From an optimization exercise on the open Yosys and OpenROAD flow, aimed at small area; shortcuts taken in it are not production practice.
In this exercise RTL edits were held to simulation tests only and were not proved equivalent to the original.
The series may have gaps, and a smaller design here may also do less where the tests do not look.

===== flow/run.sh =====
#!/bin/bash
# synth_recipe.tcl (not shown) runs the flow's synth.tcl, then flattens the netlist and writes it again
# the make line also repeats each setting of config.mk as NAME=value (left out here)
make -C /OpenROAD-flow-scripts/flow DESIGN_CONFIG=/design/flow/config.mk WORK_HOME=/design/flow/orfs CLKGATE_MAP_FILE= SYNTH_SCRIPT=/design/flow/synth_recipe.tcl finish

===== flow/config.mk =====
export PLATFORM = sky130hd
export DESIGN_NAME = draw_line
export DESIGN_NICKNAME = draw_line
export VERILOG_FILES = /design/flow/design.v
export SDC_FILE = /design/flow/constraint.sdc
export NUM_CORES = 4
export LEC_CHECK = 0
export CAP_MARGIN = 20
export CORE_MARGIN = 2
export CORE_UTILIZATION = 40
export SLEW_MARGIN = 20

===== flow/constraint.sdc =====
create_clock -name core_clock -period 14.0 [get_ports {clk}]
set_input_delay 2.8000 -clock core_clock [delete_from_list [all_inputs] [get_ports {clk}]]
set_output_delay 2.8000 -clock core_clock [all_outputs]
set_load 0.01 [all_outputs]

===== flow/design.v =====
`timescale 1ns / 1ps
module draw_line(clk, rst_n, wea, x, y, m, b, dir, range, index_rd, line_x, line_y, finish);
input             clk, rst_n;
input             wea;
input      [31:0] x, y, m, b, dir, range;
input      [31:0] index_rd;
output     [31:0] line_x, line_y;
output     reg finish;
reg        [31:0] cnt, cnt_upd;
reg        [31:0] x_reg, m_reg, b_reg;
reg               inc, dec;
reg        [4:0]  idx;
always @(posedge clk or negedge rst_n) begin
    if (!rst_n) begin
        cnt     <= 32'd0;
        cnt_upd <= 32'd0;
        finish  <= 1'b0;
    end else begin
        cnt     <= (cnt < range) ? cnt_upd + 32'd1 : cnt_upd;
        cnt_upd <= cnt;
        finish  <= !(cnt < range);
    end
end
always @(posedge clk) begin
    if (wea && !rst_n) begin
        x_reg <= x;
        m_reg <= m;
        b_reg <= b;
        dec   <= (dir == 32'd0);
        inc   <= (dir == 32'd1);
    end
end
always @(posedge clk)
    idx <= index_rd[4:0];
assign line_x = dec ? x_reg - {27'd0, idx} :
                inc ? x_reg + {27'd0, idx} : x_reg;
assign line_y = m_reg * line_x + b_reg;
endmodule

==> flow_metrics.env, run 1 <==
export IMPL_ys_seq_elements=168
export IMPL_htreeDepth=4
export IMPL_worstMarginPinSlew_ps=1130
export IMPL_hold_slack_ps=374
export IMPL_synth_compound_area_frac=0.0434
export IMPL_synth_cell_types=72
export IMPL_post_route_period_util=0.974
export IMPL_die_w_um=249
export IMPL_yosysTopAreaCellShare=0.367
export IMPL_drv_cap=0
export IMPL_final_antenna_net_count=0
export IMPL_critPathRequiredTime_ps=11200
export IMPL_outcome="no timing/DRC/antenna violations"
export IMPL_max_freq_mhz=73.4
export IMPL_grt_use_total=0.220
export IMPL_clock_root_buffer="clkbuf_16"
export IMPL_synth_xor_area_share=0.0555
export IMPL_reg2regPathDepth=12
export IMPL_hold_buffers=0
export IMPL_cp_arrival_ps=10830
export IMPL_period_needed_ps=13630
export IMPL_grt_ovfl_total=0
export IMPL_syn_avg_cell_area_um2=9.85
export IMPL_path_depth=32
run 1: metrics by stage:
stage,cell area (µm²),std cells,setup TNS (ps)
after floorplan,24000,2440,0
after global placement,27500,3402,0
after detailed placement,27500,3402,0
after CTS,28100,3434,0
after global routing,28200,3434,-41.5
final,28200,3435,0
run 1: cells in the mapped netlist, types with 4 or more instances:
| library cell | count |
|---|---|
| xnor3_1 | 8 |
| ha_1 | 166 |
| nor3_1 | 25 |
| a21o_1 | 27 |
| o21a_1 | 5 |
| nand2b_1 | 8 |
| fa_1 | 440 |
| inv_1 | 531 |
| xnor2_1 | 89 |
| nand4_1 | 13 |
| mux2i_1 | 4 |
| edfxtp_1 | 98 |
| a31oi_1 | 9 |
| nand2_1 | 341 |
| buf_1 | 6 |
| clkbuf_1 | 87 |
| a211oi_1 | 7 |
| and3_1 | 14 |
| buf_2 | 5 |
| or4_1 | 4 |
| and4_1 | 8 |
| nor2b_1 | 17 |
| a41oi_1 | 4 |
| xor2_1 | 39 |
| nand3_1 | 24 |
| dfxtp_1 | 5 |
| nor4_1 | 13 |
| nor2_1 | 55 |
| o21bai_1 | 6 |
| o2111ai_1 | 4 |
| a21oi_1 | 38 |
| dfrtp_1 | 65 |
| and2_1 | 205 |
| o21ai_0 | 14 |
run 1: area by class of cell:
cell class	instances	area, µm²	area share
repair buffers	288	2740	0.0972
inverters	531	1990	0.0708
diodes	1	2.50	0.0000888
well taps	773	967	0.0343
flip-flops and latches	168	4670	0.166
multi-input cells	1642	17200	0.610
clock inverters	15	190	0.00675
clock buffers	17	425	0.0151
run 1: layer usage:
metal	vias up	routed length (µm)	track usage
li1	7812	-	-
met1	8969	28700	0.293
met2	542	32100	0.374
met3	66	3890	0.0393
met4	4	1200	0.0523
met5	-	24	0
run 1: cells by family after synthesis:
| family | Yosys count |
|---|---|
| muxes | 6 |
| and+or+nand+nor | 742 |
| xor gates and xnor gates | 138 |
| DFF | 168 |
| adders and majority gates | 606 |
| AOI/OAI and AO/OA | 150 |
| buffers and inverters | 630 |
run_1/placed.png
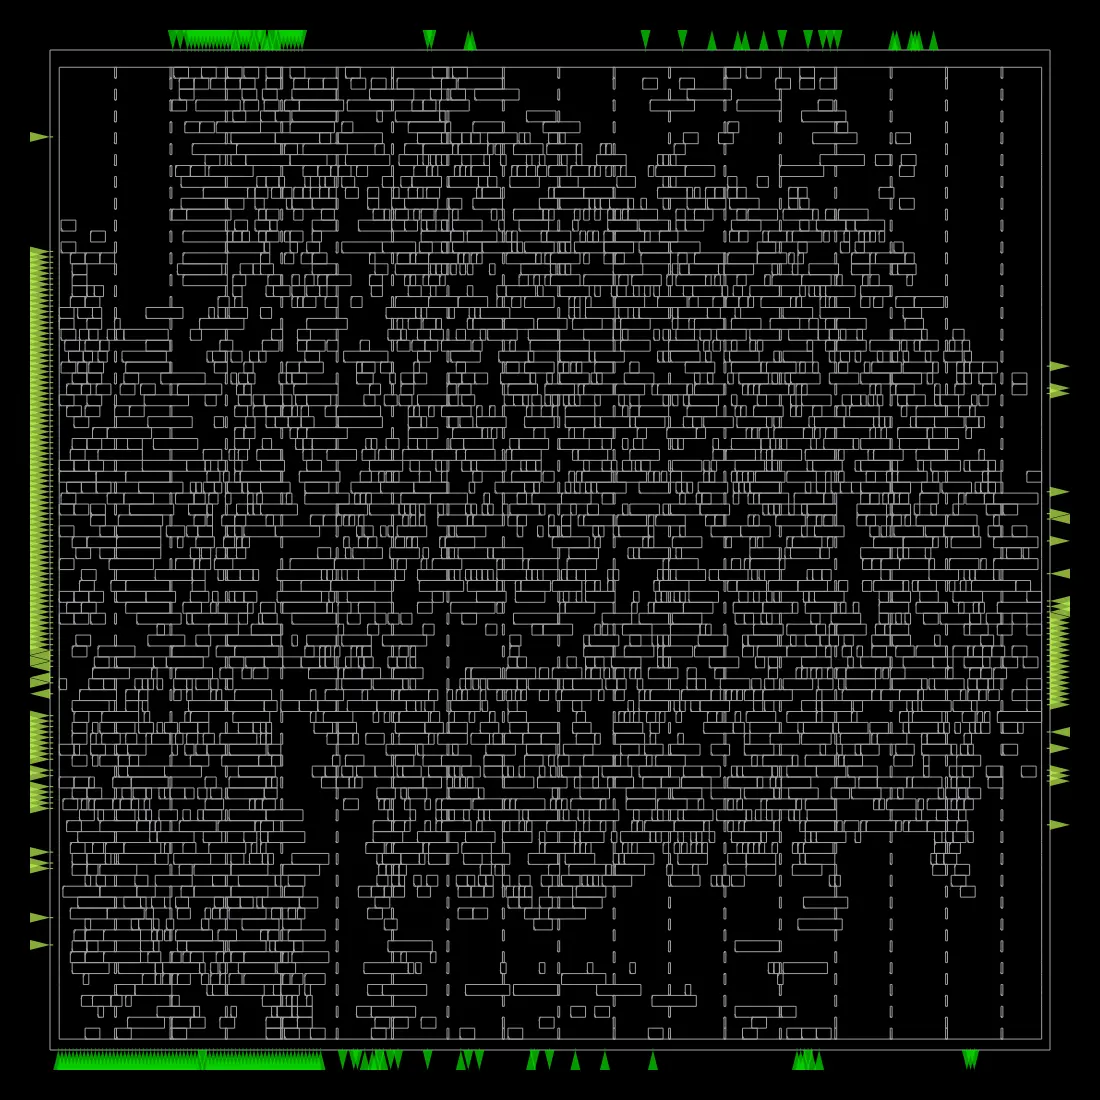
fill cell count: 5,673
Finished Core Util: 0.475
Rows: 89
Non-Filler Instances: 3,435

run_1/closeup.png
Region (50, 50) to (75, 75) µm. Cells in gray, sequential cells in the stronger gray; small squares are vias.
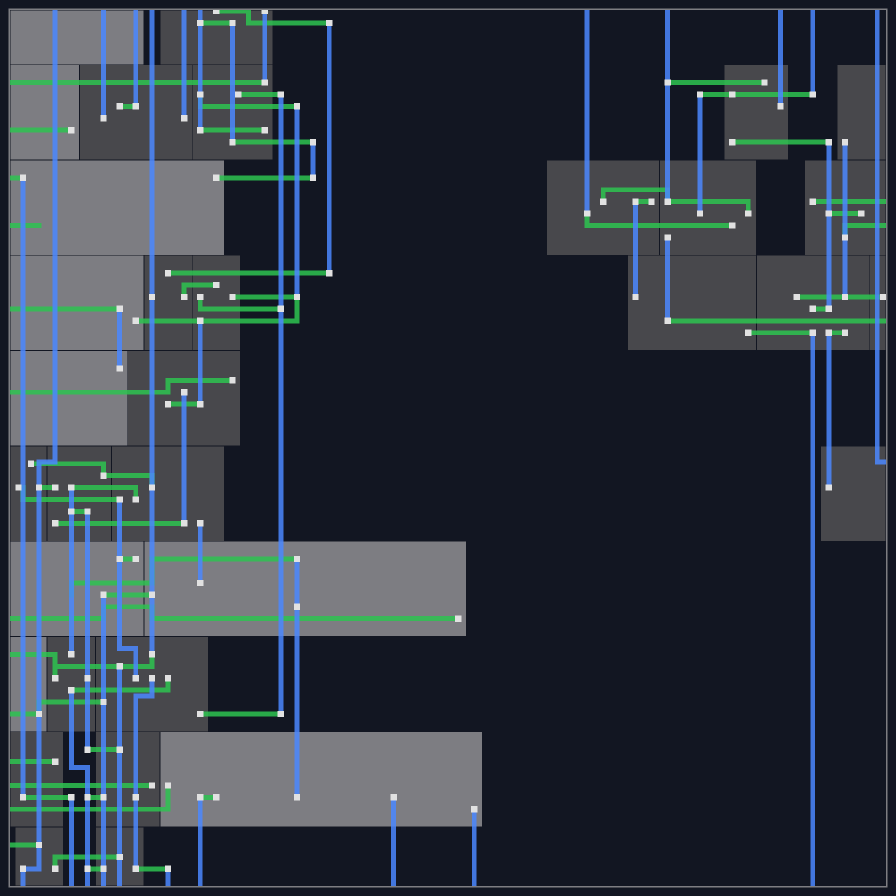
Key: green = M1; blue = M2
Netlist names of flops here include cnt (2), cnt_upd (1). Most frequent: xor2_1 (4), nor2_1 (3), dfrtp_1 (3). 24 logic cells have their middle in the window. Sequential cells in the window: 3.

run_1/util_map.png
Drawn at 1.5 px/µm. 25 x 25 tiles, from black (low) to pale yellow (high), 0 to 100% covered.
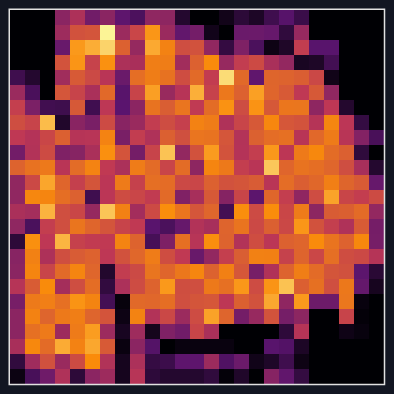
6.7% of the tiles are over 75% full. The mean over all tiles is 44%. The fullest tile reaches 98%. 12% of the tiles are nearly empty.

run_1/clock_nets.png
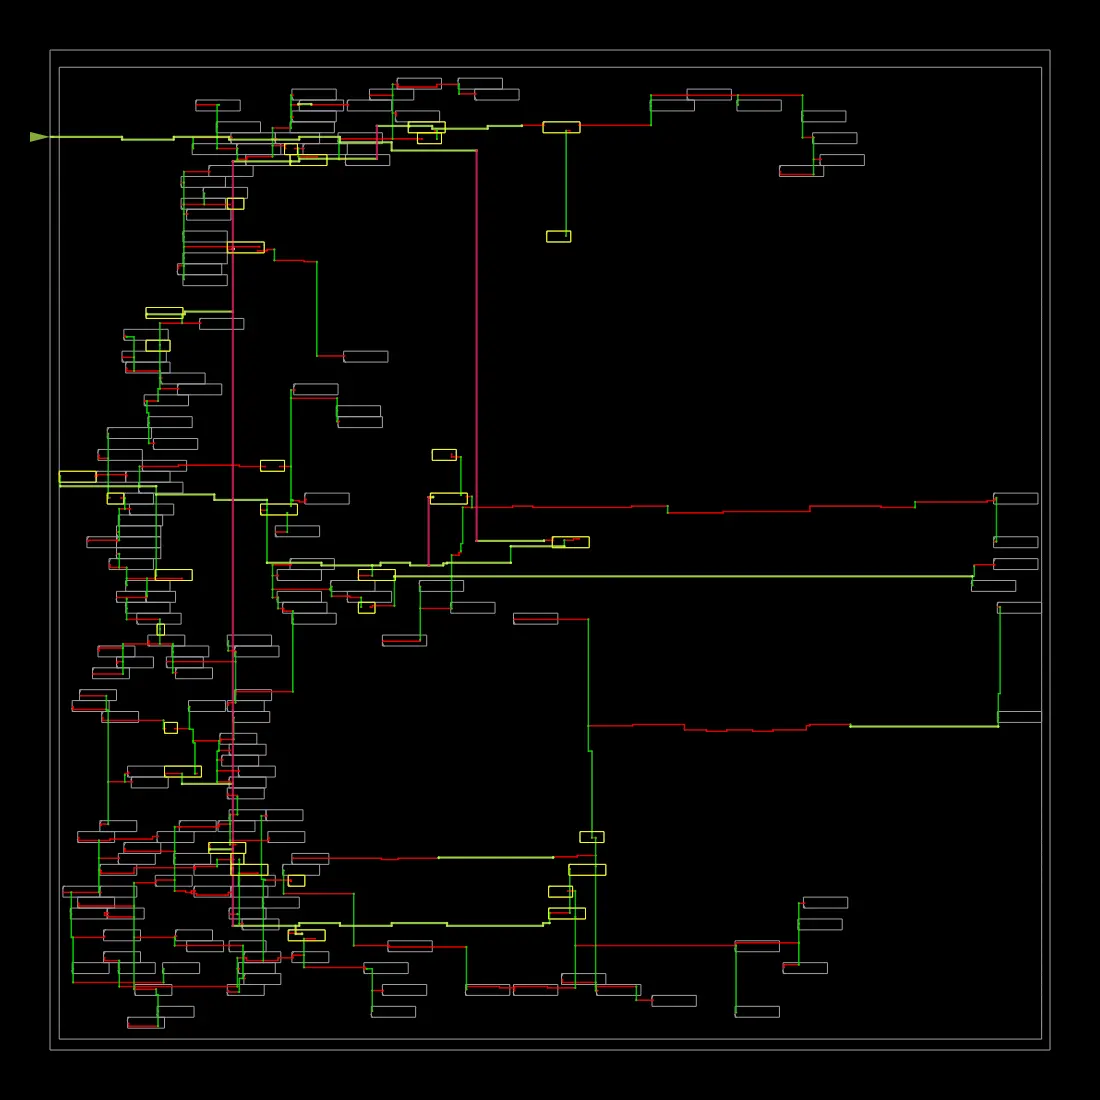
clk sinks: 168
CTS Buf Count: 17
clk latency of the worst-skew pair: 510 ps

run_1/m1.png
Drawn at 2 px/µm. Supply wires on this layer in gray.
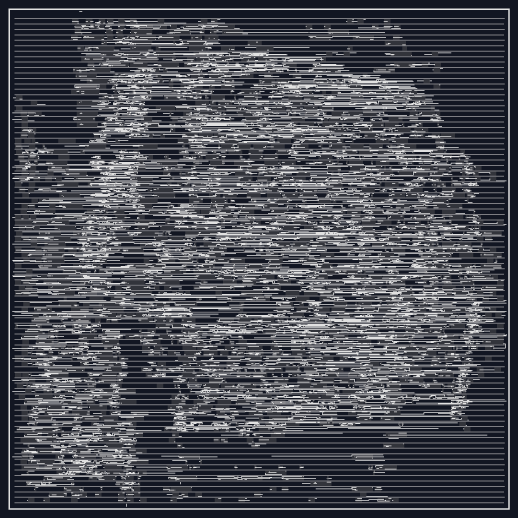

==> run 2: changes to the inputs <==
==> flow/design.v (replaced) <==
`timescale 1ns / 1ps
module draw_line(clk, rst_n, wea, x, y, m, b, dir, range, index_rd, line_x, line_y, finish);
input             clk, rst_n;
input             wea;
input      [31:0] x, y, m, b, dir, range;
input      [31:0] index_rd;
output     [31:0] line_x, line_y;
output     reg finish;
reg        [31:0] cnt, cnt_upd;
reg        [31:0] x_reg, m_reg, acc;
reg               inc, dec;
reg        [4:0]  idx;
reg        [1:0]  ph;
always @(posedge clk or negedge rst_n) begin
    if (!rst_n) begin
        cnt     <= 32'd0;
        cnt_upd <= 32'd0;
        finish  <= 1'b0;
    end else begin
        cnt     <= (cnt < range) ? cnt_upd + 32'd1 : cnt_upd;
        cnt_upd <= cnt;
        finish  <= !(cnt < range);
    end
end
always @(posedge clk or negedge rst_n) begin
    if (!rst_n)
        ph <= 2'd0;
    else if (ph != 2'd2)
        ph <= ph + 2'd1;
end
wire        dec_in = (dir == 32'd0);
wire        inc_in = (dir == 32'd1);
wire [31:0] xs_in  = x - {27'd0, {5{dec_in}}};
wire s0   = !rst_n;                  
wire s1   = rst_n && ph == 2'd0;     
wire s2   = ph == 2'd1;              
wire rd   = !wea || ph == 2'd2;      
wire [4:0]  kk = inc ? idx : dec ? ~idx : 5'd0;
wire [31:0] mop = rd ? m_reg :
                  s0 ? m :
                  s1 ? {m[20:0], 11'd0} : {m[9:0], 22'd0};
wire [10:0] wop = rd ? {6'd0, kk} :
                  s0 ? xs_in[10:0] :
                  s1 ? xs_in[21:11] : {1'b0, xs_in[31:22]};
wire [31:0] aop = (rd || !s0) ? acc : b;
wire [31:0] mac = aop + mop * wop;
always @(posedge clk) begin
    if (wea && !rst_n) begin
        x_reg <= xs_in;
        m_reg <= m;
        dec   <= dec_in;
        inc   <= inc_in;
    end
    if (!rd)
        acc <= mac;
    idx <= index_rd[4:0];
end
assign line_x = x_reg + {27'd0, kk};
assign line_y = mac;
endmodule
run_2/m1.png
Drawn at 2 px/µm. Supply wires on this layer in gray.
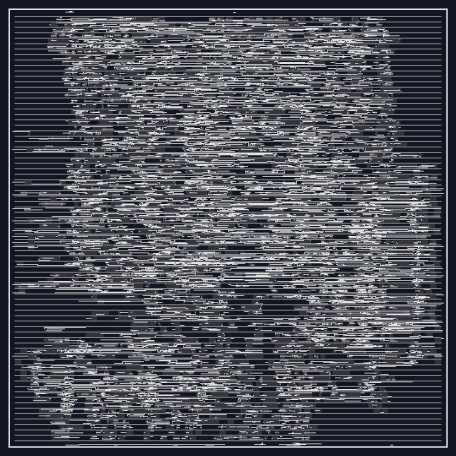
The wires run mostly horizontal. The layer holds 44% of the routed length. The layer carries 24.1 mm of wire. The longest straight run is 72.9 µm. 2,685 nets have wire on it.

run_2/clock_nets.png
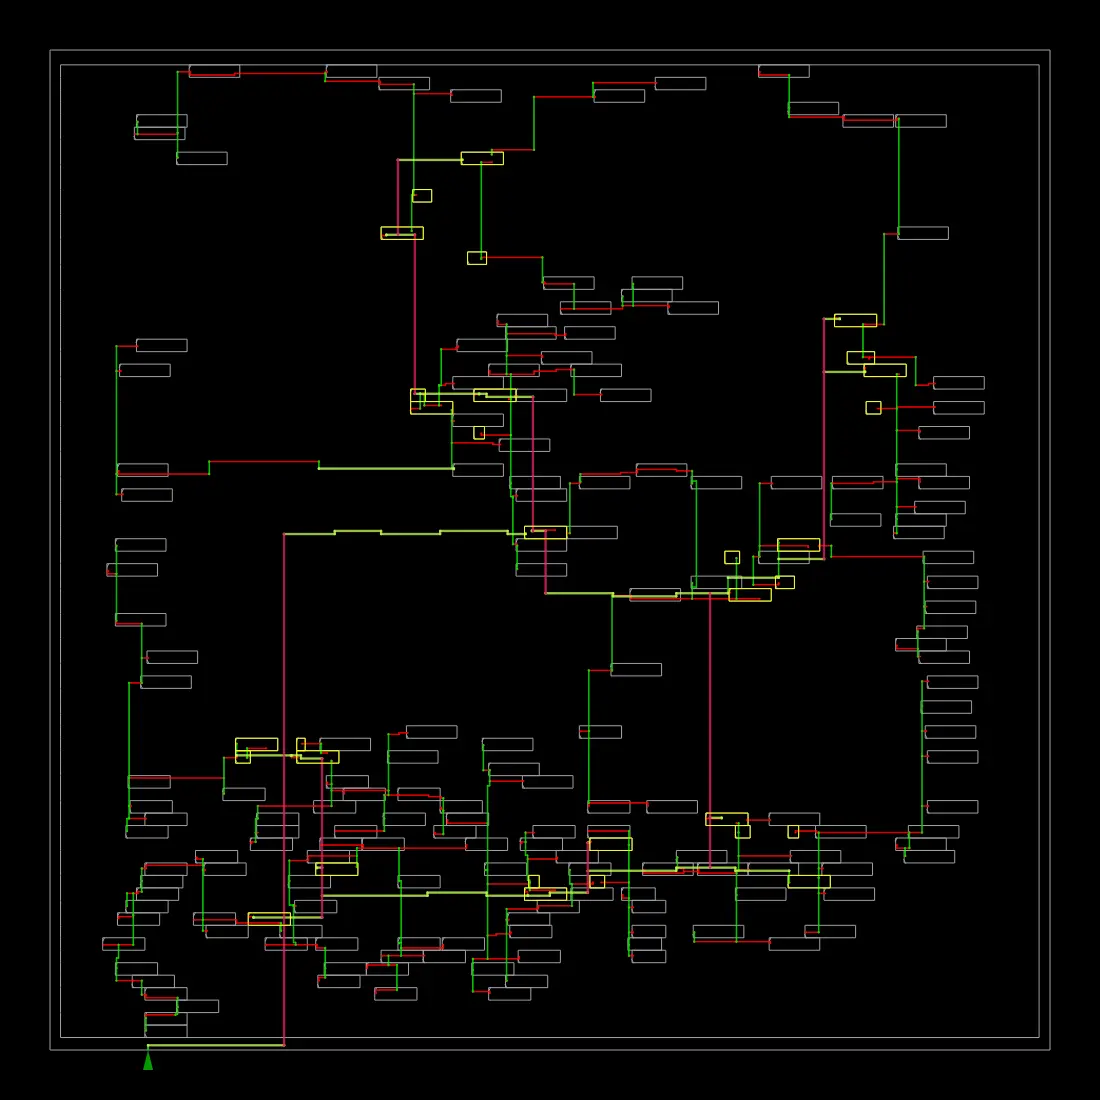
clk sinks: 170
clk latency of the worst-skew pair: 470 ps
FFs & Latches: 170

run_2/util_map.png
Drawn at 1.5 px/µm. 22 x 22 tiles, from black (low) to pale yellow (high), 0 to 100% covered.
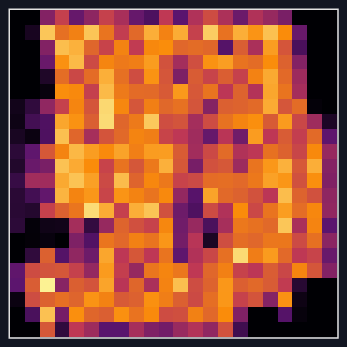
17% of the tiles are over 75% full. 10% of the tiles are nearly empty. The fullest tile reaches 97%. The mean over all tiles is 51%.

==> flow_metrics.env, run 2 <==
export IMPL_grt_util_met2=0.391
export IMPL_synth_common_cells="349 x inv_1, 286 x nand2_1, 251 x fa_1"
export IMPL_path_depth=38
export IMPL_wl_met2_mm=26.1
export IMPL_grt_use_total=0.237
export IMPL_clock_root_buffer="clkbuf_16"
export IMPL_hold_path_class="reg -> reg"
export IMPL_setup_viol=2
export IMPL_highest_layer="met5"
export IMPL_synth_cell_types=65
export IMPL_fin_cells=3012
export IMPL_r2r_slack_ps=5990
export IMPL_drt_met1_wl_mm=24.1
export IMPL_period_needed_ps=14130
export IMPL_worstMarginPinSlew_ps=963
export IMPL_outcome="complete, but fails checks"
export IMPL_ys_seq_elements=170
export IMPL_htreeDepth=4
export IMPL_grt_ovfl_total=0
export IMPL_drv_slew=0
export IMPL_worst_slack_ps=-128
export IMPL_met1_usage=0.321
export IMPL_rows=78
export IMPL_grt_busiest_layer="met2"
export IMPL_grt_use_met3=0.0352
export IMPL_critPathRequiredTime_ps=11200
export IMPL_wl_met3_mm=2.98
export IMPL_placed_area_mm2=0.0231
export IMPL_yosysMostFrequentCell="inv_1"
export IMPL_die_w_um=218
export IMPL_numCtsBuffers=17
export IMPL_cp_arrival_ps=11330
export IMPL_post_route_period_util=1.01
export IMPL_synth_compound_area_frac=0.0703
export IMPL_final_antenna_net_count=0
export IMPL_postSynth_topFlopCell="edfxtp_1"
export IMPL_reg2regPathDepth=31
export IMPL_so_violations="negative setup slack"
export IMPL_syn_avg_cell_area_um2=9.56
export IMPL_nNetsFinal=2969
export IMPL_placedCellCount=2925
export IMPL_crit_buf_inv=9
export IMPL_cp_max_fo=5
export IMPL_synthAdderAreaFrac=0.338
export IMPL_drtPass1Iterations=5
export IMPL_drv_cap=0
export IMPL_fin_tns_setup_ps=-165
export IMPL_synth_xor_area_share=0.0652
export IMPL_yosysTopAreaCellShare=0.274
export IMPL_max_freq_mhz=70.8
export IMPL_endpoint_kind="output port"
export IMPL_final_area_mm2=0.0248
-- run 2: changes by cell type in the layout (fill, tap and decap cells not counted), sizes merged, moves of 45 or more --
cell,change
nor3,+45
nand2,-55
and2,-185
clkdlybuf4s50,-48
ha,-72
inv,-182
buf,+246
fa,-189
-- run 2: cell families (layout without fill, tap and decap cells) --
kind of cell / count (synthesis) / in the layout
multiplexers: 52 / 52
other: 0 / 3
XOR/XNOR: 130 / 130
flip-flops: 170 / 170
AND/OR/NAND/NOR: 613 / 613
buffers and inverters: 412 / 903
adder cells (fa/ha/maj): 345 / 345
AO/OA/AOI/OAI: 196 / 196
-- run 2: timing repair --
action                                 in CTS  in global routing
setup endpoints to repair                  21                 21
hold buffers                                0                  0
pin swaps                                  62                 35
gates resized for setup                   159                125
cloned                                      1                  0
endpoints found under the hold margin       0                  0
setup buffers                              37                 17
-- run 2: worst min-delay path by stage --
| stage | start | end | slack, ps | depth (start not counted) |
|---|---|---|---|---|
| after global routing | cnt[29] | cnt_upd[29] | 390 | 0 |
| final | cnt[23] | cnt_upd[23] | 380 | 0 |
| after detailed placement | cnt[0] | cnt_upd[0] | 370 | 0 |
| after global placement | cnt[0] | cnt_upd[0] | 350 | 0 |
| after CTS | cnt[29] | cnt_upd[29] | 390 | 0 |
| after floorplan | cnt[0] | cnt_upd[0] | 350 | 0 |
-- run 2: final cells by class --
type	instances	area [µm²]
Clock inverter	14	126
Inverter	350	1320
Clock buffer	17	425
Timing Repair Buffer	522	4600
Antenna cell	3	7.51
Multi-Input combinational cell	1336	12900
Sequential cell	170	4720
Fill cell	4063	20400
Tap cell	600	751
-- run 2: per-stage QoR --
step / hold WS, ps / worst slack (ps) / util
finish: 382 / -128 / 0.549
global route: 392 / -431 / 0.548
CTS: 389 / -426 / 0.540
detailed placement: 366 / -1540 / 0.509
global placement: 353 / -1440 / 0.509
floorplan: 346 / 26.3 / -
run_2/gates.png
Drawn at 2 px/µm.
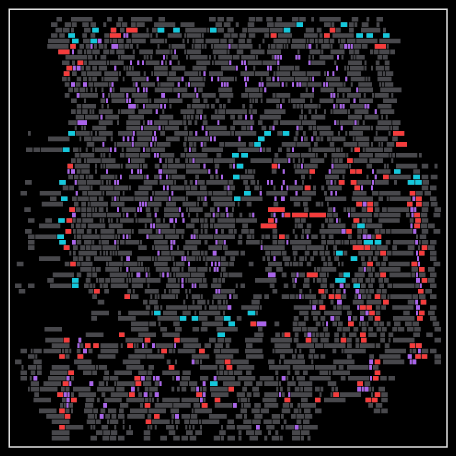

## Run 3: files that changed since run 2, shown whole
==> flow/design.v <==
`timescale 1ns / 1ps
module draw_line(clk, rst_n, wea, x, y, m, b, dir, range, index_rd, line_x, line_y, finish);
input             clk, rst_n;
input             wea;
input      [31:0] x, y, m, b, dir, range;
input      [31:0] index_rd;
output     [31:0] line_x, line_y;
output     reg finish;
reg        [31:0] cnt, cnt_upd;
reg        [31:0] x_reg, m_reg, acc;
reg               inc, dec;
reg        [4:0]  idx;
reg        [1:0]  ph;
always @(posedge clk or negedge rst_n) begin
    if (!rst_n) begin
        cnt     <= 32'd0;
        cnt_upd <= 32'd0;
        finish  <= 1'b0;
    end else begin
        cnt     <= (cnt < range) ? cnt_upd + 32'd1 : cnt_upd;
        cnt_upd <= cnt;
        finish  <= !(cnt < range);
    end
end
wire        start  = wea && !rst_n;
wire        dec_in = (dir == 32'd0);
wire        inc_in = (dir == 32'd1);
wire [31:0] xs_in  = x - {27'd0, {5{dec_in}}};
always @(posedge clk) begin
    if (start)
        ph <= 2'd0;
    else if (ph != 2'd3)
        ph <= ph + 2'd1;
end
wire [4:0]  kk = inc ? idx : dec ? ~idx : 5'd0;
reg  [31:0] mop;
reg  [7:0]  wop;
wire [31:0] aop = start ? b : acc;
always @(*) begin
    if (start) begin
        mop = m;                    wop = xs_in[7:0];
    end else case (ph)
        2'd0: begin mop = {m_reg[23:0], 8'd0};  wop = x_reg[15:8];  end
        2'd1: begin mop = {m_reg[15:0], 16'd0}; wop = x_reg[23:16]; end
        2'd2: begin mop = {m_reg[7:0], 24'd0};  wop = x_reg[31:24]; end
        default: begin mop = m_reg;             wop = {3'd0, kk};   end
    endcase
end
wire [31:0] mac;
wire [31:0] pp0 = mop[31:0] & {32{wop[0]}};
wire [30:0] pp1 = mop[30:0] & {31{wop[1]}};
wire [29:0] pp2 = mop[29:0] & {30{wop[2]}};
wire [28:0] pp3 = mop[28:0] & {29{wop[3]}};
wire [27:0] pp4 = mop[27:0] & {28{wop[4]}};
wire [26:0] pp5 = mop[26:0] & {27{wop[5]}};
wire [25:0] pp6 = mop[25:0] & {26{wop[6]}};
wire [24:0] pp7 = mop[24:0] & {25{wop[7]}};
wire t1;
wire t2;
dl_ha u2 (.a(aop[5]), .b(pp0[5]), .s(t1), .co(t2));
wire t3;
wire t4;
dl_fa u4 (.a(aop[6]), .b(pp0[6]), .c(pp1[5]), .s(t3), .co(t4));
wire t5;
wire t6;
dl_ha u6 (.a(pp2[4]), .b(pp3[3]), .s(t5), .co(t6));
wire t7;
wire t8;
dl_fa u8 (.a(aop[7]), .b(pp0[7]), .c(pp1[6]), .s(t7), .co(t8));
wire t9;
wire t10;
dl_fa u10 (.a(pp2[5]), .b(pp3[4]), .c(pp4[3]), .s(t9), .co(t10));
wire t11;
wire t12;
dl_ha u12 (.a(pp5[2]), .b(pp6[1]), .s(t11), .co(t12));
wire t13;
wire t14;
dl_fa u14 (.a(aop[8]), .b(pp0[8]), .c(pp1[7]), .s(t13), .co(t14));
wire t15;
wire t16;
dl_fa u16 (.a(pp2[6]), .b(pp3[5]), .c(pp4[4]), .s(t15), .co(t16));
wire t17;
wire t18;
dl_fa u18 (.a(pp5[3]), .b(pp6[2]), .c(pp7[1]), .s(t17), .co(t18));
wire t19;
wire t20;
dl_fa u20 (.a(aop[9]), .b(pp0[9]), .c(pp1[8]), .s(t19), .co(t20));
wire t21;
wire t22;
dl_fa u22 (.a(pp2[7]), .b(pp3[6]), .c(pp4[5]), .s(t21), .co(t22));
wire t23;
wire t24;
dl_fa u24 (.a(pp5[4]), .b(pp6[3]), .c(pp7[2]), .s(t23), .co(t24));
wire t25;
wire t26;
dl_fa u26 (.a(aop[10]), .b(pp0[10]), .c(pp1[9]), .s(t25), .co(t26));
wire t27;
wire t28;
dl_fa u28 (.a(pp2[8]), .b(pp3[7]), .c(pp4[6]), .s(t27), .co(t28));
wire t29;
wire t30;
dl_fa u30 (.a(pp5[5]), .b(pp6[4]), .c(pp7[3]), .s(t29), .co(t30));
wire t31;
wire t32;
dl_fa u32 (.a(aop[11]), .b(pp0[11]), .c(pp1[10]), .s(t31), .co(t32));
wire t33;
wire t34;
dl_fa u34 (.a(pp2[9]), .b(pp3[8]), .c(pp4[7]), .s(t33), .co(t34));
wire t35;
wire t36;
dl_fa u36 (.a(pp5[6]), .b(pp6[5]), .c(pp7[4]), .s(t35), .co(t36));
wire t37;
wire t38;
dl_fa u38 (.a(aop[12]), .b(pp0[12]), .c(pp1[11]), .s(t37), .co(t38));
wire t39;
wire t40;
dl_fa u40 (.a(pp2[10]), .b(pp3[9]), .c(pp4[8]), .s(t39), .co(t40));
wire t41;
wire t42;
dl_fa u42 (.a(pp5[7]), .b(pp6[6]), .c(pp7[5]), .s(t41), .co(t42));
wire t43;
wire t44;
dl_fa u44 (.a(aop[13]), .b(pp0[13]), .c(pp1[12]), .s(t43), .co(t44));
wire t45;
wire t46;
dl_fa u46 (.a(pp2[11]), .b(pp3[10]), .c(pp4[9]), .s(t45), .co(t46));
wire t47;
wire t48;
dl_fa u48 (.a(pp5[8]), .b(pp6[7]), .c(pp7[6]), .s(t47), .co(t48));
wire t49;
wire t50;
dl_fa u50 (.a(aop[14]), .b(pp0[14]), .c(pp1[13]), .s(t49), .co(t50));
wire t51;
wire t52;
dl_fa u52 (.a(pp2[12]), .b(pp3[11]), .c(pp4[10]), .s(t51), .co(t52));
wire t53;
wire t54;
dl_fa u54 (.a(pp5[9]), .b(pp6[8]), .c(pp7[7]), .s(t53), .co(t54));
wire t55;
wire t56;
dl_fa u56 (.a(aop[15]), .b(pp0[15]), .c(pp1[14]), .s(t55), .co(t56));
wire t57;
wire t58;
dl_fa u58 (.a(pp2[13]), .b(pp3[12]), .c(pp4[11]), .s(t57), .co(t58));
wire t59;
wire t60;
dl_fa u60 (.a(pp5[10]), .b(pp6[9]), .c(pp7[8]), .s(t59), .co(t60));
wire t61;
wire t62;
dl_fa u62 (.a(aop[16]), .b(pp0[16]), .c(pp1[15]), .s(t61), .co(t62));
wire t63;
wire t64;
dl_fa u64 (.a(pp2[14]), .b(pp3[13]), .c(pp4[12]), .s(t63), .co(t64));
wire t65;
wire t66;
dl_fa u66 (.a(pp5[11]), .b(pp6[10]), .c(pp7[9]), .s(t65), .co(t66));
wire t67;
wire t68;
dl_fa u68 (.a(aop[17]), .b(pp0[17]), .c(pp1[16]), .s(t67), .co(t68));
wire t69;
wire t70;
dl_fa u70 (.a(pp2[15]), .b(pp3[14]), .c(pp4[13]), .s(t69), .co(t70));
wire t71;
wire t72;
dl_fa u72 (.a(pp5[12]), .b(pp6[11]), .c(pp7[10]), .s(t71), .co(t72));
wire t73;
wire t74;
dl_fa u74 (.a(aop[18]), .b(pp0[18]), .c(pp1[17]), .s(t73), .co(t74));
wire t75;
wire t76;
dl_fa u76 (.a(pp2[16]), .b(pp3[15]), .c(pp4[14]), .s(t75), .co(t76));
wire t77;
wire t78;
dl_fa u78 (.a(pp5[13]), .b(pp6[12]), .c(pp7[11]), .s(t77), .co(t78));
wire t79;
wire t80;
dl_fa u80 (.a(aop[19]), .b(pp0[19]), .c(pp1[18]), .s(t79), .co(t80));
wire t81;
wire t82;
dl_fa u82 (.a(pp2[17]), .b(pp3[16]), .c(pp4[15]), .s(t81), .co(t82));
wire t83;
wire t84;
dl_fa u84 (.a(pp5[14]), .b(pp6[13]), .c(pp7[12]), .s(t83), .co(t84));
wire t85;
wire t86;
dl_fa u86 (.a(aop[20]), .b(pp0[20]), .c(pp1[19]), .s(t85), .co(t86));
wire t87;
wire t88;
dl_fa u88 (.a(pp2[18]), .b(pp3[17]), .c(pp4[16]), .s(t87), .co(t88));
wire t89;
wire t90;
dl_fa u90 (.a(pp5[15]), .b(pp6[14]), .c(pp7[13]), .s(t89), .co(t90));
wire t91;
wire t92;
dl_fa u92 (.a(aop[21]), .b(pp0[21]), .c(pp1[20]), .s(t91), .co(t92));
wire t93;
wire t94;
dl_fa u94 (.a(pp2[19]), .b(pp3[18]), .c(pp4[17]), .s(t93), .co(t94));
wire t95;
wire t96;
dl_fa u96 (.a(pp5[16]), .b(pp6[15]), .c(pp7[14]), .s(t95), .co(t96));
wire t97;
wire t98;
dl_fa u98 (.a(aop[22]), .b(pp0[22]), .c(pp1[21]), .s(t97), .co(t98));
wire t99;
wire t100;
dl_fa u100 (.a(pp2[20]), .b(pp3[19]), .c(pp4[18]), .s(t99), .co(t100));
wire t101;
wire t102;
dl_fa u102 (.a(pp5[17]), .b(pp6[16]), .c(pp7[15]), .s(t101), .co(t102));
wire t103;
wire t104;
dl_fa u104 (.a(aop[23]), .b(pp0[23]), .c(pp1[22]), .s(t103), .co(t104));
wire t105;
wire t106;
dl_fa u106 (.a(pp2[21]), .b(pp3[20]), .c(pp4[19]), .s(t105), .co(t106));
wire t107;
wire t108;
dl_fa u108 (.a(pp5[18]), .b(pp6[17]), .c(pp7[16]), .s(t107), .co(t108));
wire t109;
wire t110;
dl_fa u110 (.a(aop[24]), .b(pp0[24]), .c(pp1[23]), .s(t109), .co(t110));
wire t111;
wire t112;
dl_fa u112 (.a(pp2[22]), .b(pp3[21]), .c(pp4[20]), .s(t111), .co(t112));
wire t113;
wire t114;
dl_fa u114 (.a(pp5[19]), .b(pp6[18]), .c(pp7[17]), .s(t113), .co(t114));
wire t115;
wire t116;
dl_fa u116 (.a(aop[25]), .b(pp0[25]), .c(pp1[24]), .s(t115), .co(t116));
wire t117;
wire t118;
dl_fa u118 (.a(pp2[23]), .b(pp3[22]), .c(pp4[21]), .s(t117), .co(t118));
wire t119;
wire t120;
dl_fa u120 (.a(pp5[20]), .b(pp6[19]), .c(pp7[18]), .s(t119), .co(t120));
wire t121;
wire t122;
dl_fa u122 (.a(aop[26]), .b(pp0[26]), .c(pp1[25]), .s(t121), .co(t122));
wire t123;
wire t124;
dl_fa u124 (.a(pp2[24]), .b(pp3[23]), .c(pp4[22]), .s(t123), .co(t124));
wire t125;
wire t126;
dl_fa u126 (.a(pp5[21]), .b(pp6[20]), .c(pp7[19]), .s(t125), .co(t126));
wire t127;
wire t128;
dl_fa u128 (.a(aop[27]), .b(pp0[27]), .c(pp1[26]), .s(t127), .co(t128));
wire t129;
wire t130;
dl_fa u130 (.a(pp2[25]), .b(pp3[24]), .c(pp4[23]), .s(t129), .co(t130));
wire t131;
wire t132;
dl_fa u132 (.a(pp5[22]), .b(pp6[21]), .c(pp7[20]), .s(t131), .co(t132));
wire t133;
wire t134;
dl_fa u134 (.a(aop[28]), .b(pp0[28]), .c(pp1[27]), .s(t133), .co(t134));
wire t135;
wire t136;
dl_fa u136 (.a(pp2[26]), .b(pp3[25]), .c(pp4[24]), .s(t135), .co(t136));
wire t137;
wire t138;
dl_fa u138 (.a(pp5[23]), .b(pp6[22]), .c(pp7[21]), .s(t137), .co(t138));
wire t139;
wire t140;
dl_fa u140 (.a(aop[29]), .b(pp0[29]), .c(pp1[28]), .s(t139), .co(t140));
wire t141;
wire t142;
dl_fa u142 (.a(pp2[27]), .b(pp3[26]), .c(pp4[25]), .s(t141), .co(t142));
wire t143;
wire t144;
dl_fa u144 (.a(pp5[24]), .b(pp6[23]), .c(pp7[22]), .s(t143), .co(t144));
wire t145;
wire t146;
dl_fa u146 (.a(aop[30]), .b(pp0[30]), .c(pp1[29]), .s(t145), .co(t146));
wire t147;
wire t148;
dl_fa u148 (.a(pp2[28]), .b(pp3[27]), .c(pp4[26]), .s(t147), .co(t148));
wire t149;
wire t150;
dl_fa u150 (.a(pp5[25]), .b(pp6[24]), .c(pp7[23]), .s(t149), .co(t150));
wire t151;
dl_fa u151 (.a(aop[31]), .b(pp0[31]), .c(pp1[30]), .s(t151), .co());
wire t152;
dl_fa u152 (.a(pp2[29]), .b(pp3[28]), .c(pp4[27]), .s(t152), .co());
wire t153;
dl_fa u153 (.a(pp5[26]), .b(pp6[25]), .c(pp7[24]), .s(t153), .co());
wire t154;
wire t155;
dl_ha u155 (.a(aop[3]), .b(pp0[3]), .s(t154), .co(t155));
wire t156;
wire t157;
dl_fa u157 (.a(aop[4]), .b(pp0[4]), .c(pp1[3]), .s(t156), .co(t157));
wire t158;
wire t159;
dl_ha u159 (.a(pp2[2]), .b(pp3[1]), .s(t158), .co(t159));
wire t160;
wire t161;
dl_fa u161 (.a(pp1[4]), .b(pp2[3]), .c(pp3[2]), .s(t160), .co(t161));
wire t162;
wire t163;
dl_fa u163 (.a(pp4[1]), .b(pp5[0]), .c(t1), .s(t162), .co(t163));
wire t164;
wire t165;
dl_fa u165 (.a(pp4[2]), .b(pp5[1]), .c(pp6[0]), .s(t164), .co(t165));
wire t166;
wire t167;
dl_fa u167 (.a(t2), .b(t3), .c(t5), .s(t166), .co(t167));
wire t168;
wire t169;
dl_fa u169 (.a(pp7[0]), .b(t4), .c(t6), .s(t168), .co(t169));
wire t170;
wire t171;
dl_fa u171 (.a(t7), .b(t9), .c(t11), .s(t170), .co(t171));
wire t172;
wire t173;
dl_fa u173 (.a(t8), .b(t10), .c(t12), .s(t172), .co(t173));
wire t174;
wire t175;
dl_fa u175 (.a(t13), .b(t15), .c(t17), .s(t174), .co(t175));
wire t176;
wire t177;
dl_fa u177 (.a(t14), .b(t16), .c(t18), .s(t176), .co(t177));
wire t178;
wire t179;
dl_fa u179 (.a(t19), .b(t21), .c(t23), .s(t178), .co(t179));
wire t180;
wire t181;
dl_fa u181 (.a(t20), .b(t22), .c(t24), .s(t180), .co(t181));
wire t182;
wire t183;
dl_fa u183 (.a(t25), .b(t27), .c(t29), .s(t182), .co(t183));
wire t184;
wire t185;
dl_fa u185 (.a(t26), .b(t28), .c(t30), .s(t184), .co(t185));
wire t186;
wire t187;
dl_fa u187 (.a(t31), .b(t33), .c(t35), .s(t186), .co(t187));
wire t188;
wire t189;
dl_fa u189 (.a(t32), .b(t34), .c(t36), .s(t188), .co(t189));
wire t190;
wire t191;
dl_fa u191 (.a(t37), .b(t39), .c(t41), .s(t190), .co(t191));
wire t192;
wire t193;
dl_fa u193 (.a(t38), .b(t40), .c(t42), .s(t192), .co(t193));
wire t194;
wire t195;
dl_fa u195 (.a(t43), .b(t45), .c(t47), .s(t194), .co(t195));
wire t196;
wire t197;
dl_fa u197 (.a(t44), .b(t46), .c(t48), .s(t196), .co(t197));
wire t198;
wire t199;
dl_fa u199 (.a(t49), .b(t51), .c(t53), .s(t198), .co(t199));
wire t200;
wire t201;
dl_fa u201 (.a(t50), .b(t52), .c(t54), .s(t200), .co(t201));
wire t202;
wire t203;
dl_fa u203 (.a(t55), .b(t57), .c(t59), .s(t202), .co(t203));
wire t204;
wire t205;
dl_fa u205 (.a(t56), .b(t58), .c(t60), .s(t204), .co(t205));
wire t206;
wire t207;
dl_fa u207 (.a(t61), .b(t63), .c(t65), .s(t206), .co(t207));
wire t208;
wire t209;
dl_fa u209 (.a(t62), .b(t64), .c(t66), .s(t208), .co(t209));
wire t210;
wire t211;
dl_fa u211 (.a(t67), .b(t69), .c(t71), .s(t210), .co(t211));
wire t212;
wire t213;
dl_fa u213 (.a(t68), .b(t70), .c(t72), .s(t212), .co(t213));
wire t214;
wire t215;
dl_fa u215 (.a(t73), .b(t75), .c(t77), .s(t214), .co(t215));
wire t216;
wire t217;
dl_fa u217 (.a(t74), .b(t76), .c(t78), .s(t216), .co(t217));
wire t218;
wire t219;
dl_fa u219 (.a(t79), .b(t81), .c(t83), .s(t218), .co(t219));
wire t220;
wire t221;
dl_fa u221 (.a(t80), .b(t82), .c(t84), .s(t220), .co(t221));
wire t222;
wire t223;
dl_fa u223 (.a(t85), .b(t87), .c(t89), .s(t222), .co(t223));
wire t224;
wire t225;
dl_fa u225 (.a(t86), .b(t88), .c(t90), .s(t224), .co(t225));
wire t226;
wire t227;
dl_fa u227 (.a(t91), .b(t93), .c(t95), .s(t226), .co(t227));
wire t228;
wire t229;
dl_fa u229 (.a(t92), .b(t94), .c(t96), .s(t228), .co(t229));
wire t230;
wire t231;
dl_fa u231 (.a(t97), .b(t99), .c(t101), .s(t230), .co(t231));
wire t232;
wire t233;
dl_fa u233 (.a(t98), .b(t100), .c(t102), .s(t232), .co(t233));
wire t234;
wire t235;
dl_fa u235 (.a(t103), .b(t105), .c(t107), .s(t234), .co(t235));
wire t236;
wire t237;
dl_fa u237 (.a(t104), .b(t106), .c(t108), .s(t236), .co(t237));
wire t238;
wire t239;
dl_fa u239 (.a(t109), .b(t111), .c(t113), .s(t238), .co(t239));
wire t240;
wire t241;
dl_fa u241 (.a(t110), .b(t112), .c(t114), .s(t240), .co(t241));
wire t242;
wire t243;
dl_fa u243 (.a(t115), .b(t117), .c(t119), .s(t242), .co(t243));
wire t244;
wire t245;
dl_fa u245 (.a(t116), .b(t118), .c(t120), .s(t244), .co(t245));
wire t246;
wire t247;
dl_fa u247 (.a(t121), .b(t123), .c(t125), .s(t246), .co(t247));
wire t248;
wire t249;
dl_fa u249 (.a(t122), .b(t124), .c(t126), .s(t248), .co(t249));
wire t250;
wire t251;
dl_fa u251 (.a(t127), .b(t129), .c(t131), .s(t250), .co(t251));
wire t252;
wire t253;
dl_fa u253 (.a(t128), .b(t130), .c(t132), .s(t252), .co(t253));
wire t254;
wire t255;
dl_fa u255 (.a(t133), .b(t135), .c(t137), .s(t254), .co(t255));
wire t256;
wire t257;
dl_fa u257 (.a(t134), .b(t136), .c(t138), .s(t256), .co(t257));
wire t258;
wire t259;
dl_fa u259 (.a(t139), .b(t141), .c(t143), .s(t258), .co(t259));
wire t260;
wire t261;
dl_fa u261 (.a(t140), .b(t142), .c(t144), .s(t260), .co(t261));
wire t262;
wire t263;
dl_fa u263 (.a(t145), .b(t147), .c(t149), .s(t262), .co(t263));
wire t264;
dl_fa u264 (.a(t146), .b(t148), .c(t150), .s(t264), .co());
wire t265;
dl_fa u265 (.a(t151), .b(t152), .c(t153), .s(t265), .co());
wire t266;
wire t267;
dl_ha u267 (.a(aop[2]), .b(pp0[2]), .s(t266), .co(t267));
wire t268;
wire t269;
dl_fa u269 (.a(pp1[2]), .b(pp2[1]), .c(pp3[0]), .s(t268), .co(t269));
wire t270;
wire t271;
dl_fa u271 (.a(pp4[0]), .b(t155), .c(t156), .s(t270), .co(t271));
wire t272;
wire t273;
dl_fa u273 (.a(t157), .b(t159), .c(t160), .s(t272), .co(t273));
wire t274;
wire t275;
dl_fa u275 (.a(t161), .b(t163), .c(t164), .s(t274), .co(t275));
wire t276;
wire t277;
dl_fa u277 (.a(t165), .b(t167), .c(t168), .s(t276), .co(t277));
wire t278;
wire t279;
dl_fa u279 (.a(t169), .b(t171), .c(t172), .s(t278), .co(t279));
wire t280;
wire t281;
dl_fa u281 (.a(t173), .b(t175), .c(t176), .s(t280), .co(t281));
wire t282;
wire t283;
dl_fa u283 (.a(t177), .b(t179), .c(t180), .s(t282), .co(t283));
wire t284;
wire t285;
dl_fa u285 (.a(t181), .b(t183), .c(t184), .s(t284), .co(t285));
wire t286;
wire t287;
dl_fa u287 (.a(t185), .b(t187), .c(t188), .s(t286), .co(t287));
wire t288;
wire t289;
dl_fa u289 (.a(t189), .b(t191), .c(t192), .s(t288), .co(t289));
wire t290;
wire t291;
dl_fa u291 (.a(t193), .b(t195), .c(t196), .s(t290), .co(t291));
wire t292;
wire t293;
dl_fa u293 (.a(t197), .b(t199), .c(t200), .s(t292), .co(t293));
wire t294;
wire t295;
dl_fa u295 (.a(t201), .b(t203), .c(t204), .s(t294), .co(t295));
wire t296;
wire t297;
dl_fa u297 (.a(t205), .b(t207), .c(t208), .s(t296), .co(t297));
wire t298;
wire t299;
dl_fa u299 (.a(t209), .b(t211), .c(t212), .s(t298), .co(t299));
wire t300;
wire t301;
dl_fa u301 (.a(t213), .b(t215), .c(t216), .s(t300), .co(t301));
wire t302;
wire t303;
dl_fa u303 (.a(t217), .b(t219), .c(t220), .s(t302), .co(t303));
wire t304;
wire t305;
dl_fa u305 (.a(t221), .b(t223), .c(t224), .s(t304), .co(t305));
wire t306;
wire t307;
dl_fa u307 (.a(t225), .b(t227), .c(t228), .s(t306), .co(t307));
wire t308;
wire t309;
dl_fa u309 (.a(t229), .b(t231), .c(t232), .s(t308), .co(t309));
wire t310;
wire t311;
dl_fa u311 (.a(t233), .b(t235), .c(t236), .s(t310), .co(t311));
wire t312;
wire t313;
dl_fa u313 (.a(t237), .b(t239), .c(t240), .s(t312), .co(t313));
wire t314;
wire t315;
dl_fa u315 (.a(t241), .b(t243), .c(t244), .s(t314), .co(t315));
wire t316;
wire t317;
dl_fa u317 (.a(t245), .b(t247), .c(t248), .s(t316), .co(t317));
wire t318;
wire t319;
dl_fa u319 (.a(t249), .b(t251), .c(t252), .s(t318), .co(t319));
wire t320;
wire t321;
dl_fa u321 (.a(t253), .b(t255), .c(t256), .s(t320), .co(t321));
wire t322;
wire t323;
dl_fa u323 (.a(t257), .b(t259), .c(t260), .s(t322), .co(t323));
wire t324;
dl_fa u324 (.a(t261), .b(t263), .c(t264), .s(t324), .co());
wire t325;
wire t326;
dl_ha u326 (.a(aop[1]), .b(pp0[1]), .s(t325), .co(t326));
wire t327;
wire t328;
dl_fa u328 (.a(pp1[1]), .b(pp2[0]), .c(t266), .s(t327), .co(t328));
wire t329;
wire t330;
dl_fa u330 (.a(t154), .b(t267), .c(t268), .s(t329), .co(t330));
wire t331;
wire t332;
dl_fa u332 (.a(t158), .b(t269), .c(t270), .s(t331), .co(t332));
wire t333;
wire t334;
dl_fa u334 (.a(t162), .b(t271), .c(t272), .s(t333), .co(t334));
wire t335;
wire t336;
dl_fa u336 (.a(t166), .b(t273), .c(t274), .s(t335), .co(t336));
wire t337;
wire t338;
dl_fa u338 (.a(t170), .b(t275), .c(t276), .s(t337), .co(t338));
wire t339;
wire t340;
dl_fa u340 (.a(t174), .b(t277), .c(t278), .s(t339), .co(t340));
wire t341;
wire t342;
dl_fa u342 (.a(t178), .b(t279), .c(t280), .s(t341), .co(t342));
wire t343;
wire t344;
dl_fa u344 (.a(t182), .b(t281), .c(t282), .s(t343), .co(t344));
wire t345;
wire t346;
dl_fa u346 (.a(t186), .b(t283), .c(t284), .s(t345), .co(t346));
wire t347;
wire t348;
dl_fa u348 (.a(t190), .b(t285), .c(t286), .s(t347), .co(t348));
wire t349;
wire t350;
dl_fa u350 (.a(t194), .b(t287), .c(t288), .s(t349), .co(t350));
wire t351;
wire t352;
dl_fa u352 (.a(t198), .b(t289), .c(t290), .s(t351), .co(t352));
wire t353;
wire t354;
dl_fa u354 (.a(t202), .b(t291), .c(t292), .s(t353), .co(t354));
wire t355;
wire t356;
dl_fa u356 (.a(t206), .b(t293), .c(t294), .s(t355), .co(t356));
wire t357;
wire t358;
dl_fa u358 (.a(t210), .b(t295), .c(t296), .s(t357), .co(t358));
wire t359;
wire t360;
dl_fa u360 (.a(t214), .b(t297), .c(t298), .s(t359), .co(t360));
wire t361;
wire t362;
dl_fa u362 (.a(t218), .b(t299), .c(t300), .s(t361), .co(t362));
wire t363;
wire t364;
dl_fa u364 (.a(t222), .b(t301), .c(t302), .s(t363), .co(t364));
wire t365;
wire t366;
dl_fa u366 (.a(t226), .b(t303), .c(t304), .s(t365), .co(t366));
wire t367;
wire t368;
dl_fa u368 (.a(t230), .b(t305), .c(t306), .s(t367), .co(t368));
wire t369;
wire t370;
dl_fa u370 (.a(t234), .b(t307), .c(t308), .s(t369), .co(t370));
wire t371;
wire t372;
dl_fa u372 (.a(t238), .b(t309), .c(t310), .s(t371), .co(t372));
wire t373;
wire t374;
dl_fa u374 (.a(t242), .b(t311), .c(t312), .s(t373), .co(t374));
wire t375;
wire t376;
dl_fa u376 (.a(t246), .b(t313), .c(t314), .s(t375), .co(t376));
wire t377;
wire t378;
dl_fa u378 (.a(t250), .b(t315), .c(t316), .s(t377), .co(t378));
wire t379;
wire t380;
dl_fa u380 (.a(t254), .b(t317), .c(t318), .s(t379), .co(t380));
wire t381;
wire t382;
dl_fa u382 (.a(t258), .b(t319), .c(t320), .s(t381), .co(t382));
wire t383;
wire t384;
dl_fa u384 (.a(t262), .b(t321), .c(t322), .s(t383), .co(t384));
wire t385;
dl_fa u385 (.a(t265), .b(t323), .c(t324), .s(t385), .co());
wire [31:0] sum0 = {t384, t382, t380, t378, t376, t374, t372, t370, t368, t366, t364, t362, t360, t358, t356, t354, t352, t350, t348, t346, t344, t342, t340, t338, t336, t334, t332, t330, t328, t326, pp1[0], aop[0]};
wire [31:0] sum1 = {t385, t383, t381, t379, t377, t375, t373, t371, t369, t367, t365, t363, t361, t359, t357, t355, t353, t351, t349, t347, t345, t343, t341, t339, t337, t335, t333, t331, t329, t327, t325, pp0[0]};
assign mac = sum0 + sum1;
always @(posedge clk) begin
    if (start) begin
        x_reg <= xs_in;
        m_reg <= m;
        dec   <= dec_in;
        inc   <= inc_in;
    end
    if (start || ph != 2'd3)
        acc <= mac;
    idx <= index_rd[4:0];
end
assign line_x = x_reg + {27'd0, kk};
assign line_y = mac;
endmodule
module dl_fa(a, b, c, s, co);
input  a, b, c;
output s, co;
assign s  = a ^ b ^ c;
assign co = (a & b) | (a & c) | (b & c);
endmodule
module dl_ha(a, b, s, co);
input  a, b;
output s, co;
assign s  = a ^ b;
assign co = a & b;
endmodule
==> flow/config.mk <==
export PLATFORM = sky130hd
export DESIGN_NAME = draw_line
export DESIGN_NICKNAME = draw_line
export VERILOG_FILES = /design/flow/design.v
export SDC_FILE = /design/flow/constraint.sdc
export NUM_CORES = 4
export LEC_CHECK = 0
export CAP_MARGIN = 20
export CORE_MARGIN = 2
export CORE_UTILIZATION = 40
export SLEW_MARGIN = 20
export SYNTH_HIERARCHICAL = 1
export SYNTH_MINIMUM_KEEP_SIZE = 0
run_3/gates.png
Drawn at 2 px/µm.
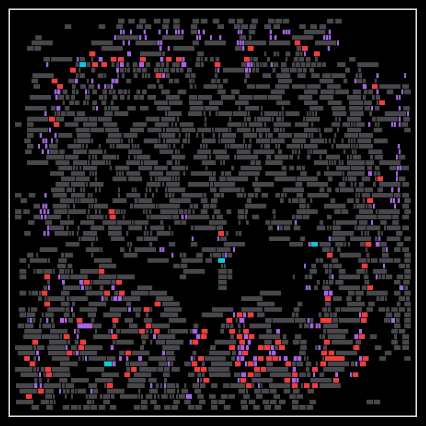
Key: red = xor and xnor cells [cells 116, where spread over the die]; cyan = mux cells [cells 4]; purple = nand cells [cells 239, where spread over the die]

run_3/closeup.png
Region (38, 38) to (63, 63) µm. Cells in gray, sequential cells in the stronger gray; small squares are vias.
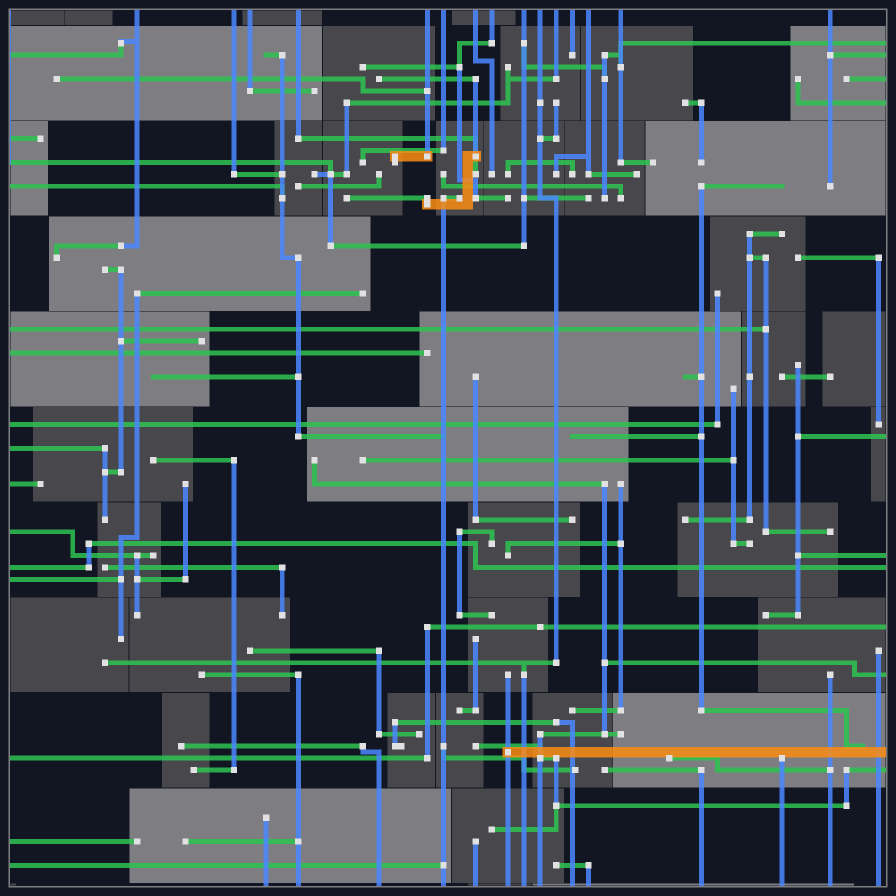

==> flow_metrics.env, run 3 <==
export IMPL_rows=72
export IMPL_yosysTopAreaCellShare=0.243
export IMPL_grt_use_total=0.233
export IMPL_synth_common_cells="289 x nor2_1, 192 x fa_1, 171 x nand2_1"
export IMPL_ctsResizeCount=0
export IMPL_final_antenna_net_count=0
export IMPL_syn_avg_cell_area_um2=9.91
export IMPL_ys_seq_elements=170
export IMPL_yosysMostFrequentCell="nor2_1"
export IMPL_numCtsBuffers=17
export IMPL_synth_cell_types=63
export IMPL_grt_util_met2=0.378
export IMPL_die_w_um=203
export IMPL_fin_tns_setup_ps=0
export IMPL_hold_slack_ps=382
export IMPL_post_route_period_util=0.964
export IMPL_clock_root_buffer="clkbuf_16"
export IMPL_drtPass1Iterations=6
export IMPL_cts_setup_buffers=0
export IMPL_cp_max_fo=9
export IMPL_fin_cells=2361
export IMPL_r2r_slack_ps=6810
export IMPL_setup_viol=0
export IMPL_period_needed_ps=13490
export IMPL_critPathRequiredTime_ps=11200
export IMPL_outcome="no timing/DRC/antenna violations"
export IMPL_hold_buffers=0
export IMPL_reg2regPathDepth=21
export IMPL_drv_cap=0
run_3/util_map.png
Drawn at 2 px/µm. 20 x 20 tiles, from black (low) to pale yellow (high), 0 to 100% covered.
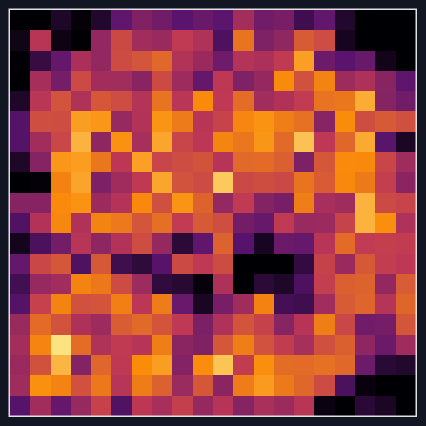
6.0% of the tiles are nearly empty. The mean over all tiles is 46%. The fullest tile reaches 94%. 8.0% of the tiles are over 75% full.

-- run 3: changes by cell type after synthesis, moves of 15 or more --
cell	previous run	this run
inv_1	349	63
nor2_1	73	289
nand2_1	286	171
fa_1	251	192
nor3_1	71	25
mux2i_1	47	3
a21oi_1	40	65
o21ai_0	27	47
a222oi_1	0	16
and2_1	20	4
a221o_1	2	17
-- run 3: area by class of cell --
type                       count  area share
timing repair buffer         277       0.137
clock inverter                11     0.00513
tap                          518      0.0332
multi-input combinational   1295       0.547
clock buffer                  21      0.0242
antenna                        6    0.000769
sequential                   170       0.241
inverter                      63      0.0124
-- run 3: worst min-delay path by stage --
stage	startpoint	end	slack (ps)	cells after the start
6_report	cnt[14]	cnt_upd[14]	380	0
5_1_grt	cnt[9]	cnt_upd[9]	400	0
4_1_cts	cnt[14]	cnt_upd[14]	380	0
3_5_place_dp	cnt[14]	cnt_upd[14]	370	0
3_3_place_gp	cnt[12]	cnt_upd[12]	360	0
2_1_floorplan	cnt[0]	cnt_upd[0]	350	0
-- run 3: metal layers --
metal	vias up	routed length (µm)
li1	5956	-
met1	6416	19800
met2	444	22500
met3	56	3130
met4	0	1180
met5	-	0
-- run 3: worst max-delay path: cells and delay by family --
kind	cells	cell delay [ps]
xor+xnor	2	570
simple gates	8	2090
buf+inv	2	1020
fa+ha+maj	6	2410
compound gates	6	1780
-- run 3: logic make-up after synthesis --
kind of cell,synth area share
AND/OR/NAND/NOR,0.187
adder cells (fa/ha/maj),0.310
AO/OA/AOI/OAI,0.106
flip-flops,0.298
buffers and inverters,0.0316
XOR/XNOR,0.0643
multiplexers,0.00261
-- run 3: modules after synthesis (local to each module, per instance) --
module	cells inside	area, µm²
dl_fa	1	20.0
draw_line	1399	11900
dl_ha	1	12.5
-- run 3: through the flow --
| stage | util | cell area, µm² | setup slack (ps) |
|---|---|---|---|
| global route | 0.503 | 19500 | -0.113 |
| finish | 0.503 | 19500 | 509 |
| CTS | 0.501 | 19500 | 51.2 |
| global placement | 0.487 | 18900 | 262 |
| detailed placement | 0.487 | 18900 | 94.0 |
| floorplan | - | 15800 | 1990 |
run_3/m1.png
Drawn at 3 px/µm. Supply wires on this layer in gray.
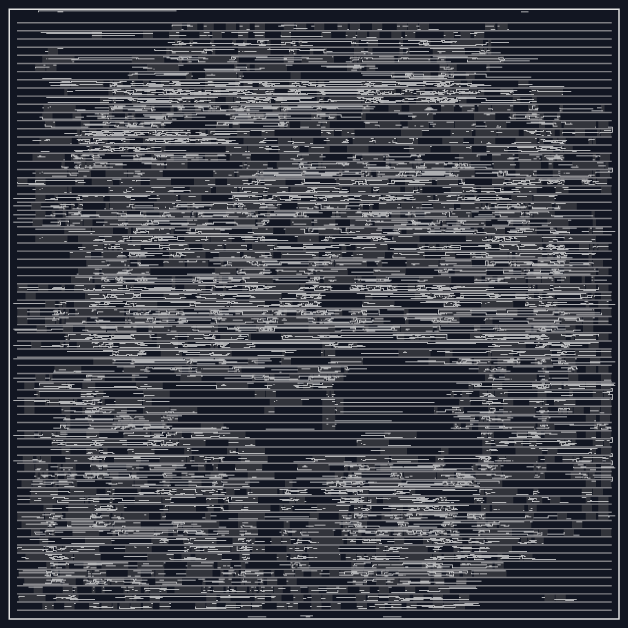

==> run 4: changes to the inputs <==
==> flow/flow/run.sh (new file) <==
#!/bin/bash
# The standard layout (standard.sh: the standard synthesis and ORFS
# from floorplan to finish), with two changes to how the layout is made:
#  - the port buffers that global placement adds to every input and output
#    are sky130_fd_sc_hd__buf_1 cells instead of the default buffer;
#  - clock tree synthesis adds no dummy loads.
# make's full output goes to flow_make.log in this folder.
set -euo pipefail
bash standard.sh \
  "BUFFER_PORTS_ARGS=-buffer_cell sky130_fd_sc_hd__buf_1" \
  "CTS_ARGS=-sink_clustering_enable -repair_clock_nets -dont_use_dummy_load" \
  finish > flow_make.log 2>&1
==> flow/standard.sh (new file) <==
#!/bin/bash
# synth_recipe.tcl (not shown) runs the flow's synth.tcl, then flattens the netlist and writes it again
# the make line also repeats each setting of config.mk as NAME=value (left out here)
make -C /OpenROAD-flow-scripts/flow DESIGN_CONFIG=/design/flow/config.mk WORK_HOME=/design/flow/orfs CLKGATE_MAP_FILE= SYNTH_SCRIPT=/design/flow/synth_recipe.tcl "${@:-finish}"
removed: flow/run.sh
run_4/m1.png
Drawn at 3 px/µm. Supply wires on this layer in gray.
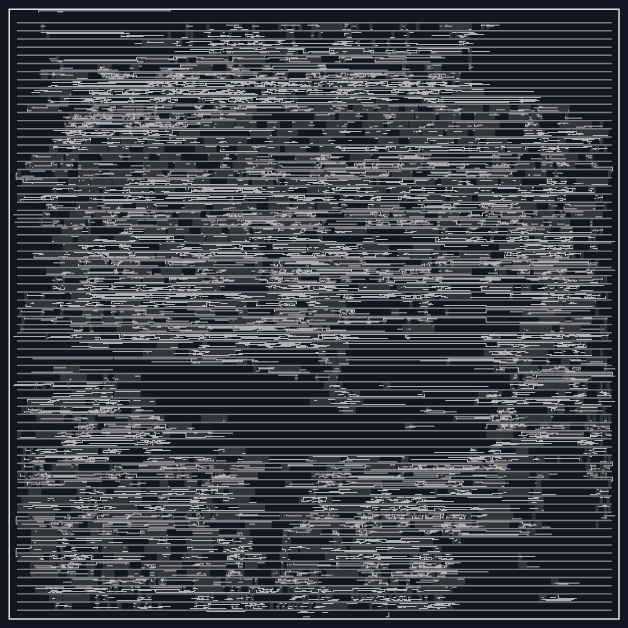
The wires run mostly horizontal. The longest straight run is 62.1 µm.

run_4/util_map.png
Drawn at 2 px/µm. 20 x 20 tiles, from black (low) to pale yellow (high), 0 to 100% covered.
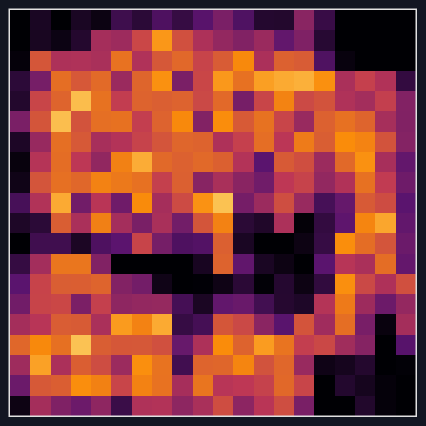
9.2% of the tiles are nearly empty. The mean over all tiles is 42%. The emptiest ninth of the die: lower right. 6.5% of the tiles are over 75% full. The fullest tile reaches 87%.

==> flow_metrics.env, run 4 <==
export IMPL_io_buffers=232
export IMPL_grt_use_total=0.229
export IMPL_post_route_period_util=0.955
export IMPL_fin_tns_setup_ps=0
export IMPL_yosysTopAreaCellShare=0.243
export IMPL_die_w_um=203
export IMPL_hold_slack_ps=377
export IMPL_nNetsFinal=2310
export IMPL_cts_tree="yes"
export IMPL_numCtsBuffers=17
export IMPL_hold_path_class="reg -> reg"
export IMPL_utilization=0.457
export IMPL_clock_root_buffer="clkbuf_16"
export IMPL_ys_seq_elements=170
export IMPL_synth_cell_types=63
export IMPL_syn_avg_cell_area_um2=9.91
export IMPL_yosysMostFrequentCell="nor2_1"
export IMPL_drv_cap=0
export IMPL_ctsResizeCount=0
export IMPL_syn_area_mm2=0.0158
export IMPL_outcome="no timing/DRC/antenna violations"
export IMPL_register_area_mm2=0.00471
export IMPL_critPathRequiredTime_ps=11200
export IMPL_cts_setup_buffers=0
export IMPL_setup_viol=0
export IMPL_ys_seq_area_frac=0.298
export IMPL_cp_max_fo=9
export IMPL_max_freq_mhz=74.8
export IMPL_synth_cells=1595
export IMPL_synth_common_cells="289 x nor2_1, 192 x fa_1, 171 x nand2_1"
export IMPL_grt_util_met2=0.371
export IMPL_hp_start="cnt[13]"
export IMPL_mostFrequentLayoutCells="289 x nor2_1, 231 x buf_1, 192 x fa_1, 171 x nand2_1, 98 x edfxtp_1"
export IMPL_drtPass1Iterations=6
export IMPL_rows=72
export IMPL_hold_buffers=0
export IMPL_cp_arrival_ps=10570
export IMPL_period_needed_ps=13370
run_4/closeup.png
Region (38, 38) to (63, 63) µm. Cells in gray, sequential cells in the stronger gray; small squares are vias.
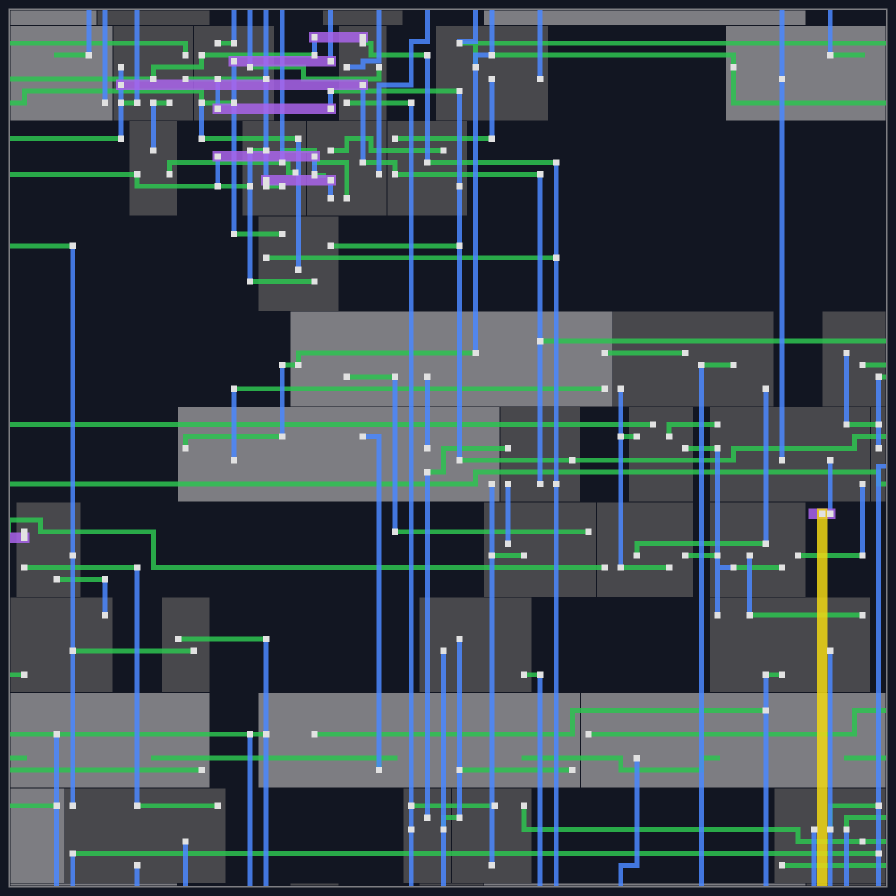
Key: green = M1; yellow = M4; blue = M2; purple = M3
Most frequent: nor4_1 (5), ha_1 (5), dfrtp_1 (5). 31 logic cells have their middle in the window. Sequential cells in the window: 5. Netlist names of flops here include cnt_upd (4), cnt (1).

## run 4: cell counts after synthesis
Identical to the previous run, type by type.
## run 4: worst paths after layout
kind / to / slack, ps / depth (start not counted)
max: line_y[22] / 630 / 25
min: cnt_upd[13] / 380 / 0
max reg2reg: acc[25] / 6710 / 20
min reg2reg: cnt_upd[13] / 380 / 0
max in group asynchronous: cnt_upd[29] / 10930 / 2
min in group asynchronous: cnt_upd[5] / 2530 / 2
## run 4: cell families (layout without fill, tap and decap cells)
| group | count (synthesis) | in the layout | share of synthesized area |
|---|---|---|---|
| AO/OA/AOI/OAI | 247 | 247 | 0.106 |
| flip-flops | 170 | 170 | 0.298 |
| multiplexers | 4 | 4 | 0.00261 |
| XOR/XNOR | 116 | 116 | 0.0643 |
| other | 0 | 4 | 0 |
| buffers and inverters | 130 | 339 | 0.0316 |
| AND/OR/NAND/NOR | 651 | 651 | 0.187 |
| adder cells (fa/ha/maj) | 277 | 277 | 0.310 |
## run 4: worst max-delay path: cells and delay by family
family	cells	cell delay, ps
adder cells (fa/ha/maj)	6	2480
AO/OA/AOI/OAI	8	2150
AND/OR/NAND/NOR	7	1850
XOR/XNOR	2	990
buffers and inverters	2	280
## run 4: stage by stage
stage	area [µm²]	setup WS, ps	instances
2_1_floorplan	15800	1990	1595
3_3_place_gp	17300	788	2305
6_report	17700	633	2326
5_1_grt	17700	58.1	2325
3_5_place_dp	17300	643	2305
4_1_cts	17700	621	2322
## run 4: Yosys stat by module, one instance, submodules excluded
module / cells / times used
dl_ha: 1 / 7
draw_line: 1399 / 1
dl_fa: 1 / 189
## run 4: layer usage
metal  vias to the layer above  wire length, µm
met5                         -               81
met4                        12             1540
met3                        80             2730
met2                       418            21300
met1                      6331            19500
li1                       5913                -
## run 4: layout make-up
type,count,share of cell area
inverters,63,0.0136
repair buffers,259,0.0606
flip-flops and latches,170,0.266
clock buffers,17,0.0240
multi-input cells,1295,0.599
well taps,518,0.0365
diodes,4,0.000564
run_4/clock_nets.png
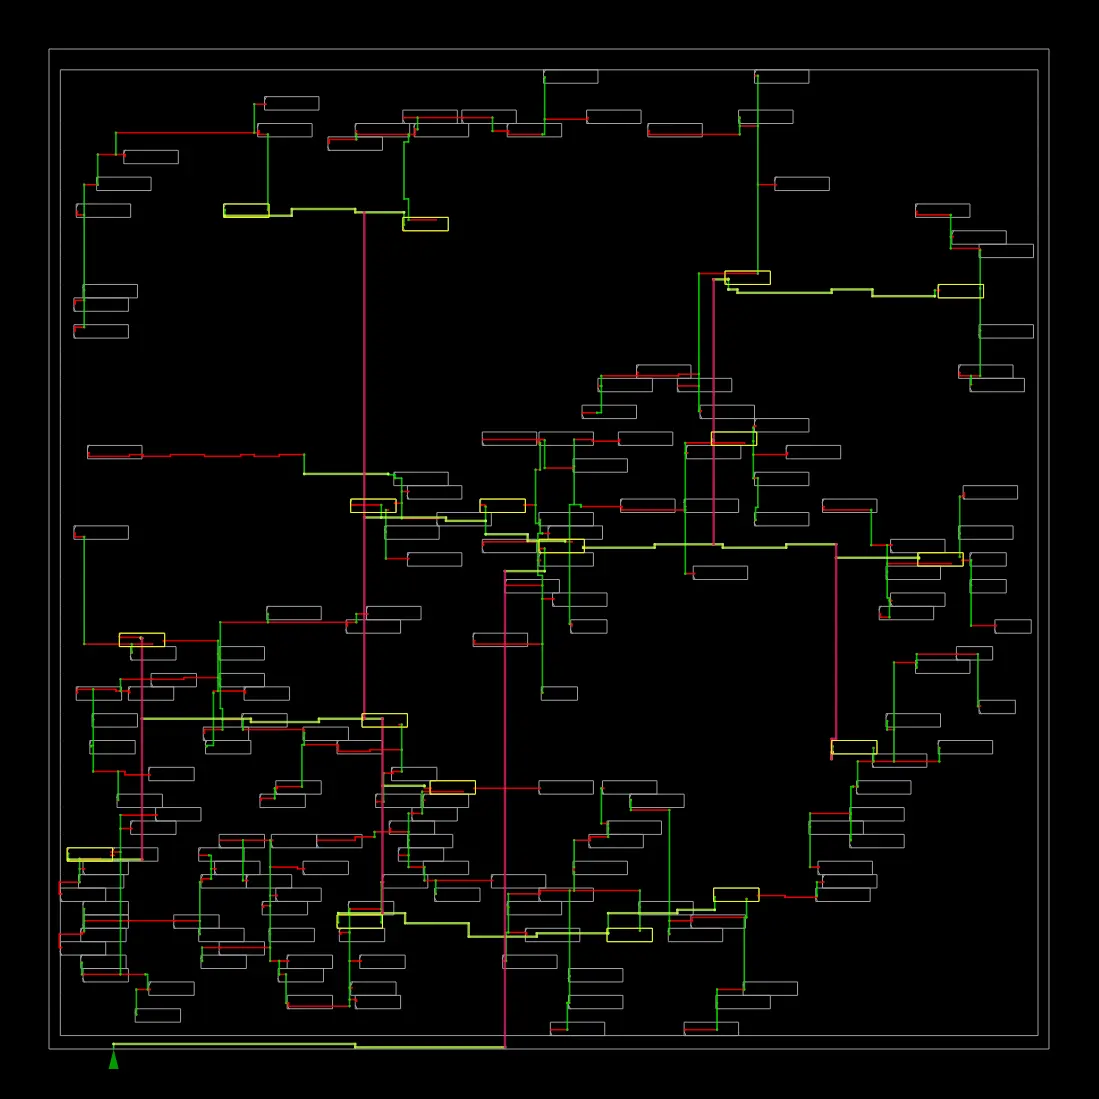

==> run 5: too many edits to list; what changed since run 4 <==
flow/design.v: 667 -> 769 lines; modules unchanged: 2
  draw_line: edited, 654 -> 751 lines
  dl_bpp: new, 5 lines
==> module dl_bpp as of run 5 <==
module dl_bpp(m1, m0, one, two, neg, p);
input  m1, m0, one, two, neg;
output p;
assign p = ((m1 & one) | (m0 & two)) ^ neg;
endmodule
run_5/clock_nets.png
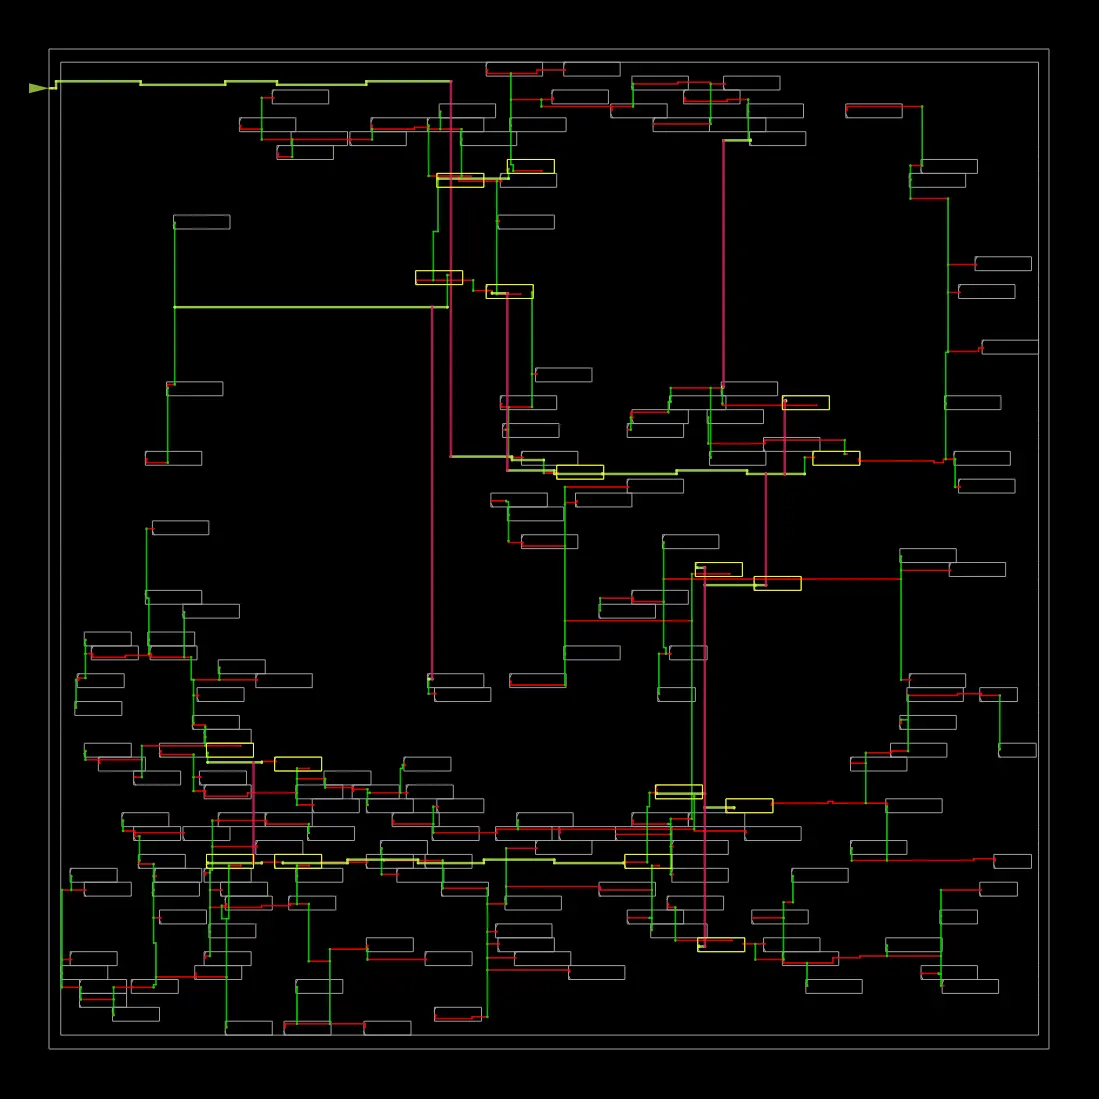
final setup skew: 26.9 ps
clk latency of the worst-skew pair: 450 ps
clk_buf instances: 17

run_5/m1.png
Drawn at 3 px/µm. Supply wires on this layer in gray.
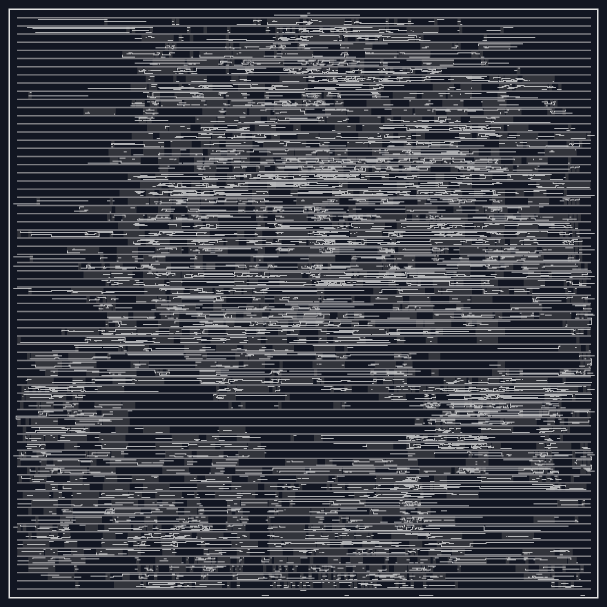
total wire length: 37.4 mm
Via Count: 10,500

==> flow_metrics.env, run 5 <==
export IMPL_pre_cts_ws_ps=6.49
export IMPL_fin_cells=2003
export IMPL_die_w_um=196
export IMPL_clock_root_buffer="clkbuf_16"
export IMPL_critPathRequiredTime_ps=11200
export IMPL_utilization=0.470
export IMPL_drv_cap=0
export IMPL_io_buffers=232
export IMPL_placed_area_mm2=0.0165
export IMPL_synth_common_cells="173 x nand2_1, 160 x ha_1, 136 x xnor2_1"
export IMPL_nNetsFinal=2032
export IMPL_fin_tns_setup_ps=0
export IMPL_outcome="no timing/DRC/antenna violations"
export IMPL_rsz0062_at_grt="no"
export IMPL_placedCellCount=1972
export IMPL_drtPass1Iterations=7
export IMPL_syn_to_final_growth_pct=16.4
export IMPL_syn_area_mm2=0.0147
export IMPL_synth_cells=1274
export IMPL_grt_pass1_vias=10900
export IMPL_period_needed_ps=13480
export IMPL_hold_slack_ps=382
export IMPL_numCtsBuffers=17
export IMPL_rows=70
export IMPL_final_area_mm2=0.0171
export IMPL_avgViaCountPerCell=5.24
export IMPL_drv_slew=0
export IMPL_cts_tree="yes"
export IMPL_hp_start="cnt[25]"
export IMPL_max_freq_mhz=74.2
export IMPL_ys_seq_elements=170
export IMPL_hold_path_class="reg -> reg"
export IMPL_cp_arrival_ps=10680
export IMPL_syn_avg_cell_area_um2=11.5
export IMPL_yosysTopAreaCellShare=0.200
export IMPL_yosysMostFrequentCell="nand2_1"
export IMPL_post_route_period_util=0.963
export IMPL_synth_top_area_cell="edfxtp_1"
export IMPL_setup_viol=0
export IMPL_gp_congestion=0.847
export IMPL_register_area_mm2=0.00471
export IMPL_synth_cell_types=60
export IMPL_cp_max_fo=13
export IMPL_ys_seq_area_frac=0.320
export IMPL_grt_use_total=0.204
export IMPL_worst_slack_ps=517
export IMPL_mostFrequentLayoutCells="229 x buf_1, 172 x nand2_1, 158 x ha_1, 132 x xnor2_1, 116 x a22oi_2"
run_5/closeup.png
Region (36, 36) to (61, 61) µm. Cells in gray, sequential cells in the stronger gray; small squares are vias.
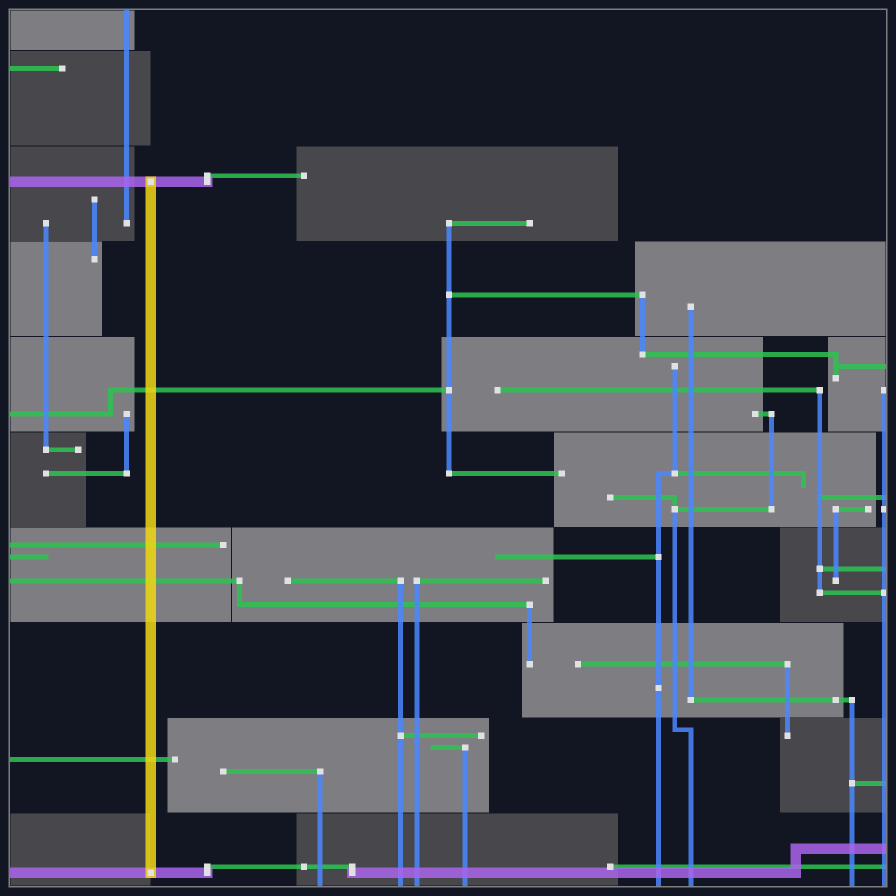
Key: yellow = M4; purple = M3; blue = M2; green = M1
12 logic cells have their middle in the window. Most frequent: dfrtp_1 (7), ha_1 (2), clkbuf_16 (2). Sequential cells in the window: 7. Netlist names of flops here include cnt (4), cnt_upd (3).

[run 5: worst paths after layout]
check / end / slack, ps / depth (start not counted)
worst max-delay path: line_y[31] / 520 / 27
worst min-delay path: cnt_upd[25] / 380 / 0
worst max register to register: acc[22] / 5450 / 29
worst min register to register: cnt_upd[25] / 380 / 0
max in group asynchronous: cnt[25] / 10900 / 2
min in group asynchronous: cnt[21] / 2580 / 2
[run 5: critical path, stage by stage]
cell and delay, ps:
buf_1 70, nor4_1 260, nand2_1 150, or4_4 620
nor3_2 190, xor2_1 120, a21o_2 330, xnor2_4 540
a22oi_2 160, xnor2_1 160, ha_1 230, fa_1 530
fa_1 420, ha_1 210, fa_1 380, fa_1 390
fa_1 380, fa_1 390, fa_1 380, fa_1 390
fa_1 580, a31oi_4 140, nor3_4 160, and2_4 190
nand3_1 120, xnor2_2 190, clkbuf_2 190
[run 5: layout make-up]
cell class	instances	area share
clock buffers	17	0.0249
multi-input cells	950	0.558
flip-flops and latches	170	0.275
well taps	468	0.0342
repair buffers	299	0.0864
inverters	94	0.0209
diodes	5	0.000731
[run 5: per-layer routing]
metal | part of all wire | vias to the layer above | global-route usage
li1 | - | 4993 | -
met1 | 0.44 | 5170 | 0.270
met2 | 0.48 | 278 | 0.340
met3 | 0.055 | 52 | 0.0404
met4 | 0.025 | 4 | 0.0617
met5 | 0.00072 | - | 0
[run 5: modules after synthesis, one instance, submodules excluded]
module	flops+latches	area (µm²)	copies in the design	cells
dl_ha	0	12.5	35	1
dl_fa	0	20.0	112	1
draw_line	170	9550	1	895
dl_bpp	0	21.3	116	2
[run 5: cell families (layout without fill, tap and decap cells)]
group           after synthesis  count (layout)  share of synthesized area
fa+ha+maj                   273             273                      0.290
simple gates                273             273                     0.0842
compound gates              241             241                      0.162
flops                       170             170                      0.320
buf+inv                     157             410                     0.0483
xor+xnor                    154             154                     0.0918
mux                           5               5                    0.00349
other cells                   1               9                   0.000255
[run 5: repair_timing]
item,CTS,global route
endpoints found under the setup margin,0,8
hold buffers,0,0
gates resized for setup,0,11
setup buffers,0,9
==> run 6: changes to the inputs <==
--- a/flow/config.mk
+++ b/flow/config.mk
@@ -8,6 +8,7 @@
 export CAP_MARGIN = 20
 export CORE_MARGIN = 2
 export CORE_UTILIZATION = 40
+export CTS_BUF_LIST = sky130_fd_sc_hd__clkbuf_4
 export SLEW_MARGIN = 20
 export SYNTH_HIERARCHICAL = 1
 export SYNTH_MINIMUM_KEEP_SIZE = 0
run_6/placed.png
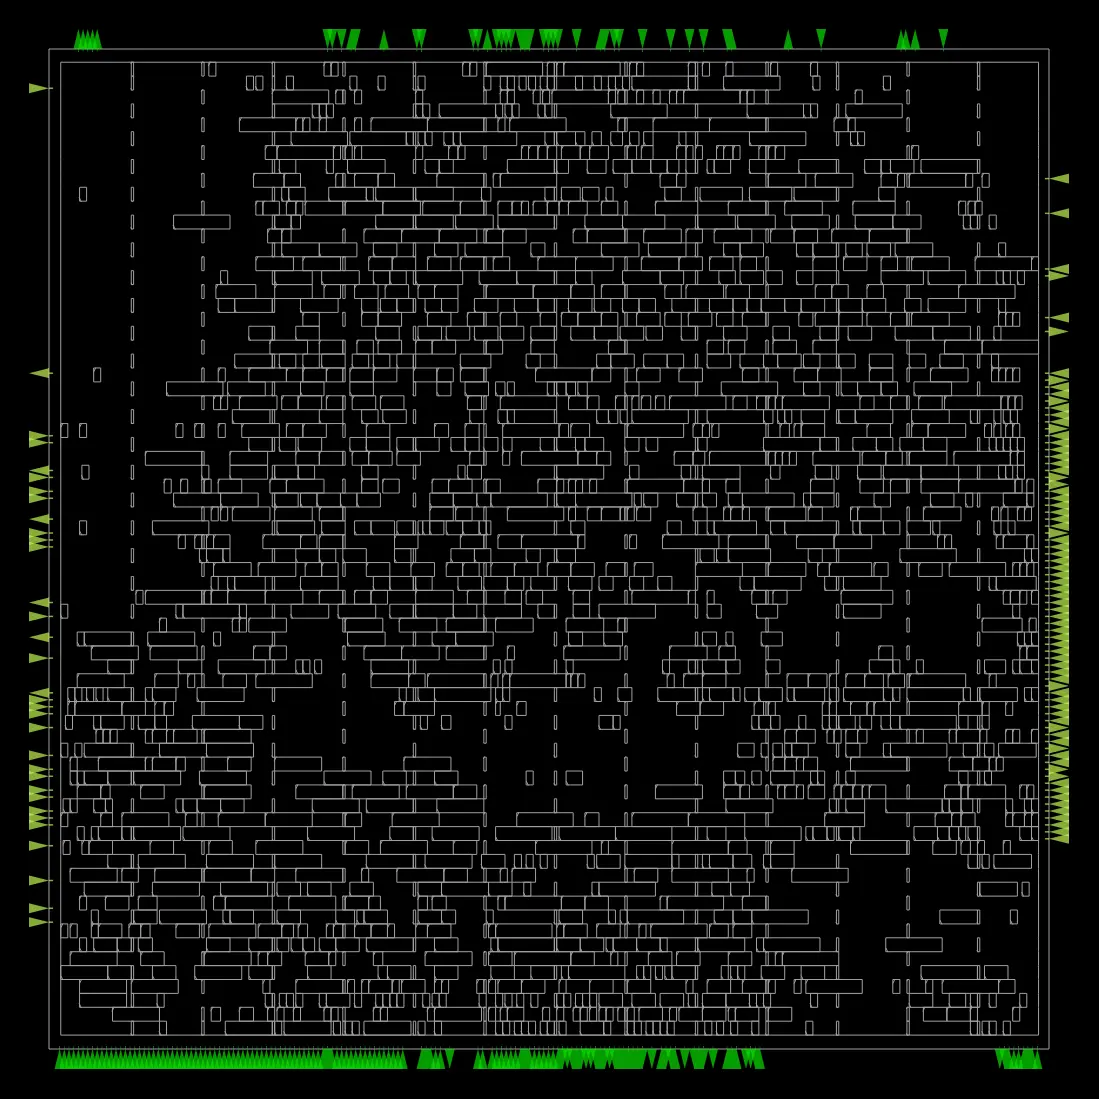
core area: 0.0364 mm²
Rows: 70
tap cells: 468

run_6/util_map.png
Drawn at 2 px/µm. 20 x 20 tiles, from black (low) to pale yellow (high), 0 to 100% covered.
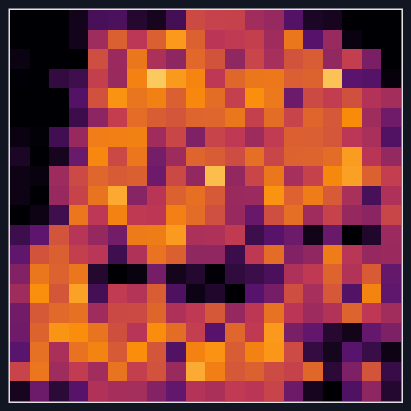
8.3% of the tiles are nearly empty. The densest ninth of the die: top center. The fullest tile reaches 89%. 5.5% of the tiles are over 75% full. The mean over all tiles is 43%.

run_6/gates.png
Drawn at 2 px/µm.
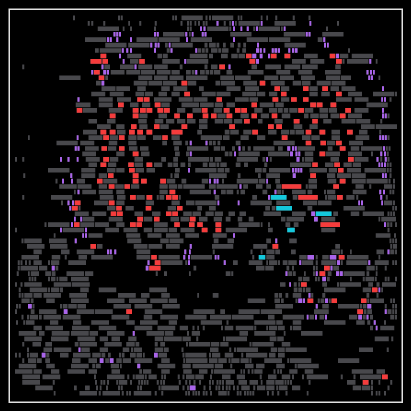
Key: cyan = mux cells [cells 5]; red = xor and xnor cells [cells 154]; purple = nand cells [cells 207, where spread over the die]

==> flow_metrics.env, run 6 <==
export IMPL_drv_slew=0
export IMPL_dr_total_vias=10500
export IMPL_outcome="no timing/DRC/antenna violations"
export IMPL_nNetsFinal=2032
export IMPL_hold_buffers=0
export IMPL_io_buffers=232
export IMPL_critPathRequiredTime_ps=11200
export IMPL_numCtsBuffers=17
export IMPL_insertion_delay_ps=450
export IMPL_syn_to_final_growth_pct=16.4
export IMPL_hold_depth=0
export IMPL_syn_area_mm2=0.0147
export IMPL_pre_cts_ws_ps=6.49
export IMPL_worst_slack_ps=517
export IMPL_reg2regPathDepth=29
export IMPL_crit_buf_inv=2
export IMPL_synth_cell_types=60
export IMPL_hp_start="cnt[25]"
export IMPL_hold_path_class="reg -> reg"
export IMPL_ys_seq_elements=170
export IMPL_yosysTopAreaCellShare=0.200
export IMPL_utilization=0.470
export IMPL_final_area_mm2=0.0171
export IMPL_avgViaCountPerCell=5.24
export IMPL_critPathSlowestCell="or4_4"
export IMPL_timing_rr_end="acc[22]"
export IMPL_syn_avg_cell_area_um2=11.5
export IMPL_die_w_um=196
export IMPL_r2r_slack_ps=5450
export IMPL_synth_top_area_cell="edfxtp_1"
export IMPL_setup_viol=0
export IMPL_ys_seq_area_frac=0.320
export IMPL_grt_use_total=0.204
export IMPL_drtPass1Iterations=7
export IMPL_mostFrequentLayoutCells="229 x buf_1, 172 x nand2_1, 158 x ha_1, 132 x xnor2_1, 116 x a22oi_2"
export IMPL_clock_root_buffer="clkbuf_16"
export IMPL_cpMostUsedCell="fa_1"
export IMPL_critPathMaxStageDelay_ps=620
export IMPL_crit_family="adder cells"
export IMPL_cp_arrival_ps=10680
-- run 6: cell counts after synthesis --
Identical to the previous run, type by type.
-- run 6: kinds of logic (layout without fill, tap and decap cells) --
logic type / after synthesis / in the layout / synth area share
XOR/XNOR: 154 / 154 / 0.0918
other: 1 / 9 / 0.000255
flip-flops: 170 / 170 / 0.320
AO/OA/AOI/OAI: 241 / 241 / 0.162
buffers and inverters: 157 / 410 / 0.0483
multiplexers: 5 / 5 / 0.00349
AND/OR/NAND/NOR: 273 / 273 / 0.0842
adder cells (fa/ha/maj): 273 / 273 / 0.290
-- run 6: worst register-to-register path: cells and delay by family, from the launching register on --
family                     cells  cell delay (ps)
AOI/OAI and AO/OA              6             1450
adders and majority gates     12             4680
muxes                          1              180
and+or+nand+nor                6              930
xor gates and xnor gates       2              330
DFF                            1              420
buffers and inverters          2              280
-- run 6: cell type report --
type / count / area (µm²) / share of cell area
flip-flops and latches: 170 / 4710 / 0.275
well taps: 468 / 586 / 0.0342
repair buffers: 299 / 1480 / 0.0864
diodes: 5 / 12.5 / 0.000731
multi-input cells: 950 / 9540 / 0.558
inverters: 94 / 358 / 0.0209
clock buffers: 17 / 425 / 0.0249
-- run 6: per-layer routing --
metal | up-vias | GRT usage | part of all wire
met4 | 4 | 0.0617 | 0.025
met1 | 5170 | 0.270 | 0.44
met3 | 52 | 0.0404 | 0.055
met2 | 278 | 0.340 | 0.48
li1 | 4993 | - | -
met5 | - | 0 | 0.00072
-- run 6: Yosys stat by module (local to each module, per instance) --
module     area, µm²  flops+latches  copies in the design
dl_bpp          21.3              0                   116
dl_fa           20.0              0                   112
dl_ha           12.5              0                    35
draw_line       9550            170                     1
-- run 6: worst max path at each step --
stage | start | endpoint | slack (ps) | cells past startpoint
final | dir[8] | line_y[31] | 520 | 27
after global routing | dir[11] | line_y[22] | 20 | 30
after CTS | dir[5] | line_y[31] | 40 | 27
after detailed placement | dir[8] | line_y[31] | 6 | 27
after global placement | dir[5] | line_y[31] | 60 | 27
after floorplan | dir[22] | line_y[31] | -160 | 27
-- run 6: what timing repair did --
item	in CTS	in global routing
setup endpoints to repair	0	8
resized for setup	0	11
buffers inserted	0	9
==> run 7: changes to the inputs <==
--- a/flow/design.v
+++ b/flow/design.v
@@ -8,13 +8,13 @@
 output     reg finish;
 reg        [31:0] cnt, cnt_upd;
 reg        [31:0] x_reg, m_reg, acc;
-reg               inc, dec;
+reg               mv, dec;
 reg        [4:0]  idx;
 reg        [1:0]  ph;
+genvar gi;
 wire        lt = cnt < range;
 wire [32:0] cch;
 assign cch[0] = lt;
-genvar gi;
 generate for (gi = 0; gi < 32; gi = gi + 1) begin : g_cnt
     assign cch[gi+1] = cch[gi] & cnt_upd[gi];
 end endgenerate
@@ -30,36 +30,27 @@
     end
 end
 wire        start  = wea && !rst_n;
-wire        dec_in = (dir == 32'd0);
-wire        inc_in = (dir == 32'd1);
-wire [7:0]  xl_m31 = x[7:0] - 8'd31;
-wire [31:0] xs_in;
-wire [24:0] xsb;
-assign xsb[0] = dec_in && (x[7:0] < 8'd31);
-assign xs_in[7:0] = dec_in ? xl_m31 : x[7:0];
-generate for (gi = 0; gi < 24; gi = gi + 1) begin : g_xs
-    assign xs_in[8+gi] = x[8+gi] ^ xsb[gi];
-    assign xsb[gi+1]   = xsb[gi] & ~x[8+gi];
-end endgenerate
 always @(posedge clk) begin
     if (start)
         ph <= 2'd0;
     else if (ph != 2'd3)
         ph <= ph + 2'd1;
 end
-wire [4:0]  kk = inc ? idx : dec ? ~idx : 5'd0;
+wire        rd   = !start && ph == 2'd3;
+wire        dneg = rd && dec;
+wire [4:0]  kz   = mv ? idx : 5'd0;
 reg  [31:0] mop;
 reg  [7:0]  wop;
 reg         wm1;
 wire [31:0] aop = start ? b : acc;
 always @(*) begin
     if (start) begin
-        mop = m;                    wop = xs_in[7:0];  wm1 = 1'b0;
+        mop = m;                    wop = x[7:0];  wm1 = 1'b0;
     end else case (ph)
         2'd0: begin mop = {m_reg[23:0], 8'd0};  wop = x_reg[15:8];  wm1 = x_reg[7];  end
         2'd1: begin mop = {m_reg[15:0], 16'd0}; wop = x_reg[23:16]; wm1 = x_reg[15]; end
         2'd2: begin mop = {m_reg[7:0], 24'd0};  wop = x_reg[31:24]; wm1 = x_reg[23]; end
-        default: begin mop = m_reg;             wop = {3'd0, kk};   wm1 = 1'b0; end
+        default: begin mop = m_reg;             wop = {3'd0, kz};   wm1 = 1'b0; end
     endcase
 end
 wire [31:0] mac;
@@ -67,7 +58,7 @@
 wire [8:0] wx = {wop, wm1};
 assign one[0] = wx[1] ^ wx[0];
 assign two[0] = (wx[2] & ~wx[1] & ~wx[0]) | (~wx[2] & wx[1] & wx[0]);
-assign neg[0] = wx[2];
+assign neg[0] = wx[2] ^ dneg;
 wire [31:0] bp0;
 dl_bpp b0_0 (.m1(mop[0]), .m0(1'b0), .one(one[0]), .two(two[0]), .neg(neg[0]), .p(bp0[0]));
 dl_bpp b0_1 (.m1(mop[1]), .m0(mop[0]), .one(one[0]), .two(two[0]), .neg(neg[0]), .p(bp0[1]));
@@ -103,7 +94,7 @@
 dl_bpp b0_31 (.m1(mop[31]), .m0(mop[30]), .one(one[0]), .two(two[0]), .neg(neg[0]), .p(bp0[31]));
 assign one[1] = wx[3] ^ wx[2];
 assign two[1] = (wx[4] & ~wx[3] & ~wx[2]) | (~wx[4] & wx[3] & wx[2]);
-assign neg[1] = wx[4];
+assign neg[1] = wx[4] ^ dneg;
 wire [29:0] bp1;
 dl_bpp b1_0 (.m1(mop[0]), .m0(1'b0), .one(one[1]), .two(two[1]), .neg(neg[1]), .p(bp1[0]));
 dl_bpp b1_1 (.m1(mop[1]), .m0(mop[0]), .one(one[1]), .two(two[1]), .neg(neg[1]), .p(bp1[1]));
@@ -137,7 +128,7 @@
 dl_bpp b1_29 (.m1(mop[29]), .m0(mop[28]), .one(one[1]), .two(two[1]), .neg(neg[1]), .p(bp1[29]));
 assign one[2] = wx[5] ^ wx[4];
 assign two[2] = (wx[6] & ~wx[5] & ~wx[4]) | (~wx[6] & wx[5] & wx[4]);
-assign neg[2] = wx[6];
+assign neg[2] = wx[6] ^ dneg;
 wire [27:0] bp2;
 dl_bpp b2_0 (.m1(mop[0]), .m0(1'b0), .one(one[2]), .two(two[2]), .neg(neg[2]), .p(bp2[0]));
 dl_bpp b2_1 (.m1(mop[1]), .m0(mop[0]), .one(one[2]), .two(two[2]), .neg(neg[2]), .p(bp2[1]));
@@ -169,7 +160,7 @@
 dl_bpp b2_27 (.m1(mop[27]), .m0(mop[26]), .one(one[2]), .two(two[2]), .neg(neg[2]), .p(bp2[27]));
 assign one[3] = wx[7] ^ wx[6];
 assign two[3] = (wx[8] & ~wx[7] & ~wx[6]) | (~wx[8] & wx[7] & wx[6]);
-assign neg[3] = wx[8];
+assign neg[3] = wx[8] ^ dneg;
 wire [25:0] bp3;
 dl_bpp b3_0 (.m1(mop[0]), .m0(1'b0), .one(one[3]), .two(two[3]), .neg(neg[3]), .p(bp3[0]));
 dl_bpp b3_1 (.m1(mop[1]), .m0(mop[0]), .one(one[3]), .two(two[3]), .neg(neg[3]), .p(bp3[1]));
@@ -731,22 +722,22 @@
 assign mac = {t337, t335, t333, t331, t329, t327, t325, t324, t306, t304, t302, t300, t298, t296, t294, t293, t274, t272, t270, t268, t266, t264, t262, t261, t243, t241, t239, t237, t235, t233, t231, t229};
 always @(posedge clk) begin
     if (start) begin
-        x_reg <= xs_in;
+        x_reg <= x;
         m_reg <= m;
-        dec   <= dec_in;
-        inc   <= inc_in;
+        dec   <= (dir == 32'd0);
+        mv    <= (dir == 32'd0) || (dir == 32'd1);
     end
     if (start || ph != 2'd3)
         acc <= mac;
     idx <= index_rd[4:0];
 end
-wire [5:0]  lx_lo = {1'b0, x_reg[4:0]} + {1'b0, kk};
+wire [5:0]  lx_lo = {1'b0, x_reg[4:0]} + {1'b0, kz ^ {5{dec}}} + {5'd0, dec};
 wire [27:0] lxc;
-assign lxc[0] = lx_lo[5];
+assign lxc[0] = lx_lo[5] ^ dec;
 assign line_x[4:0] = lx_lo[4:0];
 generate for (gi = 0; gi < 27; gi = gi + 1) begin : g_lx
     assign line_x[5+gi] = x_reg[5+gi] ^ lxc[gi];
-    assign lxc[gi+1]    = lxc[gi] & x_reg[5+gi];
+    assign lxc[gi+1]    = lxc[gi] & (x_reg[5+gi] ^ dec);
 end endgenerate
 assign line_y = mac;
 endmodule
--- a/flow/config.mk
+++ b/flow/config.mk
@@ -8,7 +8,6 @@
 export CAP_MARGIN = 20
 export CORE_MARGIN = 2
 export CORE_UTILIZATION = 40
-export CTS_BUF_LIST = sky130_fd_sc_hd__clkbuf_4
 export SLEW_MARGIN = 20
 export SYNTH_HIERARCHICAL = 1
 export SYNTH_MINIMUM_KEEP_SIZE = 0
run_7/placed.png
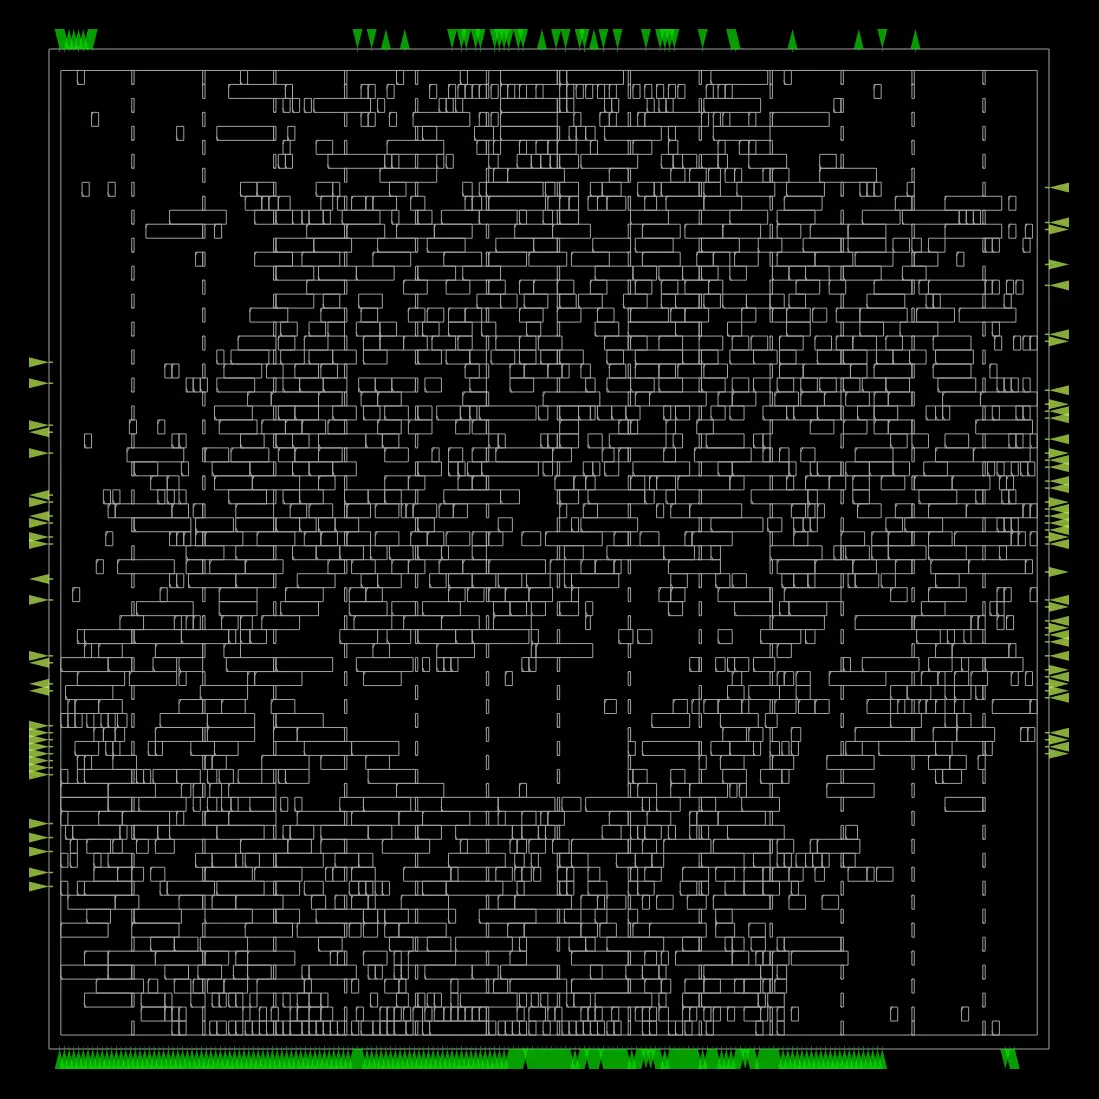
Rows: 69
fill cell count: 3,346
core area: 0.0357 mm²
Non-Filler Instances: 1,980

run_7/gates.png
Drawn at 2 px/µm.
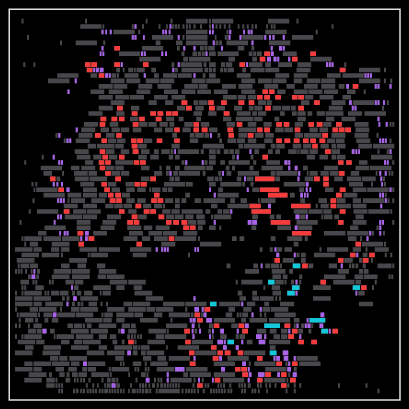
Key: cyan = mux cells [cells 11, where lower right]; red = xor and xnor cells [cells 190]; purple = nand cells [cells 242, where spread over the die]

run_7/clock_nets.png
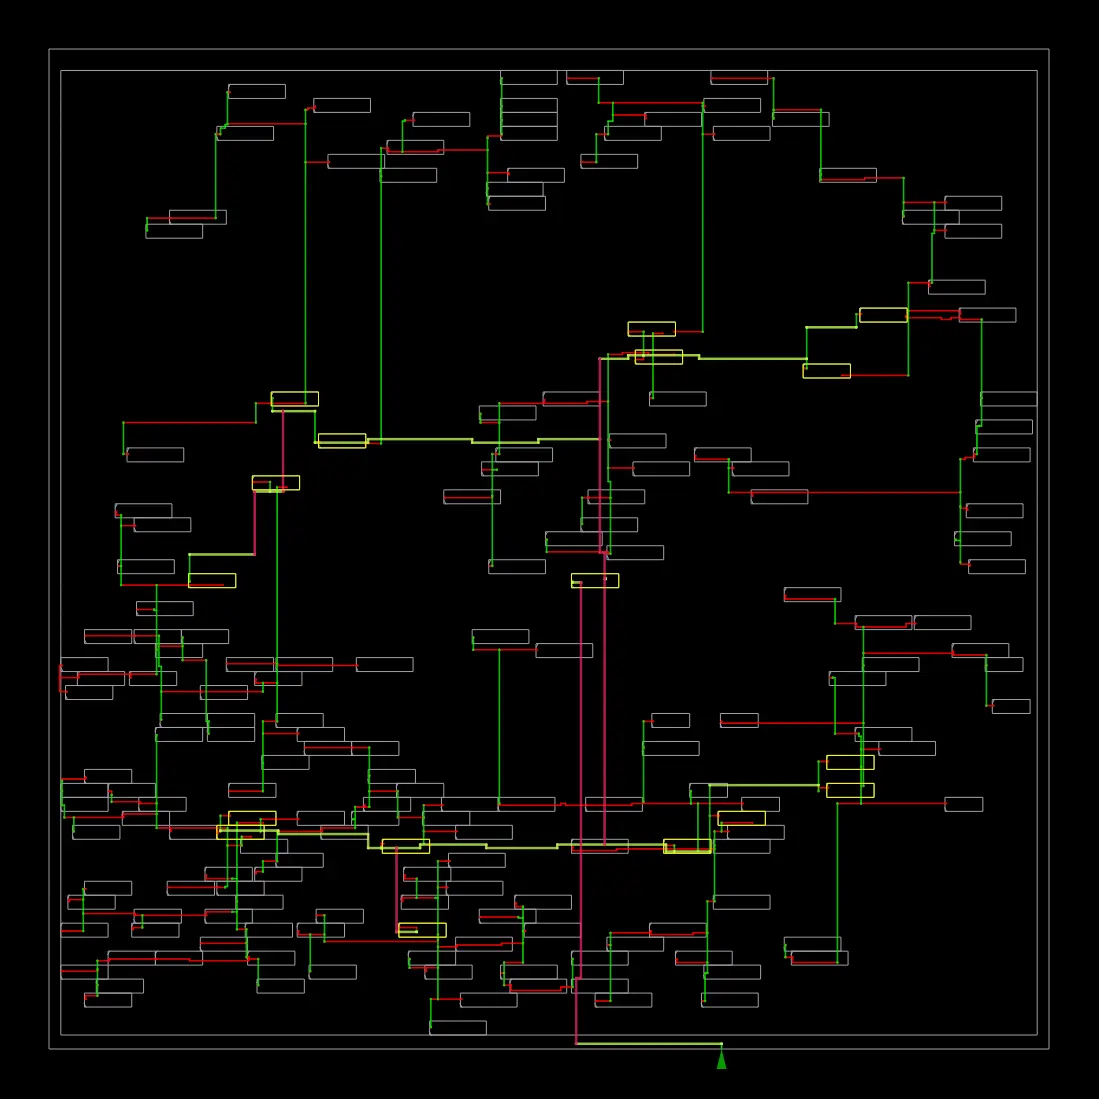
clk latency of the worst-skew pair: 460 ps
final setup skew: 23.7 ps

==> flow_metrics.env, run 7 <==
export IMPL_final_area_mm2=0.0169
export IMPL_clock_root_buffer="clkbuf_16"
export IMPL_synth_top_area_cell="edfxtp_1"
export IMPL_setup_viol=0
export IMPL_hold_depth=0
export IMPL_critPathRequiredTime_ps=11200
export IMPL_drtPass1Iterations=5
export IMPL_syn_to_final_growth_pct=16.1
export IMPL_yosysTopAreaCellShare=0.203
export IMPL_dr_total_vias=10500
export IMPL_synth_cell_types=61
export IMPL_cp_endpoint="line_y[31]"
export IMPL_pre_cts_ws_ps=199
export IMPL_mostFrequentLayoutCells="231 x buf_1, 183 x nand2_1, 161 x xnor2_1, 116 x a22oi_2, 113 x fa_1"
export IMPL_ys_seq_elements=170
export IMPL_die_area_mm2=0.0379
export IMPL_cp_arrival_ps=10690
export IMPL_syn_avg_cell_area_um2=11.5
export IMPL_numCtsBuffers=17
export IMPL_utilization=0.473
export IMPL_nNetsFinal=1965
export IMPL_hold_path_class="reg -> reg"
export IMPL_outcome="no timing/DRC/antenna violations"
export IMPL_register_area_mm2=0.00471
export IMPL_dp_final_hpwl_mm=29.3
export IMPL_multi_input_area_mm2=0.00945
export IMPL_timing_rr_end="acc[31]"
export IMPL_avgViaCountPerCell=5.31
export IMPL_worst_slack_ps=509
export IMPL_ys_seq_area_frac=0.324
export IMPL_crit_path_start="rst_n"
export IMPL_io_buffers=232
export IMPL_r2r_slack_ps=5200
export IMPL_syn_area_mm2=0.0145
[run 7: cell count changes after synthesis, moves of 5 or more]
cell,delta
ha_1,-51
inv_1,-54
nand4_1,+11
nand2_1,+10
o31ai_1,+6
buf_2,+9
o21ai_0,+13
o21ai_1,-8
nand3_1,+5
xnor2_1,+27
xor2_1,+9
[run 7: kinds of logic (layout without fill, tap and decap cells)]
kind of cell               after synthesis  after routing  share of synthesized area
AOI/OAI and AO/OA                      250            250                      0.165
xor gates and xnor gates               190            190                      0.115
adders and majority gates              222            222                      0.250
buffers and inverters                  115            367                     0.0406
DFF                                    170            170                      0.324
muxes                                   11             11                    0.00904
other                                    1              9                   0.000258
and+or+nand+nor                        300            300                     0.0965
[run 7: what timing repair did]
action | CTS | global route
resized for setup | 0 | 6
setup endpoints to repair | 0 | 4
buffers inserted | 0 | 5
hold buffers | 0 | 0
[run 7: modules after synthesis, one instance, submodules excluded]
module     cells  flops+latches  area, µm²  copies in the design
draw_line    880            170       9380                     1
dl_ha          1              0       12.5                    35
dl_fa          1              0       20.0                   112
dl_bpp         2              0       21.3                   116
[run 7: layout make-up]
class | count | area share
antenna | 5 | 0.000742
clock buffer | 17 | 0.0252
inverter | 39 | 0.00942
multi-input combinational | 977 | 0.560
sequential | 170 | 0.279
tap | 461 | 0.0342
timing repair buffer | 311 | 0.0910
[run 7: worst max-delay path, stage by stage]
cell and delay [ps]:
clkbuf_2 120, nand2b_4 250, clkinv_8 190, a211oi_1 220
a21oi_1 90, buf_4 170, o22ai_4 270, buf_12 160
a22oi_2 50, xnor2_1 210, fa_1 450, fa_1 510
fa_1 420, ha_1 200, fa_1 390, fa_1 390
fa_1 390, fa_1 390, fa_1 380, fa_1 380
fa_1 530, nand2_1 50, or4_1 420, o21ba_2 270
nor3b_4 270, nand4_1 170, xnor2_1 260, buf_1 260
[run 7: per-layer routing]
layer / wire [µm] / GRT usage / part of all wire
met1: 17100 / 0.284 / 0.45
met5: 14 / 0 / 0.00037
met2: 18300 / 0.337 / 0.48
met3: 1660 / 0.0300 / 0.044
met4: 842 / 0.0650 / 0.022
run_7/util_map.png
Drawn at 2 px/µm. 19 x 19 tiles, from black (low) to pale yellow (high), 0 to 100% covered.
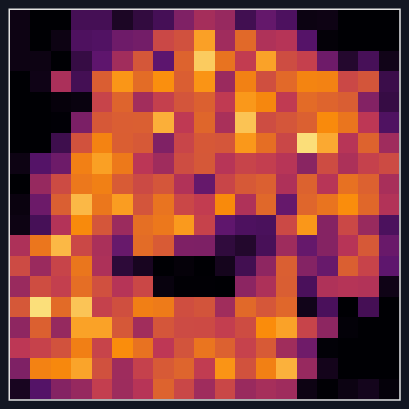

==> run 8: changes to the inputs <==
--- a/flow/design.v
+++ b/flow/design.v
@@ -12,7 +12,12 @@
 reg        [4:0]  idx;
 reg        [1:0]  ph;
 genvar gi;
-wire        lt = cnt < range;
+wire [32:0] ltc;
+assign ltc[0] = 1'b0;
+generate for (gi = 0; gi < 32; gi = gi + 1) begin : g_lt
+    assign ltc[gi+1] = (range[gi] & ~cnt[gi]) | (range[gi] & ltc[gi]) | (~cnt[gi] & ltc[gi]);
+end endgenerate
+wire        lt = ltc[32];
 wire [32:0] cch;
 assign cch[0] = lt;
 generate for (gi = 0; gi < 32; gi = gi + 1) begin : g_cnt
run_8/util_map.png
Drawn at 2 px/µm. 19 x 19 tiles, from black (low) to pale yellow (high), 0 to 100% covered.
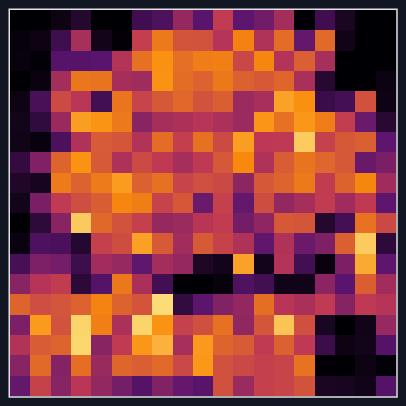
The mean over all tiles is 43%. 7.2% of the tiles are nearly empty. The emptiest ninth of the die: upper left. The fullest tile reaches 92%.

run_8/gates.png
Drawn at 2 px/µm.
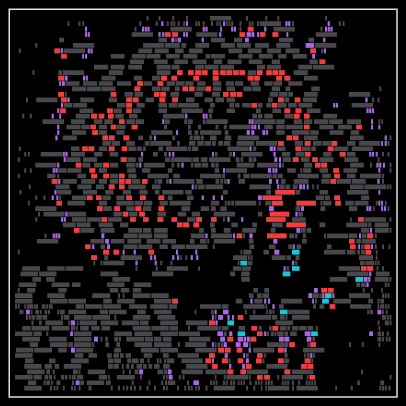
Key: purple = nand cells [cells 235, where spread over the die]; cyan = mux cells [cells 11, where lower right]; red = xor and xnor cells [cells 190]

run_8/closeup.png
Region (36, 36) to (61, 61) µm. Cells in gray, sequential cells in the stronger gray; small squares are vias.
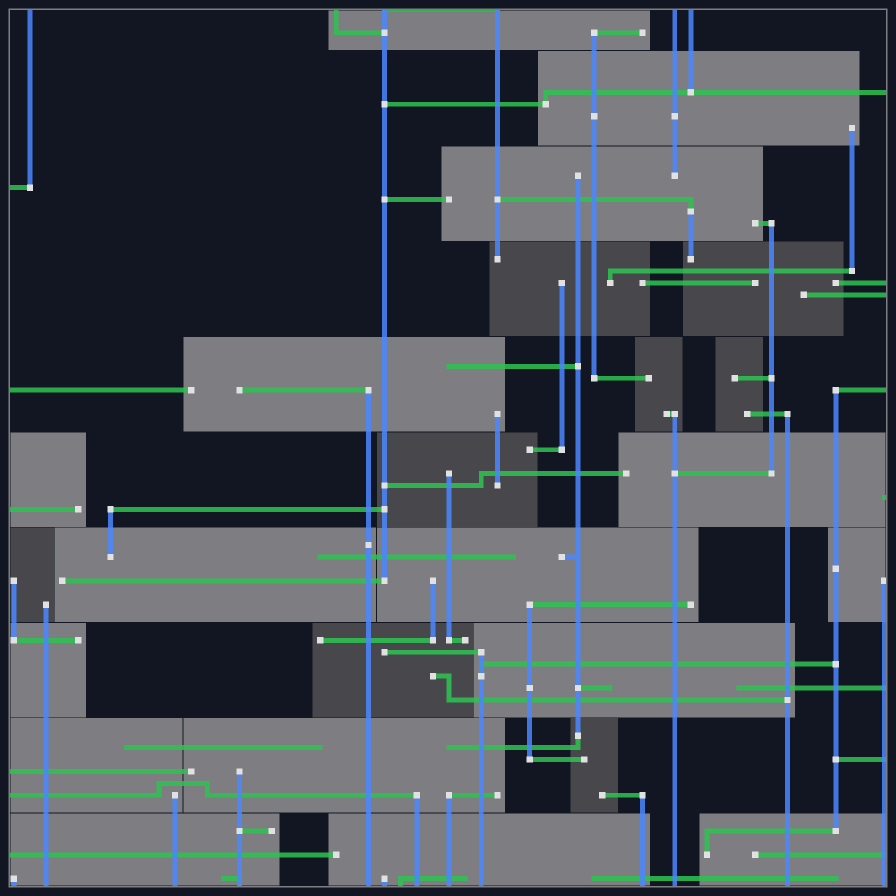
Key: blue = M2; green = M1
Sequential cells in the window: 12. Most frequent: dfrtp_1 (12), ha_1 (4), inv_1 (3). Netlist names of flops here include cnt (6), cnt_upd (6). 19 logic cells have their middle in the window.

==> flow_metrics.env, run 8 <==
export IMPL_dr_total_vias=10300
export IMPL_worst_slack_ps=459
export IMPL_r2r_slack_ps=4830
export IMPL_critPathSlowestCell="fa_1"
export IMPL_clock_root_buffer="clkbuf_16"
export IMPL_fill_cells=3357
export IMPL_outcome="no timing/DRC/antenna violations"
export IMPL_hold_path_class="reg -> reg"
export IMPL_register_area_mm2=0.00471
export IMPL_nNetsFinal=1913
export IMPL_io_buffers=232
export IMPL_syn_to_final_growth_pct=15.1
export IMPL_cp_endpoint="line_y[30]"
export IMPL_cpMostUsedCell="fa_1"
export IMPL_synth_cell_types=64
export IMPL_hold_buffers=0
export IMPL_multi_input_area_mm2=0.00928
export IMPL_dp_final_hpwl_mm=28.5
export IMPL_numCtsBuffers=17
export IMPL_synth_top_area_cell="edfxtp_1"
export IMPL_utilization=0.465
export IMPL_avgViaCountPerCell=5.26
export IMPL_yosysTopAreaCellShare=0.206
export IMPL_mostFrequentLayoutCells="231 x buf_1, 176 x nand2_1, 155 x xnor2_1, 116 x a22oi_2, 113 x fa_1"
export IMPL_path_depth=28
export IMPL_timing_rr_end="acc[28]"
export IMPL_critPathMaxStageDelay_ps=560
export IMPL_hold_depth=0
export IMPL_drtPass1Iterations=8
export IMPL_insertion_delay_ps=430
export IMPL_ctsResizeCount=0
export IMPL_finClkSkew_ps=16.7
export IMPL_die_area_mm2=0.0373
export IMPL_core_mm2=0.0354
export IMPL_cts_setup_buffers=0
export IMPL_syn_avg_cell_area_um2=11.4
export IMPL_rows=69
==> run 8: worst min path at each step <==
stage / startpoint / to / slack (ps)
floorplan: cnt[19] / cnt_upd[19] / 350
global placement: cnt[8] / cnt_upd[8] / 360
detailed placement: cnt[19] / cnt_upd[19] / 370
CTS: cnt[19] / cnt_upd[19] / 370
global route: cnt[19] / cnt_upd[19] / 390
finish: cnt[19] / cnt_upd[19] / 370
==> run 8: layer usage <==
layer / vias up / global-route usage / wire, µm
li1: 4931 / - / -
met2: 223 / 0.342 / 18100
met4: 2 / 0.0428 / 448
met1: 5111 / 0.273 / 16400
met3: 22 / 0.0362 / 1620
met5: - / 0 / 19
==> run 8: final cells by class <==
| cell class | count | area share |
|---|---|---|
| repair buffers | 294 | 0.0820 |
| multi-input cells | 979 | 0.563 |
| flip-flops and latches | 170 | 0.286 |
| clock buffers | 17 | 0.0258 |
| diodes | 1 | 0.000152 |
| well taps | 461 | 0.0350 |
| inverters | 33 | 0.00782 |
==> run 8: through the flow <==
step,hold slack [ps],std cells,instance area (µm²)
final,366,1955,16500
after global routing,387,1955,16500
after CTS,371,1952,16400
after detailed placement,367,1935,16000
after global placement,361,1935,16000
after floorplan,354,1254,14400
==> run 8: modules after synthesis (local to each module, per instance) <==
module | copies in the design | cell area (µm²) | flip-flops and latches
dl_bpp | 116 | 21.3 | 0
dl_fa | 112 | 20.0 | 0
draw_line | 1 | 9160 | 170
dl_ha | 35 | 12.5 | 0
==> run 8: logic make-up after synthesis <==
logic type / share of synthesized area
AO/OA/AOI/OAI: 0.172
multiplexers: 0.00822
buffers and inverters: 0.0369
other: 0.000262
flip-flops: 0.329
XOR/XNOR: 0.116
AND/OR/NAND/NOR: 0.104
adder cells (fa/ha/maj): 0.234

## port drivers added, routing unchanged
How much do the figures lean on ideal ports? The routed layouts below were timed once more, with nothing changed but the port constraints.
Step 1: set_driving_cell puts a clkbuf_16 on clk and a buf_2 on each other input, an assumption about the parent block.
Step 2 times the ports against the registers' clock, not the clock port: input delays grow and output delays shrink by t, the midpoint of the rising clock arrivals with the driver on.
a / b / c = ideal ports / drivers / drivers and shift; a / b = the first two.
| run | t (ns) | setup WS [ns] | worst setup path after step 2 | worst register clock-pin slew, ns | worst slew at a driven data input, ns |
|---|---|---|---|---|---|
| run 1 | 0.552 | 0.369 / 0.308 / 0.860 | register to output | 0.11 / 0.11 | 0.12 |
| run 2 | 0.519 | -0.128 / -0.150 / -0.150 | input to output | 0.08 / 0.08 | 0.13 |
| run 3 | 0.502 | 0.509 / 0.485 / 0.485 | input to output | 0.08 / 0.08 | 0.09 |
| run 4 | 0.520 | 0.633 / 0.613 / 0.613 | input to output | 0.08 / 0.08 | 0.10 |
| run 5 | 0.485 | 0.517 / 0.496 / 0.496 | input to output | 0.08 / 0.08 | 0.12 |
| run 6 | 0.485 | 0.517 / 0.496 / 0.496 | input to output | 0.08 / 0.08 | 0.12 |
| run 7 | 0.485 | 0.510 / 0.485 / 0.485 | input to output | 0.08 / 0.08 | 0.09 |
| run 8 | 0.479 | 0.459 / 0.430 / 0.430 | input to output | 0.07 / 0.07 | 0.08 |
The setup slack of run 8, which loses most, moves by -0.029 ns with the drivers and by -0.029 ns with both steps.
